From an optimization exercise on the open Yosys and OpenROAD flow, aimed at small area; shortcuts taken in it are not production practice.
Only simulation tests tie the RTL to the original design; equivalence was not proved.
Some runs may be left out. An edit can pass the tests and still lose a function that they never use.

## flow/run.sh

```bash
#!/bin/bash
# synth_recipe.tcl (not shown) runs the flow's synth.tcl, then flattens the netlist and writes it again
# the make line also repeats each setting of config.mk as NAME=value (left out here)
make -C /OpenROAD-flow-scripts/flow DESIGN_CONFIG=/design/flow/config.mk WORK_HOME=/design/flow/orfs CLKGATE_MAP_FILE= SYNTH_SCRIPT=/design/flow/synth_recipe.tcl finish
```

## flow/config.mk

```make
export PLATFORM = sky130hd
export DESIGN_NAME = GameRAMControll
export DESIGN_NICKNAME = GameRAMControll
export VERILOG_FILES = /design/flow/design.v
export SDC_FILE = /design/flow/constraint.sdc
export NUM_CORES = 4
export LEC_CHECK = 0
export CAP_MARGIN = 20
export CORE_MARGIN = 2
export CORE_UTILIZATION = 30
export SLEW_MARGIN = 20
```

## flow/constraint.sdc

```tcl
create_clock -name core_clock -period 10.0 [get_ports {clk}]
set_input_delay 2.0000 -clock core_clock [delete_from_list [all_inputs] [get_ports {clk}]]
set_output_delay 2.0000 -clock core_clock [all_outputs]
set_load 0.01 [all_outputs]
```

## flow/design.v

```verilog
`timescale 1ns / 1ps
 module GameRAMControll(
 	clk,
 	rst,
 	system_status,
 	pad_key,
 	pad_pressed,
	game_table_output,
	state,
	score
 );
 	input clk;
 	input rst;
 	input [2:0] system_status;
 	input [3:0] pad_key;
 	input pad_pressed;
 	reg [3:0] clear_counter;
 	output reg [3:0] state;
 	reg [3:0] state_next;
 	reg move_available;
 	wire move_basic_check;
 	reg [2:0] block_gen_type, block_type, block_type_next;
 	reg [1:0] block_rotate,block_rotate_next;
 	reg [6:0] block_A, block_B, block_C, block_D, block_next_A, block_next_B, block_next_C, block_next_D;
 	reg [99:0] game_table;
 	output reg [7:0] score;
 	reg [7:0] score_next;
 	output [99:0] game_table_output;
 	always @(posedge clk or posedge rst)
 	begin
 		if(rst)
 		begin
 			block_gen_type<=3'b010;
 		end
 		else
 		begin
 			block_gen_type<={block_gen_type[1:0],block_gen_type[2]^block_gen_type[0]};
 		end
 	end
 	wire [127:0] game_table_rd = {28'hfff_ffff, game_table};
 	always @*
 	begin
 		block_type = block_type_next;
 		block_next_A = block_A;
 		block_next_B = block_B;
 		block_next_C = block_C;
 		block_next_D = block_D;
 		block_rotate_next = block_rotate;
 		move_available = 1'b0;
 		case(state)
 			4'b0000:
 			begin
 				if(system_status == 3'b110)
 				begin
 					state_next = 4'b0001;
 				end
 				else
 				begin
 					state_next = 4'b0000;
 				end
 			end
 			4'b0001:
 			begin
 				case(block_gen_type)
 					3'b001:{block_type,block_next_A,block_next_B,block_next_C,block_next_D} = {3'b001,7'd4 ,7'd5 ,7'd14,7'd15};
 					3'b010:{block_type,block_next_A,block_next_B,block_next_C,block_next_D} = {3'b010,7'd25,7'd24,7'd14,7'd4 };
 					3'b011:{block_type,block_next_A,block_next_B,block_next_C,block_next_D} = {3'b011,7'd24,7'd25,7'd15,7'd5 };
 					3'b100:{block_type,block_next_A,block_next_B,block_next_C,block_next_D} = {3'b100,7'd5 ,7'd15,7'd25,7'd35};
 					3'b101:{block_type,block_next_A,block_next_B,block_next_C,block_next_D} = {3'b101,7'd5 ,7'd4 ,7'd14,7'd13};
 					3'b110:{block_type,block_next_A,block_next_B,block_next_C,block_next_D} = {3'b110,7'd4 ,7'd5 ,7'd15,7'd16};
 					3'b111:{block_type,block_next_A,block_next_B,block_next_C,block_next_D} = {3'b111,7'd6 ,7'd5 ,7'd4 ,7'd15};
 					default:{block_type,block_next_A,block_next_B,block_next_C,block_next_D}  = {3'b000  ,7'd0 ,7'd0 ,7'd0 ,7'd0 };  
 				endcase
 				block_rotate_next = 2'b00;
 				move_available = 1'b0;
 				if(game_table_rd[block_next_A] || game_table_rd[block_next_B] || game_table_rd[block_next_C] || game_table_rd[block_next_D])
 				begin
 					state_next = 4'b0000;
 				end
 				else if(system_status == 3'b111)
 				begin
 					state_next = 4'b0000;
 				end
 				else
 				begin
 					state_next = 4'b0010;
 				end
 			end
 			4'b0010:
 			begin
 				move_available = 1'b0;
 				block_rotate_next = block_rotate;
				if( 0)  
 				begin
 					state_next = 4'b1001;
 				end
 				else if(pad_pressed && pad_key == 4'd4)  
 				begin
 					state_next = 4'b1001;
 				end
 				else if(pad_pressed && pad_key == 4'd1) 
 				begin
 					state_next = 4'b1010;
 				end
 				else if(pad_pressed && pad_key == 4'd7) 
 				begin
 					state_next = 4'b1011;
 				end
 				else if (pad_pressed && pad_key == 4'd0) 
 				begin
 					state_next = 4'b1100;
 				end
 				else if(system_status == 3'b111)
 				begin
 					state_next = 4'b0000;
 				end
 				else
 				begin
 					state_next =4'b0010;
 				end
 			end
 			4'b1001:
 			begin
 				block_next_A = block_A + 7'd10;
 				block_next_B = block_B + 7'd10;
 				block_next_C = block_C + 7'd10;
 				block_next_D = block_D + 7'd10;
 				block_rotate_next = block_rotate;
 				move_available = (move_basic_check && (block_A < 7'd90) && (block_B < 7'd90) && (block_C < 7'd90) && (block_D < 7'd90));
				if(move_available)
 				begin
					state_next = 4'b0011;
 				end
 				else
 				begin
 					state_next = 4'b0100;
 				end
 			end
 			4'b1010:
 			begin
 				block_next_A = block_A - 7'd1;
 				block_next_B = block_B - 7'd1;
 				block_next_C = block_C - 7'd1;
 				block_next_D = block_D - 7'd1;
 				block_rotate_next = block_rotate;
 				move_available = (move_basic_check && (block_A % 7'd10 != 7'd0 ) && (block_B % 7'd10 != 7'd0 ) && (block_C % 7'd10 != 7'd0 ) && (block_D % 7'd10 != 7'd0 ));
				state_next = 4'b0011;
 			end
 			4'b1011:
 			begin
 				block_next_A = block_A + 7'd1;
 				block_next_B = block_B + 7'd1;
 				block_next_C = block_C + 7'd1;
 				block_next_D = block_D + 7'd1;
 				block_rotate_next = block_rotate;
 				move_available = (move_basic_check && ((block_A+7'd1) % 7'd10 != 7'd0 ) && ((block_B+7'd1) % 7'd10 != 7'd0 ) && ((block_C+7'd1) % 7'd10 != 7'd0 ) && ((block_D+7'd1) % 7'd10 != 7'd0 ));
				state_next = 4'b0011;
 			end
 			4'b1100:
 			begin
 				case({block_type_next,block_rotate})
 					{3'b011,2'b00}:{block_next_A,block_next_B,block_next_C,block_next_D} = {block_A-7'd9 ,block_B-7'd20,block_C-7'd11,block_D-7'd2 };
 					{3'b011,2'b01}:{block_next_A,block_next_B,block_next_C,block_next_D} = {block_A-7'd11,block_B-7'd2 ,block_C+7'd9 ,block_D+7'd20};
 					{3'b011,2'b10}:{block_next_A,block_next_B,block_next_C,block_next_D} = {block_A+7'd9 ,block_B+7'd20,block_C+7'd11,block_D+7'd2 };
 					{3'b011,2'b11}:{block_next_A,block_next_B,block_next_C,block_next_D} = {block_A+7'd11,block_B+7'd2 ,block_C-7'd9 ,block_D-7'd20};
 					{3'b010,2'b00}:{block_next_A,block_next_B,block_next_C,block_next_D} = {block_A-7'd9 ,block_B+7'd2 ,block_C+7'd11,block_D+7'd20};
 					{3'b010,2'b01}:{block_next_A,block_next_B,block_next_C,block_next_D} = {block_A-7'd11,block_B-7'd20,block_C-7'd9 ,block_D+7'd2 };
 					{3'b010,2'b10}:{block_next_A,block_next_B,block_next_C,block_next_D} = {block_A+7'd9 ,block_B-7'd2 ,block_C-7'd11,block_D-7'd20};
 					{3'b010,2'b11}:{block_next_A,block_next_B,block_next_C,block_next_D} = {block_A+7'd11,block_B+7'd20,block_C+7'd9 ,block_D-7'd2 };
 					{3'b101,2'b00}:{block_next_A,block_next_B,block_next_C,block_next_D} = {block_A-7'd11,block_B+7'd0 ,block_C-7'd9 ,block_D+7'd2 };
 					{3'b101,2'b01}:{block_next_A,block_next_B,block_next_C,block_next_D} = {block_A+7'd9 ,block_B+7'd0 ,block_C-7'd11,block_D-7'd20};
 					{3'b101,2'b10}:{block_next_A,block_next_B,block_next_C,block_next_D} = {block_A+7'd11,block_B+7'd0 ,block_C+7'd9 ,block_D-7'd2 };
 					{3'b101,2'b11}:{block_next_A,block_next_B,block_next_C,block_next_D} = {block_A-7'd9 ,block_B+7'd0 ,block_C+7'd11,block_D+7'd20};
 					{3'b110,2'b00}:{block_next_A,block_next_B,block_next_C,block_next_D} = {block_A+7'd11,block_B+7'd0 ,block_C-7'd9 ,block_D-7'd20};
 					{3'b110,2'b01}:{block_next_A,block_next_B,block_next_C,block_next_D} = {block_A-7'd9 ,block_B+7'd0 ,block_C-7'd11,block_D-7'd2 };
 					{3'b110,2'b10}:{block_next_A,block_next_B,block_next_C,block_next_D} = {block_A-7'd11,block_B+7'd0 ,block_C+7'd9 ,block_D+7'd20};
 					{3'b110,2'b11}:{block_next_A,block_next_B,block_next_C,block_next_D} = {block_A+7'd9 ,block_B+7'd0 ,block_C+7'd11,block_D+7'd2 };
 					{3'b111,2'b00}:{block_next_A,block_next_B,block_next_C,block_next_D} = {block_A-7'd2 ,block_B+7'd9 ,block_C+7'd20,block_D+7'd0 };
 					{3'b111,2'b01}:{block_next_A,block_next_B,block_next_C,block_next_D} = {block_A+7'd20,block_B+7'd11,block_C+7'd2 ,block_D+7'd0 };
 					{3'b111,2'b10}:{block_next_A,block_next_B,block_next_C,block_next_D} = {block_A+7'd2 ,block_B-7'd9 ,block_C-7'd20,block_D+7'd0 };
 					{3'b111,2'b11}:{block_next_A,block_next_B,block_next_C,block_next_D} = {block_A-7'd20,block_B-7'd11,block_C-7'd2 ,block_D+7'd0 };
 					{3'b100,2'b00}:{block_next_A,block_next_B,block_next_C,block_next_D} = {block_A+7'd19,block_B+7'd10,block_C+7'd1 ,block_D-7'd8 };
 					{3'b100,2'b01}:{block_next_A,block_next_B,block_next_C,block_next_D} = {block_A+7'd12,block_B+7'd1 ,block_C-7'd10,block_D-7'd21};
 					{3'b100,2'b10}:{block_next_A,block_next_B,block_next_C,block_next_D} = {block_A-7'd19,block_B-7'd10,block_C-7'd1 ,block_D+7'd8 };
 					{3'b100,2'b11}:{block_next_A,block_next_B,block_next_C,block_next_D} = {block_A-7'd12,block_B-7'd1 ,block_C+7'd10,block_D+7'd21};
 					{3'b001,2'b00}:{block_next_A,block_next_B,block_next_C,block_next_D} = {block_A+7'd0 ,block_B+7'd0 ,block_C+7'd0 ,block_D+7'd0 };
 					{3'b001,2'b01}:{block_next_A,block_next_B,block_next_C,block_next_D} = {block_A+7'd0 ,block_B+7'd0 ,block_C+7'd0 ,block_D+7'd0 };
 					{3'b001,2'b10}:{block_next_A,block_next_B,block_next_C,block_next_D} = {block_A+7'd0 ,block_B+7'd0 ,block_C+7'd0 ,block_D+7'd0 };
 					{3'b001,2'b11}:{block_next_A,block_next_B,block_next_C,block_next_D} = {block_A+7'd0 ,block_B+7'd0 ,block_C+7'd0 ,block_D+7'd0 };
 					default:;
 				endcase
				move_available = move_basic_check;
				if(move_available)
				begin
	 				block_rotate_next = block_rotate + 1'b1;
				end
				state_next = 4'b0011;
			end
			4'b0011:
			begin
 				state_next = 4'b0010;
 				block_rotate_next = block_rotate;
 			end
 			4'b0100:
 			begin
 				if(clear_counter == 4'd0 && game_table[9:0] != 10'b1111_1111_11&& game_table[19:10] != 10'b1111_1111_11&& game_table[29:20] != 10'b1111_1111_11&& game_table[39:30] != 10'b1111_1111_11&& game_table[49:40] != 10'b1111_1111_11&& game_table[59:50] != 10'b1111_1111_11&& game_table[69:60] != 10'b1111_1111_11&& game_table[79:70] != 10'b1111_1111_11&& game_table[89:80] != 10'b1111_1111_11&& game_table[99:90] != 10'b1111_1111_11)
 				begin
 					state_next = 4'b0001;
 				end
 				else
 				begin
 					state_next = 4'b0100;
 				end
 			end
 			default:
 			begin
 				move_available = 1'b0;
 				state_next = 4'b0000;
 			end
 		endcase
 	end
	always @(posedge clk or posedge rst)
 	begin
 		if (rst)
 		begin
 			state <= 4'b0000;
 			block_rotate <= 2'd0;
 			block_type_next <= 3'b000;
 		end
 		else
 		begin
 			state <= state_next;
 			block_rotate <= block_rotate_next;
 			block_type_next <= block_type;
 		end
 	end
 	assign game_table_output = game_table;
 	always @(posedge clk or posedge rst) begin
 		if (rst)
 		begin
 			score <= 8'd0;
 		end
 		else if (state == 4'b0100)
 		begin
 			case(clear_counter)
 				4'd0:if(game_table[9:0] == 10'b1111_1111_11) score <= score+1'b1;
 				4'd1:if(game_table[19:10] == 10'b1111_1111_11) score <= score+1'b1;
 				4'd2:if(game_table[29:20] == 10'b1111_1111_11) score <= score+1'b1;
 				4'd3:if(game_table[39:30] == 10'b1111_1111_11) score <= score+1'b1;
 				4'd4:if(game_table[49:40] == 10'b1111_1111_11) score <= score+1'b1;
 				4'd5:if(game_table[59:50] == 10'b1111_1111_11) score <= score+1'b1;
 				4'd6:if(game_table[69:60] == 10'b1111_1111_11) score <= score+1'b1;
 				4'd7:if(game_table[79:70] == 10'b1111_1111_11) score <= score+1'b1;
 				4'd8:if(game_table[89:80] == 10'b1111_1111_11) score <= score+1'b1;
 				4'd9:if(game_table[99:90] == 10'b1111_1111_11) score <= score+1'b1;
 			endcase
 		end
 	end
	always @(posedge clk or posedge rst)
 	begin
 		if(rst)
 		begin
 			game_table <= 100'd0;
 			{block_A, block_B, block_C, block_D} <= 28'd0;
 		end
 		else if(state == 4'b0000)
 		begin
 			game_table <= 100'd0;
 		end
 		else if(state == 4'b0100)
 		begin
 				case(clear_counter)
 					4'd0:
 					begin
 						if(game_table[9:0] == 10'b1111_1111_11)
 						begin
 							game_table[9:0]  <= {10'd0};
 						end
 					end
 					4'd1:
 					begin
 						if(game_table[19:10] == 10'b1111_1111_11)
 						begin
 							game_table[19:0] <= {game_table[9:0],10'd0};
 						end
 					end
 					4'd2:
 					begin
 						if(game_table[29:20] == 10'b1111_1111_11)
 						begin
 							game_table[29:0] <= {game_table[19:0],10'd0};
 						end
 					end
 					4'd3:
 					begin
 						if(game_table[39:30] == 10'b1111_1111_11)
 						begin
 							game_table[39:0] <= {game_table[29:0],10'd0};
 						end
 					end
 					4'd4:
 					begin
 						if(game_table[49:40] == 10'b1111_1111_11)
 						begin
 							game_table[49:0] <= {game_table[39:0],10'd0};
 						end
 					end
 					4'd5:
 					begin
 						if(game_table[59:50] == 10'b1111_1111_11)
 						begin
 							game_table[59:0] <= {game_table[49:0],10'd0};
 						end
 					end
 					4'd6:
 					begin
 						if(game_table[69:60] == 10'b1111_1111_11)
 						begin
 							game_table[69:0] <= {game_table[59:0],10'd0};
 						end
 					end
 					4'd7:
 					begin
 						if(game_table[79:70] == 10'b1111_1111_11)
 						begin
 							game_table[79:0] <= {game_table[69:0],10'd0};
 						end
 					end
 					4'd8:
 					begin
 						if(game_table[89:80] == 10'b1111_1111_11)
 						begin
 							game_table[89:0] <= {game_table[79:0],10'd0};
 						end
 					end
 					4'd9:
 					begin
 						if(game_table[99:90] == 10'b1111_1111_11)
 						begin
 							game_table[99:0] <= {game_table[89:0],10'd0};
 						end
 					end
 				endcase
 		end
 		else if((state[3] == 1'b1 && move_available) || (state == 4'b0001))
 		begin
			if(state != 4'b0001)
 			begin
 				game_table[block_A] <= 1'b0;
 				game_table[block_B] <= 1'b0;
 				game_table[block_C] <= 1'b0;
 				game_table[block_D] <= 1'b0;
 			end
 			game_table[block_next_A] <= 1'b1;
 			game_table[block_next_B] <= 1'b1;
 			game_table[block_next_C] <= 1'b1;
 			game_table[block_next_D] <= 1'b1;
 			block_A <= block_next_A;
 			block_B <= block_next_B;
 			block_C <= block_next_C;
 			block_D <= block_next_D;
 		end
 	end
 	always @(posedge clk or posedge rst) begin
 		if (rst)
 		begin
 			clear_counter <= 4'd9;
 		end
 		else if (clear_counter == 4'd0)
 		begin
 			clear_counter <= 4'd9;	
 		end
 		else if(state == 4'b0100)
 		begin
 			clear_counter <= clear_counter - 1'b1;
 		end
 		else
 		begin
 			clear_counter <= 4'd9;	
 		end
 	end
 	assign move_basic_check = (((block_next_A == block_A || block_next_A == block_B || block_next_A == block_C || block_next_A == block_D) && game_table_rd[block_next_A]) || (~(block_next_A == block_A || block_next_A == block_B || block_next_A == block_C || block_next_A == block_D) && ~game_table_rd[block_next_A])) &&
 			       			  (((block_next_B == block_A || block_next_B == block_B || block_next_B == block_C || block_next_B == block_D) && game_table_rd[block_next_B]) || (~(block_next_B == block_A || block_next_B == block_B || block_next_B == block_C || block_next_B == block_D) && ~game_table_rd[block_next_B])) &&
 					 		  (((block_next_C == block_A || block_next_C == block_B || block_next_C == block_C || block_next_C == block_D) && game_table_rd[block_next_C]) || (~(block_next_C == block_A || block_next_C == block_B || block_next_C == block_C || block_next_C == block_D) && ~game_table_rd[block_next_C])) &&
 					 		  (((block_next_D == block_A || block_next_D == block_B || block_next_D == block_C || block_next_D == block_D) && game_table_rd[block_next_D]) || (~(block_next_D == block_A || block_next_D == block_B || block_next_D == block_C || block_next_D == block_D) && ~game_table_rd[block_next_D]));
 endmodule
```

### Sequential cells grouped by signal name, run 1

Scale bar: 100 um. Other sequential cells in the stronger grey, the rest of the logic in the fainter grey.
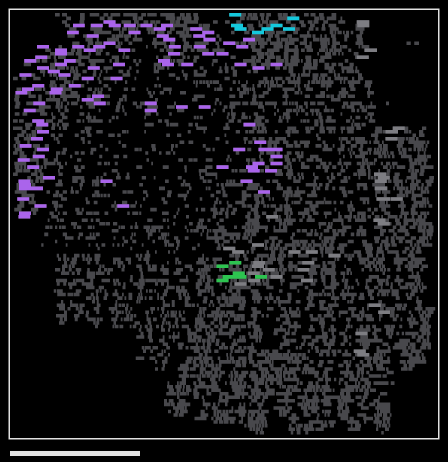
| netlist name | colour | flops |
|---|---|---|
| block_B | green | 7 |
| score | cyan | 8 |
| game_table | purple | 100 |
Seq. cell area: 3812 um^2
Seq area share: 0.1083
Util after Layout: 0.3355

### Metal 2, run 1

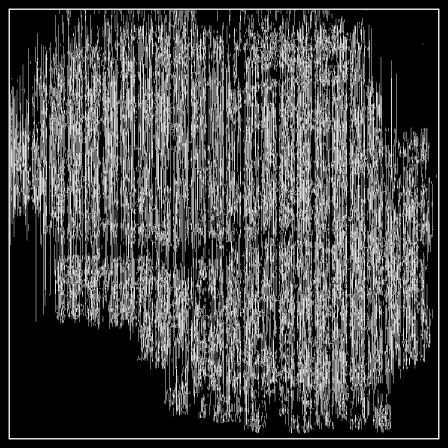
share of all routed wire: 40%
longest straight run: 141 um
main direction: vertical
wire length on this layer: 92.3 mm
total wire length: 231,800 um
global-route met2 utilization: 0.5819
vias: 42,190

### Cell area per tile, run 1

Scale bar: 100 um. The die is cut into 33 by 33 equal tiles; dark blue is low, red is high, 0 to 100% covered.
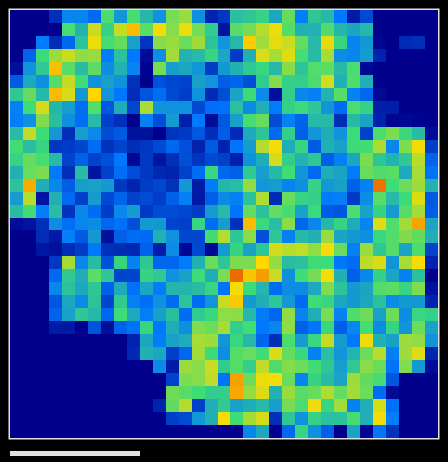
mean over tiles: 31%
emptiest ninth of the die: bottom left
nearly empty tiles: 18%
fullest tile: 88%
tiles over 75% full: 1.5%
Core ar.: 105,000 um^2
Initial Util: 0.3014

-- run 1: stage by stage --
step / area (um^2) / hold WS, ps / setup WS [ps] / std cells
2_1_floorplan: 31640 / 352.8 / 3912 / 4521
3_3_place_gp: 34510 / 460.1 / 2447 / 5815
3_5_place_dp: 34540 / 468.6 / 2427 / 5817
4_1_cts: 35120 / 484.1 / 2382 / 5849
5_1_grt: 35190 / 510.5 / 2016 / 5851
6_report: 35210 / 480.3 / 2126 / 5859
-- run 1: synth_stat cells (65+ instances only) --
library cell,number,area (um^2)
nand3_1,134,670.6
o21ai_0,340,1702
dfrtp_1,149,3729
mux2i_1,151,1511
nor3_1,141,705.7
a21oi_1,354,1772
o22ai_1,237,1483
nand2_1,492,1847
o211ai_1,65,488.0
clkbuf_1,303,1137
nor2_1,322,1209
o221ai_1,80,700.7
nand4_1,66,412.9
xnor2_1,209,1831
inv_1,95,356.6
ha_1,118,1476
buf_2,71,355.3
a221oi_1,78,683.2
-- run 1: cells by family after synthesis --
logic type / share of synthesized area
AO/OA/AOI/OAI: 0.3662
XOR/XNOR: 0.06912
adder cells (fa/ha/maj): 0.05489
buffers and inverters: 0.06722
flip-flops: 0.1203
multiplexers: 0.09676
AND/OR/NAND/NOR: 0.2255
-- run 1: routing by layer --
metal	global-route usage	wire (um)	part of all wire
met1	0.5125	86750	0.37
met3	0.1465	31440	0.14
met4	0.3002	21180	0.091
met2	0.5819	92250	0.40
met5	0.007098	187	0.00081
-- run 1: path summary, 6_finish.rpt --
check,start,end,cells after the start
setup / recovery,block_rotate[0],game_table[73],18
hold / removal,clear_counter[0],clear_counter[0],1
setup reg to reg,block_rotate[0],game_table[73],18
hold reg to reg,clear_counter[0],clear_counter[0],1
max in group asynchronous,rst,game_table[95],4
min in group asynchronous,rst,clear_counter[2],2
-- run 1: flip-flops by register name, summed over array words and instances (netlist names) --
register         count
game_table         100
clear_counter        4
block_type_next      3
block_D              7
block_gen_type       3
block_C              7
score                8
block_A              7
block_B              7
state                4
block_rotate         2
-- run 1: final cells by class --
class	count	area, um^2	share of cell area
clock buffers	17	425.4	0.01208
well taps	1391	1740	0.04943
inverters	115	436.7	0.01240
multi-input cells	3837	25830	0.7337
flip-flops and latches	152	3812	0.1083
repair buffers	324	2788	0.07917
clock inverters	15	155.1	0.004406
diodes	8	20.02	0.0005685
-- run 1: critical path: stages, from the launching register on --
cell	delay, ps
dfrtp_1	400
ha_1	610
and4bb_2	670
inv_1	360
fa_1	560
nand3_1	210
a31o_2	240
o21ai_4	70
inv_2	630
a211oi_1	200
a2111oi_0	740
nor3_1	130
or4_1	520
and3_1	190
or3_4	410
a31oi_4	280
nand3_4	300
a21oi_4	780
mux2_4	360
-- run 1: layout by cell type (no fill, tap or decap), drive strengths merged, types with 17 or more instances in the layout --
master         synthesis  final
mux2i                152    152
nand2                492    492
o21a                  17     17
and3                  40     40
clkbuf               303     17
dfrtp                149    149
a211oi                60     60
or2                   21     21
mux2                 114    114
ha                   118    118
a21oi                363    363
o22ai                237    237
o211ai                66     66
buf                  114    203
nand3                135    135
inv                  110    118
o221ai                81     81
a221oi                78     78
o31ai                 19     19
a21o                  45     45
nor4                  19     19
nor3b                 18     18
and2                  35     35
xor2                  35     35
nand4                 66     66
or3                   33     33
clkdlybuf4s50          0    121
a32oi                 21     21
a31oi                 63     63
nand2b                40     40
nor2                 325    325
a22oi                 61     61
o21ai                351    351
nor3                 143    143
xnor2                210    210
nor2b                 37     37
==> impl_metrics.py, run 1 <==
metrics = {
    "drt": {
        "postRouteAntennaNets": 0,
        "drc": 0,
        "dr.pass1.iters": 14,
        "wire_per_inst_um": 39.56,
        "dr.first_iter.drc_count": 7623,
        "routed_via_density": 7.202,
    },
    "placement": {
        "portBuffers": 121,
        "gp_congestion": 1.120,
        "dp_hpwl_um": 173200,
    },
    "logic_synthesis": {
        "syn-num-nets": 4662,
        "syn_inst": 4521,
        "ys_types": 123,
        "async_reset_ff_frac": 1.000,
        "syn_area_per_cell_um2": 6.999,
        "synthesis.area_um2": 31640,
        "synth_edf_count": 0,
        "ys_seq_area_frac": 0.1203,
        "ys_seq_elements": 152,
        "yosysWarningCount": 1,
        "synth_flop_cell": "dfrtp_1",
    },
    "critical_path": {
        "critPathLaunchType": "flop",
        "critPathArrivalTime_ps": 8280,
        "critical_path_required_ps": 10410,
        "rrSetupSlack_ps": 2130,
        "path_class": "flop to flop",
        "worstSetupEndpointType": "flop",
        "worstPathMaxFanout": 44,
    },
    "timing": {
        "period_needed_ps": 7874,
        "fin_tns_setup_ps": 0,
        "hold_violations": 0,
        "rsz0062_at_grt": "false",
        "clock.fmax_ghz": 0.1270,
        "fin_crit_sh": 0.7874,
        "slew_viol_final": 0,
        "worst_pin_slew_ps": 1203,
        "relSlewSlack": 0.1918,
        "setup_violations": 0,
        "final.setup_skew_ps": 29.30,
    },
    "clock_network": {
        "cts_tree": "done",
        "cts_resized": 0,
        "clock_sinks": 152,
        "htree_levels": 4,
        "cts_buffers": 17,
        "clkLatencyLatePin_ps": 550,
        "clock-root-buffer": "clkbuf_16",
        "post_cts_buffers": 0,
        "cts_buffer_depth": 2,
        "path_clk_slew_ps": 80,
        "hold_buffers": 0,
    },
    "die": {
        "rows": 119,
        "dieArea_um2": 108100,
        "boundaryPins": 122,
        "die_x_um": 328.8,
        "die-height_um": 328.8,
    },
    "finish": {
        "fillers": 11370,
        "drive_gt1_frac": 0.1013,
        "fin_nets": 4588,
        "syn2layout_area_growth_pct": 11.29,
    },
    "run": {
        "drv_cap": 0,
    },
    "worst_hold_path": {
        "hp-class": "flop to flop",
    },
    "grt": {
        "grt_overflow": 0,
        "grt_max_degree": 95,
        "grt_pass1_vias": 38250,
        "antenna_found_initial": 20,
        "gr-usage-all-layers": 0.4120,
        "grt_pass1_wl_um": 314700,
    },
    "run_status": {
        "status": "finished clean",
    },
}
### The worst timing path, run 1

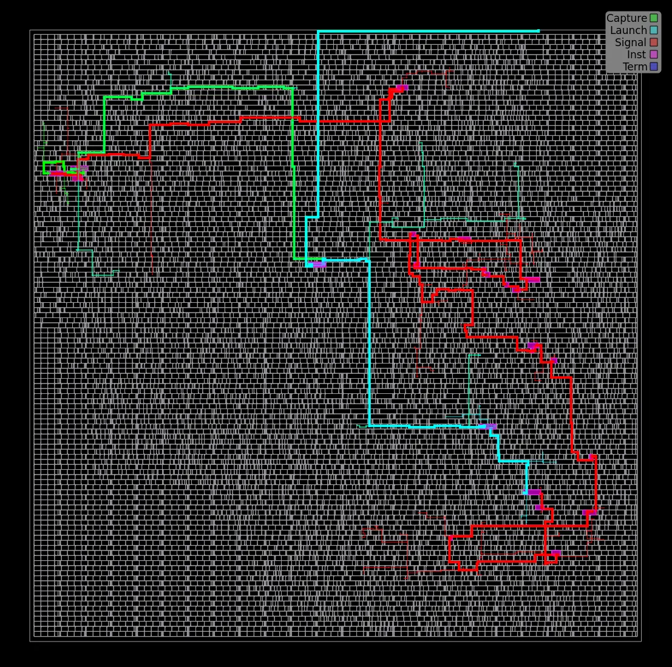

--- run 2 (changed files replaced; the others as in run 1) ---
removed: flow/run.sh
==> flow/design.v <==
`timescale 1ns / 1ps
module GameRAMControll(
	clk,
	rst,
	system_status,
	pad_key,
	pad_pressed,
	game_table_output,
	state,
	score
);
	input clk;
	input rst;
	input [2:0] system_status;
	input [3:0] pad_key;
	input pad_pressed;
	output [99:0] game_table_output;
	output reg [3:0] state;
	output reg [7:0] score;
	localparam ST_STOP   = 4'b0000;
	localparam ST_CREATE = 4'b0001;
	localparam ST_WAIT   = 4'b0010;
	localparam ST_DOWN   = 4'b1001;
	localparam ST_LEFT   = 4'b1010;
	localparam ST_RIGHT  = 4'b1011;
	localparam ST_ROTATE = 4'b1100;
	localparam ST_PAUSE  = 4'b0011;
	localparam ST_CLEAR  = 4'b0100;
	function [12:0] dech(input [3:0] v);
		begin
			dech[0]  = ~v[3] & ~v[2] & ~v[1] & ~v[0];
			dech[1]  = ~v[3] & ~v[2] & ~v[1] &  v[0];
			dech[2]  = ~v[3] & ~v[2] &  v[1] & ~v[0];
			dech[3]  = ~v[3] & ~v[2] &  v[1] &  v[0];
			dech[4]  = ~v[3] &  v[2] & ~v[1] & ~v[0];
			dech[5]  =  v[2] & ~v[1] &  v[0];
			dech[6]  =  v[2] &  v[1] & ~v[0];
			dech[7]  =  v[2] &  v[1] &  v[0];
			dech[8]  =  v[3] & ~v[2] & ~v[1] & ~v[0];
			dech[9]  =  v[3] & ~v[2] & ~v[1] &  v[0];
			dech[10] =  v[3] &  v[1] & ~v[0];
			dech[11] =  v[3] &  v[1] &  v[0];
			dech[12] =  v[3] &  v[2];
		end
	endfunction
	function [7:0] decl(input [2:0] v);
		begin
			decl[0] = ~v[2] & ~v[1] & ~v[0];
			decl[1] = ~v[2] & ~v[1] &  v[0];
			decl[2] = ~v[2] &  v[1] & ~v[0];
			decl[3] = ~v[2] &  v[1] &  v[0];
			decl[4] =  v[2] & ~v[1] & ~v[0];
			decl[5] =  v[2] & ~v[1] &  v[0];
			decl[6] =  v[2] &  v[1] & ~v[0];
			decl[7] =  v[2] &  v[1] &  v[0];
		end
	endfunction
	reg [2:0] lfsr;
	reg [2:0] ty;
	reg [1:0] rot;
	reg [3:0] cc;
	reg vis;
	reg [99:0] S;
	reg [27:0] pos;    
	always @(posedge clk or posedge rst)
		if (rst) lfsr <= 3'b010;
		else lfsr <= {lfsr[1:0], lfsr[2] ^ lfsr[0]};
	reg [51:0] HL;
	reg [31:0] LL;
	reg [99:0] P;
	integer i, k;
	always @* begin
		for (k = 0; k < 4; k = k + 1) begin
			HL[13*k +: 13] = dech(pos[7*k+3 +: 4]) & {13{vis}};
			LL[8*k +: 8] = decl(pos[7*k +: 3]);
		end
		for (i = 0; i < 100; i = i + 1)
			P[i] = (HL[i/8] & LL[i%8]) | (HL[13+i/8] & LL[8+i%8]) |
			       (HL[26+i/8] & LL[16+i%8]) | (HL[39+i/8] & LL[24+i%8]);
	end
	assign game_table_output = S | P;
	wire st_stop   = (state == ST_STOP);
	wire st_create = (state == ST_CREATE);
	wire st_down   = (state == ST_DOWN);
	wire st_left   = (state == ST_LEFT);
	wire st_right  = (state == ST_RIGHT);
	wire st_rot    = (state == ST_ROTATE);
	wire st_clear  = (state == ST_CLEAR);
	reg [27:0] dl;
	always @* begin
		if (st_down) dl = {7'd10, 7'd10, 7'd10, 7'd10};
		else if (st_left) dl = {-7'd1, -7'd1, -7'd1, -7'd1};
		else if (st_right) dl = {7'd1, 7'd1, 7'd1, 7'd1};
		else case ({ty, rot})
			{3'd3, 2'd0}: dl = {-7'd2,  -7'd11, -7'd20, -7'd9 };
			{3'd3, 2'd1}: dl = { 7'd20,  7'd9,  -7'd2,  -7'd11};
			{3'd3, 2'd2}: dl = { 7'd2,   7'd11,  7'd20,  7'd9 };
			{3'd3, 2'd3}: dl = {-7'd20, -7'd9,   7'd2,   7'd11};
			{3'd2, 2'd0}: dl = { 7'd20,  7'd11,  7'd2,  -7'd9 };
			{3'd2, 2'd1}: dl = { 7'd2,  -7'd9,  -7'd20, -7'd11};
			{3'd2, 2'd2}: dl = {-7'd20, -7'd11, -7'd2,   7'd9 };
			{3'd2, 2'd3}: dl = {-7'd2,   7'd9,   7'd20,  7'd11};
			{3'd5, 2'd0}: dl = { 7'd2,  -7'd9,   7'd0,  -7'd11};
			{3'd5, 2'd1}: dl = {-7'd20, -7'd11,  7'd0,   7'd9 };
			{3'd5, 2'd2}: dl = {-7'd2,   7'd9,   7'd0,   7'd11};
			{3'd5, 2'd3}: dl = { 7'd20,  7'd11,  7'd0,  -7'd9 };
			{3'd6, 2'd0}: dl = {-7'd20, -7'd9,   7'd0,   7'd11};
			{3'd6, 2'd1}: dl = {-7'd2,  -7'd11,  7'd0,  -7'd9 };
			{3'd6, 2'd2}: dl = { 7'd20,  7'd9,   7'd0,  -7'd11};
			{3'd6, 2'd3}: dl = { 7'd2,   7'd11,  7'd0,   7'd9 };
			{3'd7, 2'd0}: dl = { 7'd0,   7'd20,  7'd9,  -7'd2 };
			{3'd7, 2'd1}: dl = { 7'd0,   7'd2,   7'd11,  7'd20};
			{3'd7, 2'd2}: dl = { 7'd0,  -7'd20, -7'd9,   7'd2 };
			{3'd7, 2'd3}: dl = { 7'd0,  -7'd2,  -7'd11, -7'd20};
			{3'd4, 2'd0}: dl = {-7'd8,   7'd1,   7'd10,  7'd19};
			{3'd4, 2'd1}: dl = {-7'd21, -7'd10,  7'd1,   7'd12};
			{3'd4, 2'd2}: dl = { 7'd8,  -7'd1,  -7'd10, -7'd19};
			{3'd4, 2'd3}: dl = { 7'd21,  7'd10, -7'd1,  -7'd12};
			default: dl = 28'd0;
		endcase
	end
	reg [27:0] tg;
	reg [3:0] tfree;
	reg [12:0] th;
	reg [7:0] tl;
	reg [12:0] rowhit;
	integer h;
	always @* begin
		for (k = 0; k < 4; k = k + 1) begin
			tg[7*k +: 7] = pos[7*k +: 7] + dl[7*k +: 7];
			th = dech(tg[7*k+3 +: 4]);
			tl = decl(tg[7*k +: 3]);
			for (h = 0; h < 13; h = h + 1)
				rowhit[h] = th[h] & |(tl & ((h == 12) ? {4'd0, S[99:96]} : S[8*h +: 8]));
			tfree[k] = (tg[7*k +: 7] < 7'd100) & ~|rowhit;
		end
	end
	reg edge_l, edge_r;
	always @* begin
		edge_l = 1'b0;
		edge_r = 1'b0;
		for (i = 0; i < 10; i = i + 1) begin
			edge_l = edge_l | P[10*i];
			edge_r = edge_r | P[10*i+9];
		end
	end
	wire ok = &tfree & ~(st_left & edge_l) & ~(st_right & edge_r);
	reg [27:0] sp;
	reg spawn_hit;
	always @* begin
		case (lfsr)
			3'd1: begin sp = {7'd15, 7'd14, 7'd5,  7'd4 }; spawn_hit = S[4] | S[5] | S[14] | S[15]; end
			3'd2: begin sp = {7'd4,  7'd14, 7'd24, 7'd25}; spawn_hit = S[25] | S[24] | S[14] | S[4]; end
			3'd3: begin sp = {7'd5,  7'd15, 7'd25, 7'd24}; spawn_hit = S[24] | S[25] | S[15] | S[5]; end
			3'd4: begin sp = {7'd35, 7'd25, 7'd15, 7'd5 }; spawn_hit = S[5] | S[15] | S[25] | S[35]; end
			3'd5: begin sp = {7'd13, 7'd14, 7'd4,  7'd5 }; spawn_hit = S[5] | S[4] | S[14] | S[13]; end
			3'd6: begin sp = {7'd16, 7'd15, 7'd5,  7'd4 }; spawn_hit = S[4] | S[5] | S[15] | S[16]; end
			3'd7: begin sp = {7'd15, 7'd4,  7'd5,  7'd6 }; spawn_hit = S[6] | S[5] | S[4] | S[15]; end
			default: begin sp = 28'd0; spawn_hit = S[0]; end
		endcase
	end
	wire [9:0] full;
	genvar gi;
	generate for (gi = 0; gi < 10; gi = gi + 1) begin : g_full
		assign full[gi] = &S[10*gi +: 10];
	end endgenerate
	wire [12:0] cch = dech(cc);
	wire [9:0] ccl = cch[9:0];
	wire full_cc = |(full & ccl);
	wire clr_shift = st_clear & full_cc;
	wire [9:0] upto = {ccl[9], |ccl[9:8], |ccl[9:7], |ccl[9:6], |ccl[9:5], |ccl[9:4], |ccl[9:3], |ccl[9:2], |ccl[9:1], 1'b1};
	reg [3:0] state_next;
	always @* begin
		case (state)
			ST_STOP: state_next = (system_status == 3'b110) ? ST_CREATE : ST_STOP;
			ST_CREATE: state_next = (spawn_hit || system_status == 3'b111) ? ST_STOP : ST_WAIT;
			ST_WAIT:
				if (pad_pressed && pad_key == 4'd4) state_next = ST_DOWN;
				else if (pad_pressed && pad_key == 4'd1) state_next = ST_LEFT;
				else if (pad_pressed && pad_key == 4'd7) state_next = ST_RIGHT;
				else if (pad_pressed && pad_key == 4'd0) state_next = ST_ROTATE;
				else if (system_status == 3'b111) state_next = ST_STOP;
				else state_next = ST_WAIT;
			ST_DOWN: state_next = ok ? ST_PAUSE : ST_CLEAR;
			ST_LEFT, ST_RIGHT, ST_ROTATE: state_next = ST_PAUSE;
			ST_PAUSE: state_next = ST_WAIT;
			ST_CLEAR: state_next = (cc == 4'd0 && full == 10'd0) ? ST_CREATE : ST_CLEAR;
			default: state_next = ST_STOP;
		endcase
	end
	wire land = st_down & ~ok;
	wire moving = (st_down | st_left | st_right | st_rot) & ok;
	always @(posedge clk or posedge rst)
		if (rst) begin
			state <= ST_STOP;
			score <= 8'd0;
			cc <= 4'd9;
			vis <= 1'b0;
		end else begin
			state <= state_next;
			if (clr_shift) score <= score + 8'd1;
			if (cc == 4'd0 || !st_clear) cc <= 4'd9;
			else cc <= cc - 4'd1;
			if (st_stop || land) vis <= 1'b0;
			else if (st_create) vis <= 1'b1;
		end
	always @(posedge clk) begin
		if (st_create) begin
			ty <= lfsr;
			rot <= 2'd0;
			pos <= sp;
		end else if (moving) begin
			if (st_rot) rot <= rot + 2'd1;
			pos <= tg;
		end
	end
	wire [9:0] rA = {10{~st_stop & clr_shift}} & upto;
	wire [9:0] rH = {10{~st_stop}} & ~({10{clr_shift}} & upto);
	reg [99:0] Sn;
	always @* begin
		for (i = 0; i < 10; i = i + 1)
			Sn[i] = (rH[0] & S[i]) | (land & P[i]);
		for (i = 10; i < 100; i = i + 1)
			Sn[i] = (rA[i/10] & S[i-10]) | (rH[i/10] & S[i]) | (land & P[i]);
	end
	always @(posedge clk or posedge rst)
		if (rst) S <= 100'd0;
		else S <= Sn;
endmodule
==> flow/flow/run.sh <==
#!/bin/bash
# Own layout flow: the standard synthesis, then the combinational logic
# re-mapped by ABC for area (registers kept as they are, same names and
# cells), then the standard layout from floorplan to finish.
set -euo pipefail
WORK=$(pwd)
HERE=$(cd "$(dirname "${BASH_SOURCE[0]}")" && pwd)
R=$WORK/orfs/results/${FLOW_PLATFORM:-sky130hd}/GameRAMControll/base
LIB=$FLOW_HOME/platforms/sky130hd/lib/sky130_fd_sc_hd__tt_025C_1v80.lib
YOSYS=$(command -v yosys || echo /OpenROAD-flow-scripts/tools/install/yosys/bin/yosys)

bash standard.sh synth > "$WORK/flow_1_synth.log" 2>&1
cp "$R/1_2_yosys.v" "$WORK/std_1_2_yosys.v"

DU=""
DU=$(awk '/^export DONT_USE_CELLS/{f=1} f{print} f&&!/\\$/{f=0}' "$FLOW_HOME/platforms/sky130hd/config.mk" \
  | sed 's/export DONT_USE_CELLS *+*=//; s/\\//g' | tr -s ' \t\n' '\n' | grep sky130 | sed 's/^/-dont_use /' | tr '\n' ' ')

sed -e "s#@LIB@#$LIB#g" -e "s#@IN@#$WORK/std_1_2_yosys.v#g" -e "s#@OUT@#$WORK/reopt.v#g" \
    -e "s#@SCR@#$HERE/area.abc#g" -e "s#@DU@#$DU#g" -e "s#@STAT@#$WORK/reopt_stat.txt#g" \
    "$HERE/reopt.ys" > "$WORK/reopt_run.ys"
"$YOSYS" -s "$WORK/reopt_run.ys" > "$WORK/flow_2_reopt.log" 2>&1

cp "$WORK/reopt.v" "$R/1_2_yosys.v"
rm -f "$R/1_synth.odb" "$R/1_synth.sdc"
bash standard.sh > "$WORK/flow_3_layout.log" 2>&1
==> flow/flow/area.abc <==
strash; dc2; dch -f; &get -n; &nf -R 1000; &put; strash; dc2; dch -f; &get -n; &nf -R 1000; &put
==> flow/flow/reopt.ys <==
read_liberty -ignore_miss_func @LIB@
read_verilog @IN@
hierarchy -top GameRAMControll
blackbox sky130_fd_sc_hd__df* sky130_fd_sc_hd__edf*
flatten
hierarchy -top GameRAMControll
opt -purge
abc -script @SCR@ -liberty @LIB@ @DU@
opt_clean -purge
hilomap -singleton -hicell sky130_fd_sc_hd__conb_1 HI -locell sky130_fd_sc_hd__conb_1 LO
splitnets
opt_clean -purge
tee -o @STAT@ stat -liberty @LIB@
write_verilog -noattr -nohex -nodec @OUT@
==> flow/standard.sh <==
#!/bin/bash
# synth_recipe.tcl (not shown) runs the flow's synth.tcl, then flattens the netlist and writes it again
# the make line also repeats each setting of config.mk as NAME=value (left out here)
make -C /OpenROAD-flow-scripts/flow DESIGN_CONFIG=/design/flow/config.mk WORK_HOME=/design/flow/orfs CLKGATE_MAP_FILE= SYNTH_SCRIPT=/design/flow/synth_recipe.tcl "${@:-finish}"
### The worst timing path, run 2

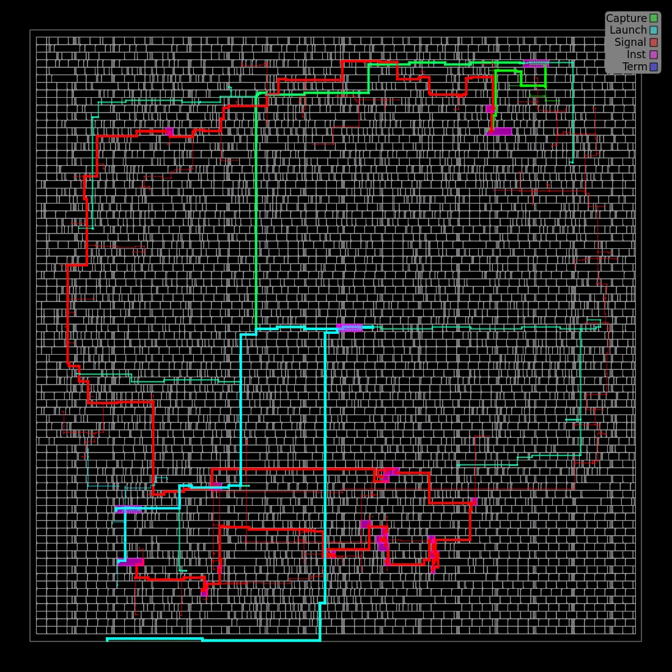
Util after Layout: 0.3734
Non-Filler Instances: 2,749
setup ws final: 2515 ps
Final min period: 7485 ps

### Sequential cells grouped by signal name, run 2

Scale bar: 50 um. Other sequential cells in the stronger grey, the rest of the logic in the fainter grey.
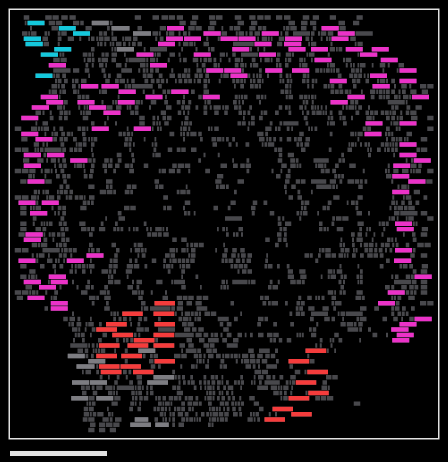
| netlist name | colour | flops |
|---|---|---|
| S | magenta | 100 |
| pos | red | 28 |
| score | cyan | 8 |
Seq area share: 0.2298
Seq. cell area: 3978 um^2

==> impl_metrics.py, run 2 <==
metrics = {
    "drt": {
        "highest_layer": "met5",
        "vias": 20070,
        "postRouteAntennaNets": 0,
        "routed_via_density": 7.301,
        "finalWirelength_um": 100300,
        "dr.first_iter.drc_count": 4260,
    },
    "clock_network": {
        "path_clk_slew_ps": 70,
        "post_cts_buffers": 0,
        "cts_buffers": 17,
        "cts_buffer_depth": 2,
        "clkLatencyLatePin_ps": 520,
        "cts_tree": "done",
        "clock_sinks": 153,
        "hold_buffers": 0,
        "clock-root-buffer": "clkbuf_16",
    },
    "finish": {
        "mostFrequentLayoutCells": "nand2_1, nor2_1, o22ai_1, clkdlybuf4s50_1, dfrtp_1",
        "reg_top3": "S x100, pos x28, score x8",
        "top_register": "S",
        "fin_area_um2": 17310,
        "syn2layout_area_growth_pct": 23.50,
        "final_common_cell": "nand2_1",
        "drive_gt1_frac": 0.06495,
    },
    "critical_path": {
        "rrSetupSlack_ps": 2510,
        "critical_path_required_ps": 10350,
        "startpoint": "state[0]",
        "critPathArrivalTime_ps": 7840,
        "worstSetupEndpointType": "flop",
        "reg2reg_depth": 21,
        "critPathLaunchType": "flop",
        "r2r_start": "state[0]",
        "r2r_end": "S[65]",
    },
    "logic_synthesis": {
        "syn_inst": 1914,
        "syn_area_per_cell_um2": 7.324,
        "synthesis.area_um2": 14020,
        "syn-num-nets": 1924,
    },
    "placement": {
        "gp_congestion": 1.047,
        "dp_cells": 2715,
        "dp_hpwl_um": 69870,
        "portBuffers": 121,
    },
    "die": {
        "rows": 79,
        "die_x_um": 220.2,
        "dieArea_um2": 48470,
        "die-height_um": 220.2,
    },
    "grt": {
        "grt_overflow": 0,
        "grt_max_degree": 66,
        "grt_pass1_vias": 18210,
        "antenna_found_initial": 2,
        "gr-usage-all-layers": 0.4083,
        "grt_pass1_wl_um": 138000,
    },
    "timing": {
        "fin_tns_setup_ps": 0,
        "clock.fmax_ghz": 0.1336,
        "setup_violations": 0,
        "hold_violations": 0,
        "final.setup_skew_ps": 18.06,
        "fin_crit_sh": 0.7485,
        "worst_pin_slew_ps": 1239,
    },
    "worst_hold_path": {
        "hp-class": "flop to flop",
    },
    "run_status": {
        "status": "finished clean",
    },
}
-- run 2: worst min-delay path by stage --
stage	from	endpoint	slack (ps)	cells after the start
6_report	score[7]	score[7]	470	1
5_1_grt	lfsr[1]	lfsr[2]	490	0
4_1_cts	score[7]	score[7]	480	1
3_5_place_dp	score[7]	score[7]	470	1
3_3_place_gp	score[7]	score[7]	460	1
2_1_floorplan	lfsr[1]	lfsr[2]	440	0
-- run 2: cell type report --
| cell class | count | share of cell area |
|---|---|---|
| Multi-Input combinational cell | 1724 | 0.5808 |
| Tap cell | 607 | 0.04387 |
| Sequential cell | 153 | 0.2298 |
| Inverter | 37 | 0.008167 |
| Timing Repair Buffer | 194 | 0.1016 |
| Clock inverter | 14 | 0.01070 |
| Clock buffer | 18 | 0.02479 |
| Antenna cell | 2 | 0.0002891 |
-- run 2: layer usage --
metal / global-route usage / vias up
li1: - / 8010
met3: 0.1682 / 480
met5: 0.004040 / -
met2: 0.5727 / 1882
met4: 0.2418 / 2
met1: 0.5211 / 9697
-- run 2: worst max-delay path, stage by stage (launching register included) --
cell,delay [ps]
dfrtp_1,560
nor2b_1,240
nand2_1,130
nor2_1,650
nor2_1,270
o21ai_0,310
maj3_1,390
nand2b_1,70
o21ai_0,180
clkinv_1,130
maj3_1,390
o21ai_0,330
or2_0,190
nand2_1,80
xnor2_1,720
nor3_1,190
nor4_1,310
o2111ai_1,140
or3_1,570
nand2_4,680
buf_4,530
o221ai_1,200
-- run 2: through the flow --
step | setup WS, ps | utilization | hold WS, ps
2_1_floorplan | 2979 | - | 443.3
3_3_place_gp | 2459 | 0.3595 | 461.6
3_5_place_dp | 2660 | 0.3597 | 468.3
4_1_cts | 2638 | 0.3730 | 478.1
5_1_grt | 2104 | 0.3733 | 493.5
6_report | 2515 | 0.3734 | 468.3
### Cell area per tile, run 2

Scale bar: 50 um. The die is cut into 22 by 22 equal tiles; dark blue is low, red is high, 0 to 100% covered.
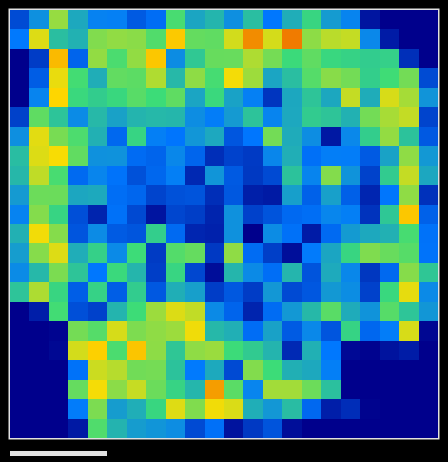

==> run 3: changes to the inputs <==
==> flow/run.sh (new file) <==
#!/bin/bash
# synth_recipe.tcl (not shown) runs the flow's synth.tcl, then flattens the netlist and writes it again
# the make line also repeats each setting of config.mk as NAME=value (left out here)
make -C /OpenROAD-flow-scripts/flow DESIGN_CONFIG=/design/flow/config.mk WORK_HOME=/design/flow/orfs CLKGATE_MAP_FILE= SYNTH_SCRIPT=/design/flow/synth_recipe.tcl finish
removed: flow/flow/run.sh
removed: flow/flow/area.abc
removed: flow/flow/reopt.ys
removed: flow/standard.sh
### Cell area per tile, run 3

Scale bar: 50 um. The die is cut into 24 by 24 equal tiles; dark blue is low, red is high, 0 to 100% covered.
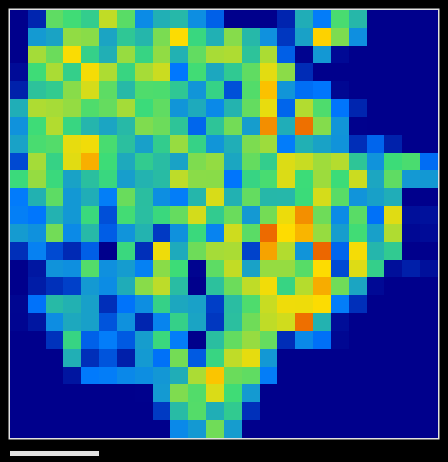
emptiest ninth of the die: bottom right
tiles over 75% full: 2.3%
fullest tile: 88%
nearly empty tiles: 28%
mean over tiles: 32%
Initial Util: 0.3020
Core ar.: 56,060 um^2

### Metal 2, run 3

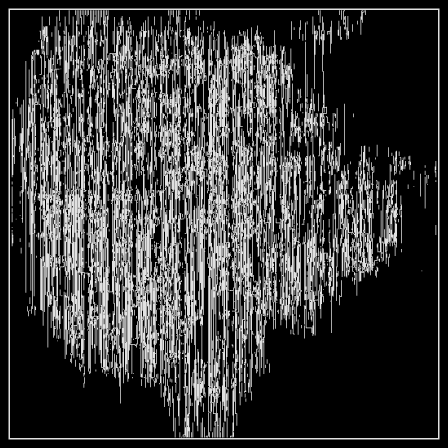
global-route met2 utilization: 0.4446
total wire length: 92,750 um
vias: 20,170

==> impl_metrics.py, run 3 <==
metrics = {
    "clock_network": {
        "clock-root-buffer": "clkbuf_16",
        "cts_tree": "done",
        "clock_sinks": 153,
        "clkLatencyLatePin_ps": 490,
        "cts_buffer_depth": 2,
        "hold_buffers": 0,
        "path_clk_slew_ps": 80,
        "cts_buffers": 17,
        "post_cts_buffers": 0,
    },
    "critical_path": {
        "critPathArrivalTime_ps": 7400,
        "critical_path_required_ps": 10310,
        "crit_chain": "inv_1 > ha_1 > o21ai_0 > a22oi_1 > o21ai_0 > fa_1 > xor2_4 > buf_4 > mux4_2 > o21ai_0 > o21ai_0 > o2111a_1 > a311oi_1 > nor4b_4 > a21o_4 > o21ai_0",
        "cpMostUsedCell": "o21ai_0",
        "worstSetupEndpointType": "flop",
        "critPathLaunchType": "flop",
        "crit_slowest_cell": "a21o_4",
        "slowest_delay_ps": 850,
    },
    "drt": {
        "dr.first_iter.drc_count": 3825,
        "highest_layer": "met5",
        "routed_via_density": 6.762,
        "postRouteAntennaNets": 0,
    },
    "die": {
        "die_x_um": 241.6,
        "rows": 87,
        "die-height_um": 241.6,
    },
    "worst_hold_path": {
        "hp-class": "flop to flop",
    },
    "grt": {
        "grt_pass1_wl_um": 132700,
        "gr-usage-all-layers": 0.3068,
        "grt_pass1_vias": 18360,
        "grt_overflow": 0,
        "antenna_found_initial": 6,
        "grt_max_degree": 97,
    },
    "logic_synthesis": {
        "syn-num-nets": 2275,
        "yosysWarningCount": 1,
        "syn_area_per_cell_um2": 7.614,
        "syn_inst": 2224,
        "synth_common_cells": "nand2_1, o21ai_0, clkbuf_1",
        "synthesis.area_um2": 16930,
    },
    "timing": {
        "slew_viol_final": 0,
        "fin_tns_setup_ps": 0,
        "hold_violations": 0,
        "fin_hold_ws_ps": 496.1,
        "period_needed_ps": 7088,
        "fin_crit_sh": 0.7088,
        "final.setup_skew_ps": 23.50,
        "clock.fmax_ghz": 0.1411,
        "worst_pin_slew_ps": 1216,
        "setup_violations": 0,
    },
    "run_status": {
        "status": "finished clean",
    },
    "finish": {
        "top_register": "S",
        "syn2layout_area_growth_pct": 14.34,
        "reg_top3": "S x100, pos x28, score x8",
        "final_common_cell": "nand2_1",
        "antenna_cells": 0,
        "fin_area_um2": 19360,
        "mostFrequentLayoutCells": "nand2_1, o21ai_0, nor2_1, clkdlybuf4s50_1, dfrtp_1",
        "drive_gt1_frac": 0.08666,
        "fin_cells": 2983,
    },
    "placement": {
        "portBuffers": 121,
        "gp_congestion": 0.9919,
        "dp_cells": 2951,
        "dp_hpwl_um": 67280,
    },
}
==> run 3: kinds of logic (layout without fill, tap and decap cells) <==
family | Yosys count | in the layout
adders and majority gates | 41 | 41
buffers and inverters | 225 | 228
muxes | 107 | 107
xor gates and xnor gates | 39 | 39
DFF | 153 | 153
AOI/OAI and AO/OA | 723 | 723
and+or+nand+nor | 936 | 936
==> run 3: layout make-up <==
cell class              count  area (um^2)
clock buffers              17        425.4
clock inverters            15        180.2
fillers                  5860        36700
inverters                  27        103.9
multi-input cells        1846        12160
flip-flops and latches    153         3978
well taps                 756        945.9
repair buffers            169         1569
==> run 3: critical path: cells and delay by family (launching register included) <==
family | cells | cell delay, ps
buffers and inverters | 2 | 670
XOR/XNOR | 1 | 700
flip-flops | 1 | 740
multiplexers | 1 | 500
AND/OR/NAND/NOR | 1 | 360
adder cells (fa/ha/maj) | 2 | 1390
AO/OA/AOI/OAI | 9 | 2470
==> run 3: stage by stage <==
step	setup WS, ps	utilization
after floorplan	3896	-
final	2912	0.3453
after global routing	2495	0.3453
after CTS	2934	0.3451
after detailed placement	2934	0.3343
after global placement	3095	0.3341
==> run 3: final timing paths <==
check / slack [ps] / end / startpoint / depth (start not counted)
max in group asynchronous: 6600 / S[35] / rst / 3
min reg2reg: 500 / score[4] / score[4] / 1
max reg2reg: 2910 / S[68] / rot[1] / 16
min in group asynchronous: 2000 / S[59] / rst / 2
min: 500 / score[4] / score[4] / 1
max: 2910 / S[68] / rot[1] / 16
==> run 3: metal layers <==
metal,global-route usage,up-vias
met5,0,-
met4,0.1989,6
met3,0.07492,376
met2,0.4446,1621
met1,0.4056,9788
li1,-,8379
### Sequential cells grouped by signal name, run 3

Scale bar: 50 um. Other sequential cells in the stronger grey, the rest of the logic in the fainter grey.
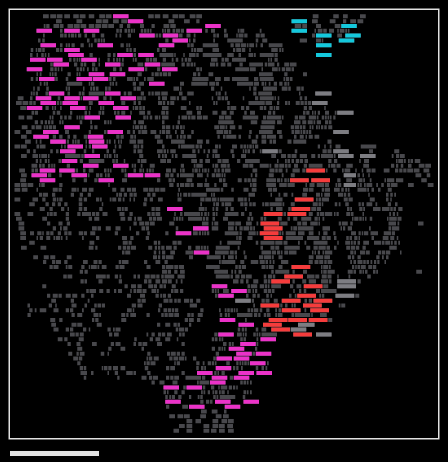

==> run 4: changes to the inputs <==
--- a/flow/design.v
+++ b/flow/design.v
@@ -80,3 +80,4 @@
 	end
-	assign game_table_output = S | P;
+	reg valid;
+	assign game_table_output = (S & {100{valid}}) | P;
 	wire st_stop   = (state == ST_STOP);
@@ -88,7 +89,14 @@
 	wire st_clear  = (state == ST_CLEAR);
+	wire k_down  = pad_pressed & (pad_key == 4'd4);
+	wire k_left  = pad_pressed & (pad_key == 4'd1);
+	wire k_right = pad_pressed & (pad_key == 4'd7);
+	wire st_wait = (state == ST_WAIT);
+	wire m_down  = st_down | (st_wait & k_down);
+	wire m_left  = st_left | (st_wait & k_left);
+	wire m_right = st_right | (st_wait & k_right);
 	reg [27:0] dl;
 	always @* begin
-		if (st_down) dl = {7'd10, 7'd10, 7'd10, 7'd10};
-		else if (st_left) dl = {-7'd1, -7'd1, -7'd1, -7'd1};
-		else if (st_right) dl = {7'd1, 7'd1, 7'd1, 7'd1};
+		if (m_down) dl = {7'd10, 7'd10, 7'd10, 7'd10};
+		else if (m_left) dl = {-7'd1, -7'd1, -7'd1, -7'd1};
+		else if (m_right) dl = {7'd1, 7'd1, 7'd1, 7'd1};
 		else case ({ty, rot})
@@ -122,3 +130,11 @@
 	reg [27:0] tg;
-	reg [3:0] tfree;
+	reg [3:0] tin;
+	always @* begin
+		for (k = 0; k < 4; k = k + 1) begin
+			tg[7*k +: 7] = pos[7*k +: 7] + dl[7*k +: 7];
+			tin[k] = (tg[7*k +: 7] < 7'd100);
+		end
+	end
+	wire [13:0] ra = st_wait ? tg[13:0] : tg[27:14];
+	reg [1:0] rfree;
 	reg [12:0] th;
@@ -128,11 +144,12 @@
 	always @* begin
-		for (k = 0; k < 4; k = k + 1) begin
-			tg[7*k +: 7] = pos[7*k +: 7] + dl[7*k +: 7];
-			th = dech(tg[7*k+3 +: 4]);
-			tl = decl(tg[7*k +: 3]);
+		for (k = 0; k < 2; k = k + 1) begin
+			th = dech(ra[7*k+3 +: 4]);
+			tl = decl(ra[7*k +: 3]);
 			for (h = 0; h < 13; h = h + 1)
 				rowhit[h] = th[h] & |(tl & ((h == 12) ? {4'd0, S[99:96]} : S[8*h +: 8]));
-			tfree[k] = (tg[7*k +: 7] < 7'd100) & ~|rowhit;
-		end
-	end
+			rfree[k] = ~|rowhit;
+		end
+	end
+	reg free_ab;
+	always @(posedge clk) free_ab <= &rfree;
 	reg edge_l, edge_r;
@@ -146,3 +163,3 @@
 	end
-	wire ok = &tfree & ~(st_left & edge_l) & ~(st_right & edge_r);
+	wire ok = free_ab & (&rfree) & (&tin) & ~(st_left & edge_l) & ~(st_right & edge_r);
 	reg [27:0] sp;
@@ -196,9 +213,8 @@
 			score <= 8'd0;
-			cc <= 4'd9;
 			vis <= 1'b0;
+			valid <= 1'b0;
 		end else begin
 			state <= state_next;
+			valid <= 1'b1;
 			if (clr_shift) score <= score + 8'd1;
-			if (cc == 4'd0 || !st_clear) cc <= 4'd9;
-			else cc <= cc - 4'd1;
 			if (st_stop || land) vis <= 1'b0;
@@ -206,2 +222,5 @@
 		end
+	always @(posedge clk)
+		if (cc == 4'd0 || !st_clear) cc <= 4'd9;
+		else cc <= cc - 4'd1;
 	always @(posedge clk) begin
@@ -225,5 +244,3 @@
 	end
-	always @(posedge clk or posedge rst)
-		if (rst) S <= 100'd0;
-		else S <= Sn;
+	always @(posedge clk) S <= Sn;
 endmodule
### Sequential cells grouped by signal name, run 4

Scale bar: 50 um. Other sequential cells in the stronger grey, the rest of the logic in the fainter grey.
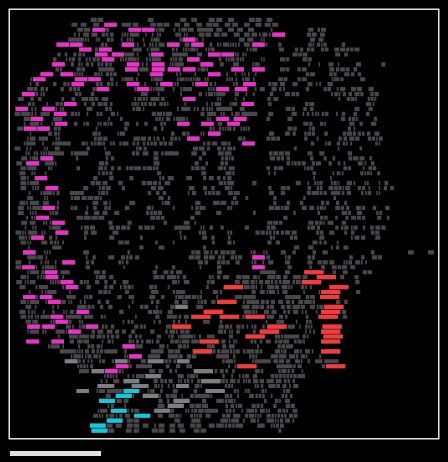
| netlist name | colour | flops |
|---|---|---|
| S | magenta | 100 |
| score | cyan | 8 |
| pos | red | 28 |
not coloured: 19
Util after Layout: 0.3488
Seq area share: 0.1902

### The worst timing path, run 4

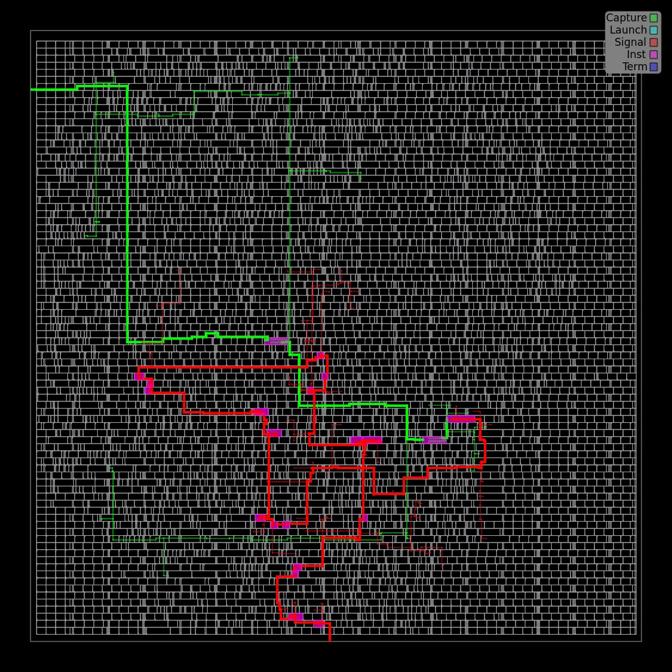
setup ws final: 1353 ps
Non-Filler Instances: 2,924
TNS Setup: 0 ps
Final min period: 8647 ps

==> impl_metrics.py, run 4 <==
metrics = {
    "run_status": {
        "status": "finished clean",
    },
    "grt": {
        "grt_overflow": 0,
        "grt_max_degree": 89,
        "grt_pass1_vias": 18310,
        "gr-usage-all-layers": 0.3405,
        "grt_pass1_wl_um": 137700,
        "antenna_found_initial": 1,
    },
    "die": {
        "die-height_um": 235.2,
        "start_util": 0.3040,
        "die_x_um": 235.2,
        "rows": 84,
        "design.core.area_um2": 52760,
    },
    "logic_synthesis": {
        "syn_area_per_cell_um2": 7.249,
        "yosys-top-cells-area": "dfxtp_1, nand2_1, edfxtp_1",
        "synth_edf_count": 31,
        "synth_most_common_cell": "nand2_1",
        "ys_seq_area_frac": 0.2182,
        "synth_area_leader_cell": "dfxtp_1",
        "ys_types": 103,
        "synth_flop_cell": "dfxtp_1",
        "syn-num-nets": 2264,
        "synthesis.area_um2": 16040,
        "yosysWarningCount": 1,
        "synth_common_cells": "nand2_1, clkbuf_1, o22ai_1",
        "syn_inst": 2213,
    },
    "drt": {
        "dr.first_iter.drc_count": 3695,
        "postRouteAntennaNets": 0,
        "vias": 20140,
        "dr.pass1.iters": 7,
        "wire_per_inst_um": 33.49,
        "finalWirelength_um": 97910,
        "routed_via_density": 6.888,
    },
    "clock_network": {
        "post_cts_buffers": 0,
        "hold_buffers": 0,
        "cts_buffers": 17,
        "clock_sinks": 155,
        "clkLatencyLatePin_ps": 480,
        "cts_tree": "done",
        "cts_resized": 0,
        "path_clk_slew_ps": 70,
        "clock-root-buffer": "clkbuf_16",
        "cts_buffer_depth": 2,
        "htree_levels": 4,
    },
    "timing": {
        "worst_pin_slew_ps": 1277,
        "rsz0062_at_grt": "false",
        "hold_violations": 0,
        "clock.fmax_ghz": 0.1156,
        "final.setup_skew_ps": 14.49,
        "slew_viol_final": 0,
        "fin_crit_sh": 0.8647,
        "setup_violations": 0,
    },
    "finish": {
        "top_register": "S",
        "mostFrequentLayoutCells": "nand2_1, clkdlybuf4s50_1, o22ai_1, nor2_1, dfxtp_1",
        "largest_reg_flops": 100,
        "syn2layout_area_growth_pct": 14.71,
        "drive_gt1_frac": 0.1055,
        "antenna_cells": 0,
        "final_common_cell": "nand2_1",
        "reg_top3": "S x100, pos x28, score x8",
        "fin_nets": 2274,
    },
    "critical_path": {
        "path_class": "input pin to flop",
        "worstSetupEndpointType": "flop",
        "critical_path_required_ps": 10190,
        "critPathArrivalTime_ps": 8830,
        "critPathLaunchType": "input pin",
    },
    "placement": {
        "portBuffers": 121,
        "dp_hpwl_um": 74040,
        "gp_congestion": 1.106,
    },
    "worst_hold_path": {
        "hp-class": "flop to flop",
    },
}
## run 4: cell count changes in the layout (fill, tap and decap cells not counted), moves of 41 or more
cell,previous run,this run
nand2_1,318,478
o21ai_0,217,75
dfxtp_1,2,107
dfrtp_1,117,15
nand2b_1,101,30
o221ai_2,0,48
nor3_1,29,71
nand3_1,97,56
## run 4: kinds of logic after synthesis
family / share of synthesized area
simple gates: 0.3055
fa+ha+maj: 0.03385
buf+inv: 0.06068
flops: 0.2182
compound gates: 0.3264
other cells: 0.0002338
mux: 0.03424
xor+xnor: 0.02090
## run 4: final timing paths
path / endpoint / slack, ps / from / cells past startpoint
worst min register to register: score[7] / 480 / score[7] / 1
max in group asynchronous: valid / 7640 / rst / 2
min in group asynchronous: state[3] / 1910 / rst / 2
worst max-delay path: pos[6] / 1350 / pad_key[1] / 18
worst min-delay path: score[7] / 480 / score[7] / 1
worst max register to register: pos[6] / 2690 / rot[1] / 17
## run 4: cell type report
type / count / area (um^2)
tap: 688 / 860.8
clock buffer: 18 / 439.2
clock inverter: 14 / 111.4
sequential: 155 / 3501
inverter: 26 / 97.59
multi-input combinational: 1831 / 11640
fill: 5607 / 34360
timing repair buffer: 192 / 1747
## run 4: per-layer routing
layer  wire [um]  part of all wire  global-route usage  up-vias
li1            -                 -                   -     8451
met1       38310              0.39              0.4323     9753
met2       41840              0.43              0.5176     1567
met3       12170              0.12              0.1135      370
met4        5584             0.057              0.1639        0
met5           0                 0                   0        -
## run 4: through the flow
stage | instance area [um^2] | worst slack (ps) | util | std cells | hold WS (ps)
after floorplan | 16040 | 2378 | - | 2213 | 404.5
after global placement | 17750 | 1092 | 0.3365 | 2879 | 463.4
after detailed placement | 17780 | 1108 | 0.3369 | 2884 | 473.0
after CTS | 18330 | 1573 | 0.3474 | 2916 | 483.7
after global routing | 18400 | 1102 | 0.3488 | 2924 | 515.6
final | 18400 | 1353 | 0.3488 | 2924 | 479.5
## run 4: critical path, cell delays in order
cell             delay, ps
clkdlybuf4s50_1        560
nor4b_2                500
nand4_1                170
a21oi_2                640
a21oi_1                190
ha_1                   280
fa_1                   960
nor2b_1                440
and3_1                 280
or2_0                  720
a221o_1                280
nor4_1                  50
a31oi_1                320
a221oi_2               130
o2111ai_2              420
nor3_2                 130
or4_1                  480
buf_4                  270
### Ports around the boundary, run 4

Scale bar: 50 um. Pins as bars across the die edge, other pins in grey.
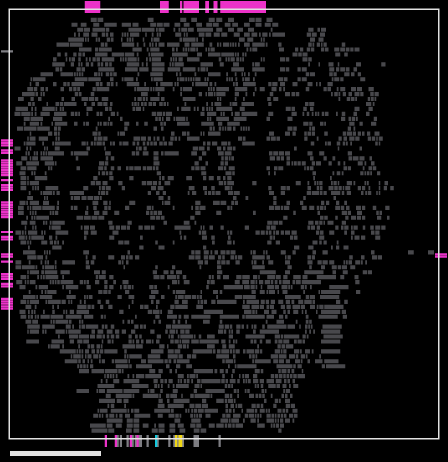

==> run 5: changes to the inputs <==
--- a/flow/design.v
+++ b/flow/design.v
@@ -73,4 +73,4 @@
 		for (k = 0; k < 4; k = k + 1) begin
-			HL[13*k +: 13] = dech(pos[7*k+3 +: 4]) & {13{vis}};
-			LL[8*k +: 8] = decl(pos[7*k +: 3]);
+			HL[13*k +: 13] = dech(pos[7*k+3 +: 4]);
+			LL[8*k +: 8] = decl(pos[7*k +: 3]) & {8{vis}};
 		end
@@ -96,35 +96,29 @@
 	wire m_right = st_right | (st_wait & k_right);
-	reg [27:0] dl;
-	always @* begin
-		if (m_down) dl = {7'd10, 7'd10, 7'd10, 7'd10};
-		else if (m_left) dl = {-7'd1, -7'd1, -7'd1, -7'd1};
-		else if (m_right) dl = {7'd1, 7'd1, 7'd1, 7'd1};
-		else case ({ty, rot})
-			{3'd3, 2'd0}: dl = {-7'd2,  -7'd11, -7'd20, -7'd9 };
-			{3'd3, 2'd1}: dl = { 7'd20,  7'd9,  -7'd2,  -7'd11};
-			{3'd3, 2'd2}: dl = { 7'd2,   7'd11,  7'd20,  7'd9 };
-			{3'd3, 2'd3}: dl = {-7'd20, -7'd9,   7'd2,   7'd11};
-			{3'd2, 2'd0}: dl = { 7'd20,  7'd11,  7'd2,  -7'd9 };
-			{3'd2, 2'd1}: dl = { 7'd2,  -7'd9,  -7'd20, -7'd11};
-			{3'd2, 2'd2}: dl = {-7'd20, -7'd11, -7'd2,   7'd9 };
-			{3'd2, 2'd3}: dl = {-7'd2,   7'd9,   7'd20,  7'd11};
-			{3'd5, 2'd0}: dl = { 7'd2,  -7'd9,   7'd0,  -7'd11};
-			{3'd5, 2'd1}: dl = {-7'd20, -7'd11,  7'd0,   7'd9 };
-			{3'd5, 2'd2}: dl = {-7'd2,   7'd9,   7'd0,   7'd11};
-			{3'd5, 2'd3}: dl = { 7'd20,  7'd11,  7'd0,  -7'd9 };
-			{3'd6, 2'd0}: dl = {-7'd20, -7'd9,   7'd0,   7'd11};
-			{3'd6, 2'd1}: dl = {-7'd2,  -7'd11,  7'd0,  -7'd9 };
-			{3'd6, 2'd2}: dl = { 7'd20,  7'd9,   7'd0,  -7'd11};
-			{3'd6, 2'd3}: dl = { 7'd2,   7'd11,  7'd0,   7'd9 };
-			{3'd7, 2'd0}: dl = { 7'd0,   7'd20,  7'd9,  -7'd2 };
-			{3'd7, 2'd1}: dl = { 7'd0,   7'd2,   7'd11,  7'd20};
-			{3'd7, 2'd2}: dl = { 7'd0,  -7'd20, -7'd9,   7'd2 };
-			{3'd7, 2'd3}: dl = { 7'd0,  -7'd2,  -7'd11, -7'd20};
-			{3'd4, 2'd0}: dl = {-7'd8,   7'd1,   7'd10,  7'd19};
-			{3'd4, 2'd1}: dl = {-7'd21, -7'd10,  7'd1,   7'd12};
-			{3'd4, 2'd2}: dl = { 7'd8,  -7'd1,  -7'd10, -7'd19};
-			{3'd4, 2'd3}: dl = { 7'd21,  7'd10, -7'd1,  -7'd12};
-			default: dl = 28'd0;
-		endcase
-	end
+	reg [27:0] bm;
+	reg sgn;
+	always @* begin
+		sgn = 1'b0;
+		if (m_down) bm = {7'd10, 7'd10, 7'd10, 7'd10};
+		else if (m_left) begin bm = {7'd1, 7'd1, 7'd1, 7'd1}; sgn = 1'b1; end
+		else if (m_right) bm = {7'd1, 7'd1, 7'd1, 7'd1};
+		else begin
+			sgn = rot[1];
+			case ({ty, rot[0]})
+			{3'd3, 1'd0}: bm = {-7'd2,  -7'd11, -7'd20, -7'd9 };
+			{3'd3, 1'd1}: bm = { 7'd20,  7'd9,  -7'd2,  -7'd11};
+			{3'd2, 1'd0}: bm = { 7'd20,  7'd11,  7'd2,  -7'd9 };
+			{3'd2, 1'd1}: bm = { 7'd2,  -7'd9,  -7'd20, -7'd11};
+			{3'd5, 1'd0}: bm = { 7'd2,  -7'd9,   7'd0,  -7'd11};
+			{3'd5, 1'd1}: bm = {-7'd20, -7'd11,  7'd0,   7'd9 };
+			{3'd6, 1'd0}: bm = {-7'd20, -7'd9,   7'd0,   7'd11};
+			{3'd6, 1'd1}: bm = {-7'd2,  -7'd11,  7'd0,  -7'd9 };
+			{3'd7, 1'd0}: bm = { 7'd0,   7'd20,  7'd9,  -7'd2 };
+			{3'd7, 1'd1}: bm = { 7'd0,   7'd2,   7'd11,  7'd20};
+			{3'd4, 1'd0}: bm = {-7'd8,   7'd1,   7'd10,  7'd19};
+			{3'd4, 1'd1}: bm = {-7'd21, -7'd10,  7'd1,   7'd12};
+			default: bm = 28'd0;
+			endcase
+		end
+	end
+	wire [27:0] dl = bm ^ {28{sgn}};
 	reg [27:0] tg;
@@ -133,3 +127,3 @@
 		for (k = 0; k < 4; k = k + 1) begin
-			tg[7*k +: 7] = pos[7*k +: 7] + dl[7*k +: 7];
+			tg[7*k +: 7] = pos[7*k +: 7] + dl[7*k +: 7] + {6'd0, sgn};
 			tin[k] = (tg[7*k +: 7] < 7'd100);
==> flow/flow/run.sh (new file) <==
#!/bin/bash
# Own layout flow: the standard synthesis, then the combinational logic
# re-mapped by ABC for area (registers kept as they are, same names and
# cells), then the standard layout from floorplan to finish.
set -euo pipefail
WORK=$(pwd)
HERE=$(cd "$(dirname "${BASH_SOURCE[0]}")" && pwd)
R=$WORK/orfs/results/${FLOW_PLATFORM:-sky130hd}/GameRAMControll/base
LIB=$FLOW_HOME/platforms/sky130hd/lib/sky130_fd_sc_hd__tt_025C_1v80.lib
YOSYS=$(command -v yosys || echo /OpenROAD-flow-scripts/tools/install/yosys/bin/yosys)

bash standard.sh synth > "$WORK/flow_1_synth.log" 2>&1
cp "$R/1_2_yosys.v" "$WORK/std_1_2_yosys.v"

DU=""
DU=$(awk '/^export DONT_USE_CELLS/{f=1} f{print} f&&!/\\$/{f=0}' "$FLOW_HOME/platforms/sky130hd/config.mk" \
  | sed 's/export DONT_USE_CELLS *+*=//; s/\\//g' | tr -s ' \t\n' '\n' | grep sky130 | sed 's/^/-dont_use /' | tr '\n' ' ')

sed -e "s#@LIB@#$LIB#g" -e "s#@IN@#$WORK/std_1_2_yosys.v#g" -e "s#@OUT@#$WORK/reopt.v#g" \
    -e "s#@SCR@#$HERE/area.abc#g" -e "s#@DU@#$DU#g" -e "s#@STAT@#$WORK/reopt_stat.txt#g" \
    "$HERE/reopt.ys" > "$WORK/reopt_run.ys"
"$YOSYS" -s "$WORK/reopt_run.ys" > "$WORK/flow_2_reopt.log" 2>&1

cp "$WORK/reopt.v" "$R/1_2_yosys.v"
rm -f "$R/1_synth.odb" "$R/1_synth.sdc"
# port buffers as small buffers; clock tree of small buffers, no dummy loads
bash standard.sh "BUFFER_PORTS_ARGS=-buffer_cell sky130_fd_sc_hd__buf_1" \
  "CTS_ARGS=-sink_clustering_enable -repair_clock_nets -dont_use_dummy_load -buf_list sky130_fd_sc_hd__clkbuf_8 -root_buf sky130_fd_sc_hd__clkbuf_16" \
  finish > "$WORK/flow_3_layout.log" 2>&1
==> flow/flow/area.abc (new file) <==
&get -n; &st; &deepsyn -T 60; &put; dch -f; &get -n; &nf -R 1000 -p -F 8 -A 4 -a; &put
==> flow/flow/reopt.ys (new file) <==
read_liberty -ignore_miss_func @LIB@
read_verilog @IN@
hierarchy -top GameRAMControll
blackbox sky130_fd_sc_hd__df* sky130_fd_sc_hd__edf*
flatten
hierarchy -top GameRAMControll
opt -purge
abc -script @SCR@ -liberty @LIB@ @DU@
opt_clean -purge
hilomap -singleton -hicell sky130_fd_sc_hd__conb_1 HI -locell sky130_fd_sc_hd__conb_1 LO
splitnets
opt_clean -purge
tee -o @STAT@ stat -liberty @LIB@
write_verilog -noattr -nohex -nodec @OUT@
==> flow/standard.sh (new file) <==
#!/bin/bash
# synth_recipe.tcl (not shown) runs the flow's synth.tcl, then flattens the netlist and writes it again
# the make line also repeats each setting of config.mk as NAME=value (left out here)
make -C /OpenROAD-flow-scripts/flow DESIGN_CONFIG=/design/flow/config.mk WORK_HOME=/design/flow/orfs CLKGATE_MAP_FILE= SYNTH_SCRIPT=/design/flow/synth_recipe.tcl "${@:-finish}"
--- a/flow/config.mk
+++ b/flow/config.mk
@@ -10,2 +10,4 @@
 export CORE_UTILIZATION = 30
+export GPL_TIMING_DRIVEN = 0
+export SETUP_SLACK_MARGIN = 0.8
 export SLEW_MARGIN = 20
removed: flow/run.sh
### Ports around the boundary, run 5

Scale bar: 50 um. Pins as bars across the die edge, other pins in grey.
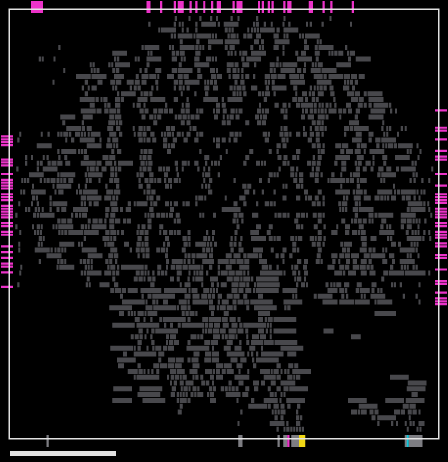
| port | colour | pins | direction | edge |
|---|---|---|---|---|
| game_table_output | magenta | 100 | output | 35 top, 33 right, 31 left, 1 bottom |
| system_status | yellow | 3 | input | bottom |
| rst | cyan | 1 | input | bottom |
all pins by edge: 35 top, 33 right, 31 left, 23 bottom
IO Port Bufs: 121
die span in y: 201.2 um
chip width: 201.2 um

==> impl_metrics.py, run 5 <==
metrics = {
    "run_status": {
        "status": "finished clean",
    },
    "grt": {
        "gr-usage-all-layers": 0.2876,
        "grt_pass1_wl_um": 88470,
        "grt_pass1_vias": 13710,
        "grt_overflow": 0,
        "antenna_found_initial": 0,
        "grt_max_degree": 69,
    },
    "die": {
        "rows": 72,
        "boundaryPins": 122,
        "design.core.area_um2": 38560,
        "dieArea_um2": 40490,
        "start_util": 0.3026,
    },
    "critical_path": {
        "r2r_start": "state[1]",
        "worstSetupEndpointType": "flop",
        "r2r_end": "pos[2]",
        "critical_path_required_ps": 10110,
        "path_class": "input pin to flop",
        "crit_slowest_cell": "or4_1",
        "critical_path_buf_inv_count": 3,
        "path_delay_family": "simple AND/OR/NAND/NOR gates",
        "critPathLaunchType": "input pin",
        "rrSetupSlack_ps": 1340,
        "reg2reg_depth": 27,
        "worstPathMaxFanout": 14,
        "critPathArrivalTime_ps": 9030,
        "slowest_delay_ps": 580,
        "cpMostUsedCell": "maj3_1",
    },
    "timing": {
        "hold_violations": 0,
        "worst_pin_slew_ps": 1142,
        "slew_viol_final": 0,
        "clock.fmax_ghz": 0.1122,
        "setup_violations": 0,
        "fin_crit_sh": 0.8915,
        "rsz0062_at_grt": "false",
        "fin_hold_ws_ps": 493.7,
        "setup_slack_ps": 1085,
        "final.setup_skew_ps": 36.75,
        "period_needed_ps": 8915,
        "relSlewSlack": 0.2288,
    },
    "logic_synthesis": {
        "synthesis.area_um2": 11670,
        "yosysWarningCount": 1,
        "syn-num-nets": 1632,
        "syn_area_per_cell_um2": 7.193,
        "syn_inst": 1622,
    },
    "placement": {
        "place_ws_ps": -957.2,
        "gp_congestion": 0.9752,
        "dpl-instance-area_um2": 13100,
        "dp_hpwl_um": 42810,
    },
    "worst_hold_path": {
        "holdPathStages": 1,
        "min_from": "score[7]",
        "whs_endpoint": "score[7]",
        "hp-class": "flop to flop",
    },
    "drt": {
        "routed_via_density": 6.584,
        "vias": 15170,
        "dr.first_iter.drc_count": 2695,
        "finalWirelength_um": 60780,
        "dr.pass1.iters": 10,
        "postRouteAntennaNets": 0,
        "wire_per_inst_um": 26.38,
        "drc": 0,
    },
    "clock_network": {
        "cts_tree": "done",
        "path_clk_slew_ps": 60,
        "cts_buffers": 17,
        "cts_buffer_depth": 2,
        "clock-root-buffer": "clkbuf_16",
        "htree_levels": 4,
        "hold_buffers": 0,
        "clkLatencyLatePin_ps": 430,
        "clock_sinks": 155,
    },
    "run": {
        "drv_cap": 0,
    },
    "finish": {
        "syn2layout_area_growth_pct": 15.86,
        "mostFrequentLayoutCells": "nand2_1, o22ai_1, nor2_1, o21ai_0, buf_1",
        "top_register": "S",
        "largest_reg_flops": 100,
        "fin_area_um2": 13520,
        "drive_gt1_frac": 0.04202,
        "final_common_cell": "nand2_1",
        "fin_nets": 1797,
        "reg_top3": "S x100, pos x28, score x8",
        "utilization": 0.3506,
    },
}
### Sequential cells grouped by signal name, run 5

Scale bar: 50 um. Other sequential cells in the stronger grey, the rest of the logic in the fainter grey.
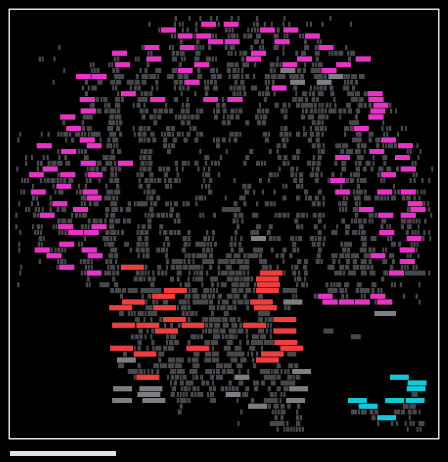
Seq area share: 0.2592

## run 5: cell types whose count changed in the layout (fill, tap and decap cells not counted), moves of 31 or more
cell             change
ha_1                -37
o221ai_2            -48
nand2_1            -120
o22ai_1             +92
a22oi_1             +71
o21ai_0             +68
buf_1              +120
nor2_1              +60
buf_4               -45
clkdlybuf4s50_1    -121
and3_1              -31
a221oi_1            -92
nor3_1              -55
a21oi_1             -40
## run 5: area by class of cell
type	count	area (um^2)
fill	4207	25040
multi-input combinational	1452	8334
sequential	155	3503
timing repair buffer	145	724.4
tap	518	648.1
clock buffer	17	245.2
inverter	16	60.06
antenna	1	2.502
## run 5: worst max path at each step
| stage | start | to | slack, ps | cells after the start |
|---|---|---|---|---|
| 2_1_floorplan | pad_pressed | pos[0] | 1010 | 27 |
| 3_3_place_gp | pad_key[2] | S[41] | -2430 | 30 |
| 3_5_place_dp | pad_key[2] | pos[1] | -960 | 28 |
| 4_1_cts | pad_key[2] | pos[2] | 830 | 30 |
| 5_1_grt | pad_pressed | pos[2] | 770 | 31 |
| 6_report | pad_pressed | pos[2] | 1090 | 31 |
## run 5: timing repair
action | in CTS | in global routing
hold endpoints to repair | 0 | 0
resized for setup | 8 | 13
endpoints found under the setup margin | 134 | 129
buffers inserted | 5 | 4
pin swaps | 3 | 1
cloned | 1 | 0
## run 5: routing by layer
metal	GRT usage	up-vias	wire [um]
met5	0	-	0
met4	0.1402	0	3222
met3	0.1006	250	8156
met2	0.4197	1265	25100
met1	0.3768	7052	24290
li1	-	6602	-
## run 5: through the flow
step | instances | TNS, ps
2_1_floorplan | 1622 | 0
3_3_place_gp | 2261 | -305540
3_5_place_dp | 2276 | -53470
4_1_cts | 2299 | 0
5_1_grt | 2303 | 0
6_report | 2304 | 0
### Cell area per tile, run 5

Scale bar: 50 um. The die is cut into 20 by 20 equal tiles; dark blue is low, red is high, 0 to 100% covered.
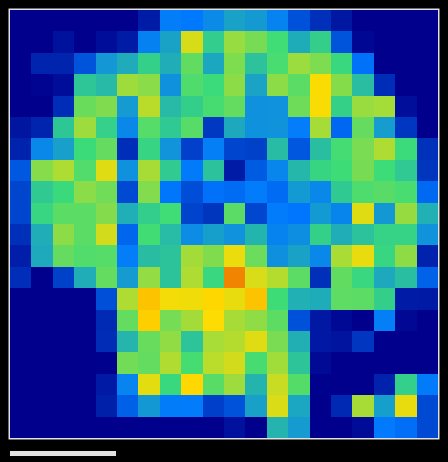

==> run 6: changes to the inputs <==
--- a/flow/flow/run.sh
+++ b/flow/flow/run.sh
@@ -27,3 +27,3 @@
 bash standard.sh "BUFFER_PORTS_ARGS=-buffer_cell sky130_fd_sc_hd__buf_1" \
-  "CTS_ARGS=-sink_clustering_enable -repair_clock_nets -dont_use_dummy_load -buf_list sky130_fd_sc_hd__clkbuf_8 -root_buf sky130_fd_sc_hd__clkbuf_16" \
+  "CTS_ARGS=-sink_clustering_enable -repair_clock_nets -dont_use_dummy_load -sink_clustering_size 20 -buf_list sky130_fd_sc_hd__clkbuf_8 -root_buf sky130_fd_sc_hd__clkbuf_16" \
   finish > "$WORK/flow_3_layout.log" 2>&1
--- a/flow/config.mk
+++ b/flow/config.mk
@@ -11,3 +11,3 @@
 export GPL_TIMING_DRIVEN = 0
-export SETUP_SLACK_MARGIN = 0.8
+export SETUP_SLACK_MARGIN = 0.4
 export SLEW_MARGIN = 20
### Cell area per tile, run 6

Scale bar: 50 um. The die is cut into 20 by 20 equal tiles; dark blue is low, red is high, 0 to 100% covered.
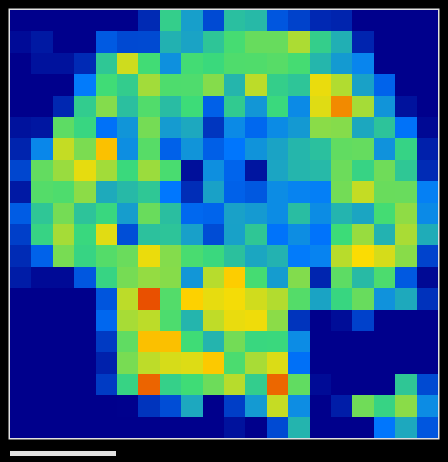
tiles over 75% full: 2.5%
nearly empty tiles: 23%
mean over tiles: 32%
densest ninth of the die: bottom middle
emptiest ninth of the die: bottom left
fullest tile: 91%
Initial Util: 0.3026
Core ar.: 38,560 um^2
Util after Layout: 0.3503

### Ports around the boundary, run 6

Scale bar: 50 um. Pins as bars across the die edge, other pins in grey.
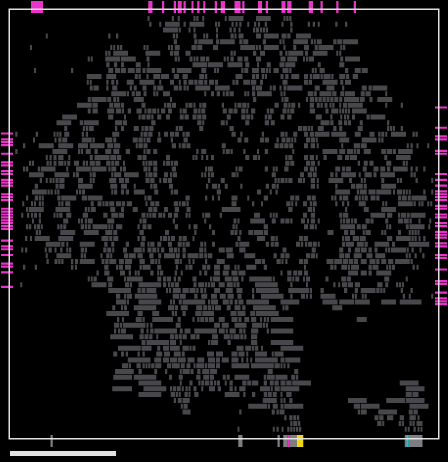
| port | colour | pins | direction | edge |
|---|---|---|---|---|
| rst | cyan | 1 | input | bottom |
| system_status | yellow | 3 | input | bottom |
| game_table_output | magenta | 100 | output | 35 top, 33 right, 31 left, 1 bottom |

==> impl_metrics.py, run 6 <==
metrics = {
    "critical_path": {
        "crit_slowest_cell": "or4_1",
        "path_delay_family": "simple AND/OR/NAND/NOR gates",
        "path_class": "input pin to flop",
        "cpMostUsedCell": "maj3_1",
        "slowest_delay_ps": 590,
        "worstSetupEndpointType": "flop",
        "critPathArrivalTime_ps": 9360,
        "critical_path_required_ps": 10120,
        "worstPathMaxFanout": 14,
        "critPathLaunchType": "input pin",
        "critical_path_buf_inv_count": 2,
    },
    "timing": {
        "fin_crit_sh": 0.9238,
        "hold_violations": 0,
        "setup_violations": 0,
        "period_needed_ps": 9238,
        "final.setup_skew_ps": 30.43,
        "slew_viol_final": 0,
        "relSlewSlack": 0.2383,
        "clock.fmax_ghz": 0.1082,
        "rsz0062_at_grt": "false",
        "worst_pin_slew_ps": 1139,
        "setup_slack_ps": 761.5,
    },
    "placement": {
        "gp_congestion": 0.9963,
        "portBuffers": 121,
        "dp_hpwl_um": 43000,
        "place_ws_ps": -969.0,
        "dp_cells": 2280,
    },
    "grt": {
        "busiest_layer": "met2",
        "grt_pass1_vias": 13930,
        "grtUsageMet3": 0.09718,
        "antenna_found_initial": 0,
        "grt_overflow": 0,
        "gr-usage-met1": 0.3826,
        "gr-usage-all-layers": 0.2886,
        "grt_pass1_wl_um": 88850,
        "globalRouteMet2Util": 0.4236,
        "grt_max_degree": 68,
    },
    "clock_network": {
        "clock_sinks": 155,
        "cts_buffers": 17,
        "htree_levels": 4,
        "path_clk_slew_ps": 70,
        "clock-root-buffer": "clkbuf_16",
        "clkLatencyLatePin_ps": 430,
        "cts_buffer_depth": 2,
        "hold_buffers": 0,
        "cts_tree": "done",
    },
    "finish": {
        "mostFrequentLayoutCells": "nand2_1, o22ai_1, nor2_1, o21ai_0, buf_1",
        "multi_input_area_um2": 8297,
        "regArea_um2": 3503,
        "largest_reg_flops": 100,
        "fin_cells": 2307,
        "top_register": "S",
        "syn2layout_area_growth_pct": 15.75,
        "final_common_cell": "nand2_1",
        "fin_nets": 1800,
        "fillers": 4207,
        "drive_gt1_frac": 0.04139,
        "reg_top3": "S x100, pos x28, score x8",
    },
    "die": {
        "boundaryPins": 122,
        "die_x_um": 201.2,
        "dieArea_um2": 40490,
        "rows": 72,
        "die-height_um": 201.2,
    },
    "drt": {
        "dr.first_iter.drc_count": 2446,
        "finalWirelength_um": 60720,
        "drc": 0,
        "dr.pass1.iters": 10,
        "routed_via_density": 6.570,
        "vias": 15160,
        "wire_per_inst_um": 26.32,
        "postRouteAntennaNets": 0,
    },
    "run": {
        "drv_cap": 0,
    },
    "worst_hold_path": {
        "hp-class": "flop to flop",
    },
    "logic_synthesis": {
        "yosysWarningCount": 1,
        "syn-num-nets": 1632,
        "syn_area_per_cell_um2": 7.193,
        "syn_inst": 1622,
        "synthesis.area_um2": 11670,
    },
    "run_status": {
        "status": "finished clean",
    },
}
==> run 6: layer usage <==
metal	vias to the layer above	routed length (um)	part of all wire
li1	6602	-	-
met1	7087	24350	0.40
met2	1217	25050	0.41
met3	252	8319	0.14
met4	0	3002	0.049
met5	-	0	0
==> run 6: area by class of cell <==
cell class,instances,share of cell area
Multi-Input combinational cell,1452,0.6143
Inverter,16,0.004447
Timing Repair Buffer,148,0.05549
Clock buffer,17,0.01816
Sequential cell,155,0.2594
Tap cell,518,0.04799
Antenna cell,1,0.0001853
==> run 6: worst register-to-register path: cells and delay by family, from the launching register on <==
kind	cells	cell delay [ps]
xor gates and xnor gates	1	240
AOI/OAI and AO/OA	8	1930
DFF	1	590
buffers and inverters	1	170
adders and majority gates	4	1630
muxes	2	590
and+or+nand+nor	13	3540
==> run 6: path summary, 6_finish.rpt <==
kind                                  from       end  slack (ps)  depth (start not counted)
worst max-delay path            pad_key[2]   pos[24]         760                         28
worst min-delay path              score[7]  score[7]         500                          1
worst max register to register    state[1]   pos[24]        1020                         29
worst min register to register    score[7]  score[7]         500                          1
max in group asynchronous              rst     valid        8040                          2
min in group asynchronous              rst  state[3]        1560                          2
==> run 6: timing repair <==
item | CTS | global route
setup buffers | 4 | 4
cloned | 1 | 0
pin swaps | 2 | 3
endpoints found under the hold margin | 0 | 0
endpoints found under the setup margin | 132 | 129
resized for setup | 5 | 11
==> run 6: per-stage QoR <==
step / setup TNS (ps) / hold slack, ps / util / instance area, um^2
2_1_floorplan: 0 / 453.8 / - / 11680
5_1_grt: 0 / 534.7 / 0.3502 / 13500
6_report: 0 / 499.0 / 0.3503 / 13510
3_5_place_dp: -55370 / 489.1 / 0.3401 / 13110
3_3_place_gp: -400580 / 458.3 / 0.3315 / 12780
4_1_cts: 0 / 504.2 / 0.3483 / 13430
### The worst timing path, run 6

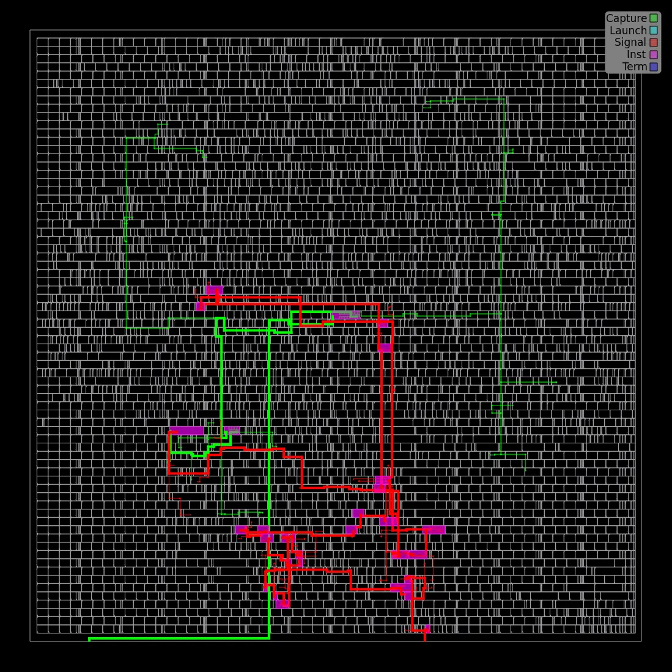

==> run 7: changes to the inputs <==
--- a/flow/config.mk
+++ b/flow/config.mk
@@ -11,3 +11,3 @@
 export GPL_TIMING_DRIVEN = 0
-export SETUP_SLACK_MARGIN = 0.4
+export SETUP_SLACK_MARGIN = 0.1
 export SLEW_MARGIN = 20
### The worst timing path, run 7

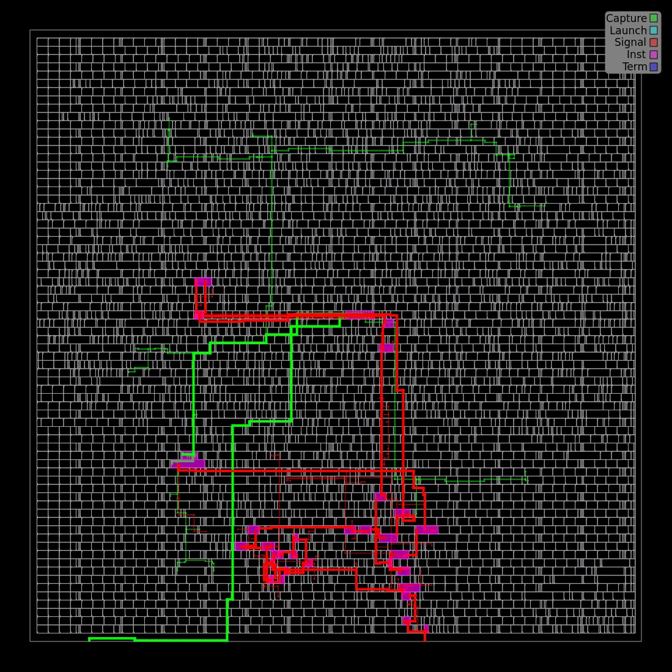
setup ws final: 460.0 ps
Final min period: 9540 ps
Util after Layout: 0.3489
Non-Filler Instances: 2,300

### Cell area per tile, run 7

Scale bar: 50 um. The die is cut into 20 by 20 equal tiles; dark blue is low, red is high, 0 to 100% covered.
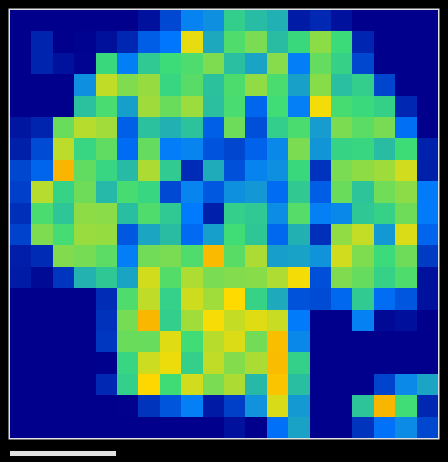
emptiest ninth of the die: bottom left
densest ninth of the die: bottom middle
mean over tiles: 32%
tiles over 75% full: 2.2%
fullest tile: 79%
nearly empty tiles: 23%

==> impl_metrics.py, run 7 <==
metrics = {
    "run_status": {
        "status": "finished clean",
    },
    "critical_path": {
        "r2r_start": "state[1]",
        "crit_slowest_cell": "or4_1",
        "reg2reg_depth": 29,
        "slowest_delay_ps": 590,
        "worstSetupEndpointType": "flop",
        "critical_path_required_ps": 10110,
        "r2r_end": "pos[0]",
        "path_class": "input pin to flop",
        "critPathArrivalTime_ps": 9650,
        "worstPathMaxFanout": 14,
    },
    "finish": {
        "largest_reg_flops": 100,
        "fin_nets": 1793,
        "top_register": "S",
        "reg_top3": "S x100, pos x28, score x8",
        "drive_gt1_frac": 0.03593,
        "final_common_cell": "nand2_1",
        "regArea_um2": 3503,
        "fillers": 4162,
    },
    "logic_synthesis": {
        "syn-num-nets": 1632,
        "synthesis.area_um2": 11670,
        "syn_area_per_cell_um2": 7.193,
        "syn_inst": 1622,
        "yosysWarningCount": 1,
    },
    "clock_network": {
        "clkLatencyLatePin_ps": 430,
        "clock_sinks": 155,
        "cts_buffers": 17,
    },
    "die": {
        "rows": 72,
        "die-height_um": 201.2,
        "start_util": 0.3026,
        "boundaryPins": 122,
        "design.core.area_um2": 38560,
    },
    "drt": {
        "dr.first_iter.drc_count": 2773,
        "drc": 0,
        "vias": 15240,
    },
    "placement": {
        "place_ws_ps": -1120,
        "portBuffers": 121,
        "dp_cells": 2279,
        "dp_hpwl_um": 42660,
        "gp_congestion": 0.9882,
    },
    "grt": {
        "grtUsageMet3": 0.09751,
        "gr-usage-all-layers": 0.2863,
        "busiest_layer": "met2",
        "grt_pass1_vias": 13670,
        "grt_max_degree": 75,
        "globalRouteMet2Util": 0.4234,
        "grt_overflow": 0,
    },
    "run": {
        "drv_cap": 0,
    },
    "timing": {
        "clock.fmax_ghz": 0.1048,
        "hold_violations": 0,
        "relSlewSlack": 0.2813,
        "fin_crit_sh": 0.9540,
        "slew_viol_final": 0,
        "rsz0062_at_grt": "false",
        "setup_violations": 0,
    },
    "worst_hold_path": {
        "whs_endpoint": "score[7]",
        "hp-class": "flop to flop",
        "min_from": "score[7]",
        "holdPathStages": 1,
    },
}
[run 7: critical path, delay by kind of cell]
| kind | cells | cell delay, ps |
|---|---|---|
| mux | 2 | 630 |
| buf+inv | 2 | 390 |
| compound gates | 7 | 1870 |
| xor+xnor | 1 | 250 |
| fa+ha+maj | 4 | 1640 |
| simple gates | 13 | 2860 |
[run 7: layout make-up]
| class | count | area share |
|---|---|---|
| flip-flops and latches | 155 | 0.2604 |
| inverters | 16 | 0.004464 |
| well taps | 518 | 0.04817 |
| diodes | 1 | 0.0001860 |
| repair buffers | 141 | 0.05217 |
| multi-input cells | 1452 | 0.6164 |
| clock buffers | 17 | 0.01823 |
[run 7: through the flow]
step	hold WS, ps	setup TNS, ps	area (um^2)
floorplan	453.8	0	11680
global placement	459.4	-526660	12780
detailed placement	495.8	-73120	13100
CTS	504.2	0	13410
global route	516.7	0	13450
finish	496.2	0	13450
[run 7: how the worst max path moves through the flow]
stage                            from  endpoint  slack (ps)
after floorplan           pad_pressed      S[0]         310
after global placement     pad_key[2]     S[41]       -4350
after detailed placement   pad_key[2]   pos[23]       -1120
after CTS                  pad_key[2]    pos[0]         240
after global routing       pad_key[2]    pos[0]          90
final                      pad_key[2]    pos[0]         460
[run 7: timing repair]
| item | in CTS | in global routing |
|---|---|---|
| setup buffers | 2 | 0 |
| resized for setup | 4 | 8 |
| endpoints found under the setup margin | 102 | 100 |
| endpoints found under the hold margin | 0 | 0 |
| hold buffers | 0 | 0 |
| pin swaps | 2 | 1 |
| gates cloned | 1 | 0 |
[run 7: routing by layer]
metal | vias up | share of wire | wire length, um
li1 | 6581 | - | -
met1 | 7108 | 0.40 | 23940
met2 | 1276 | 0.42 | 25080
met3 | 274 | 0.14 | 8232
met4 | 2 | 0.049 | 2983
met5 | - | 0.00095 | 57

==> static timing again, ports no longer ideal <==
The results above use ideal ports. As a check the final layouts listed here were re-extracted and re-timed, cells and wires unchanged. Step 1 assumes that a clkbuf_16 drives the clock port and a buf_2 every other input. Step 2 adds t to the input delays and takes it off the output delays; t is the mean of the earliest and latest rising clock arrival at the registers after step 1. Input paths then give back, and output paths get back, about the clock's delay inside the block. Three values: ideal ports, drivers, drivers and shift; two values: the first two.
| run | t (ns) | setup WS [ns] | worst register clock-pin slew, ns |
|---|---|---|---|
| run 1 | 0.595 | 2.126 / 2.126 / 2.126 | 0.10 / 0.10 |
| run 2 | 0.569 | 2.515 / 2.515 / 2.515 | 0.08 / 0.08 |
| run 3 | 0.532 | 2.912 / 2.912 / 2.912 | 0.09 / 0.09 |
| run 4 | 0.536 | 1.353 / 1.390 / 0.854 | 0.07 / 0.07 |
| run 5 | 0.467 | 1.085 / 1.117 / 0.651 | 0.10 / 0.10 |
| run 6 | 0.472 | 0.762 / 0.794 / 0.322 | 0.09 / 0.09 |
| run 7 | 0.460 | 0.460 / 0.492 / 0.032 | 0.10 / 0.10 |
After both steps setup and hold are still met in every run listed. For run 4, which loses most, drivers alone change the setup slack by +0.037 ns; drivers and shift together by -0.499 ns.
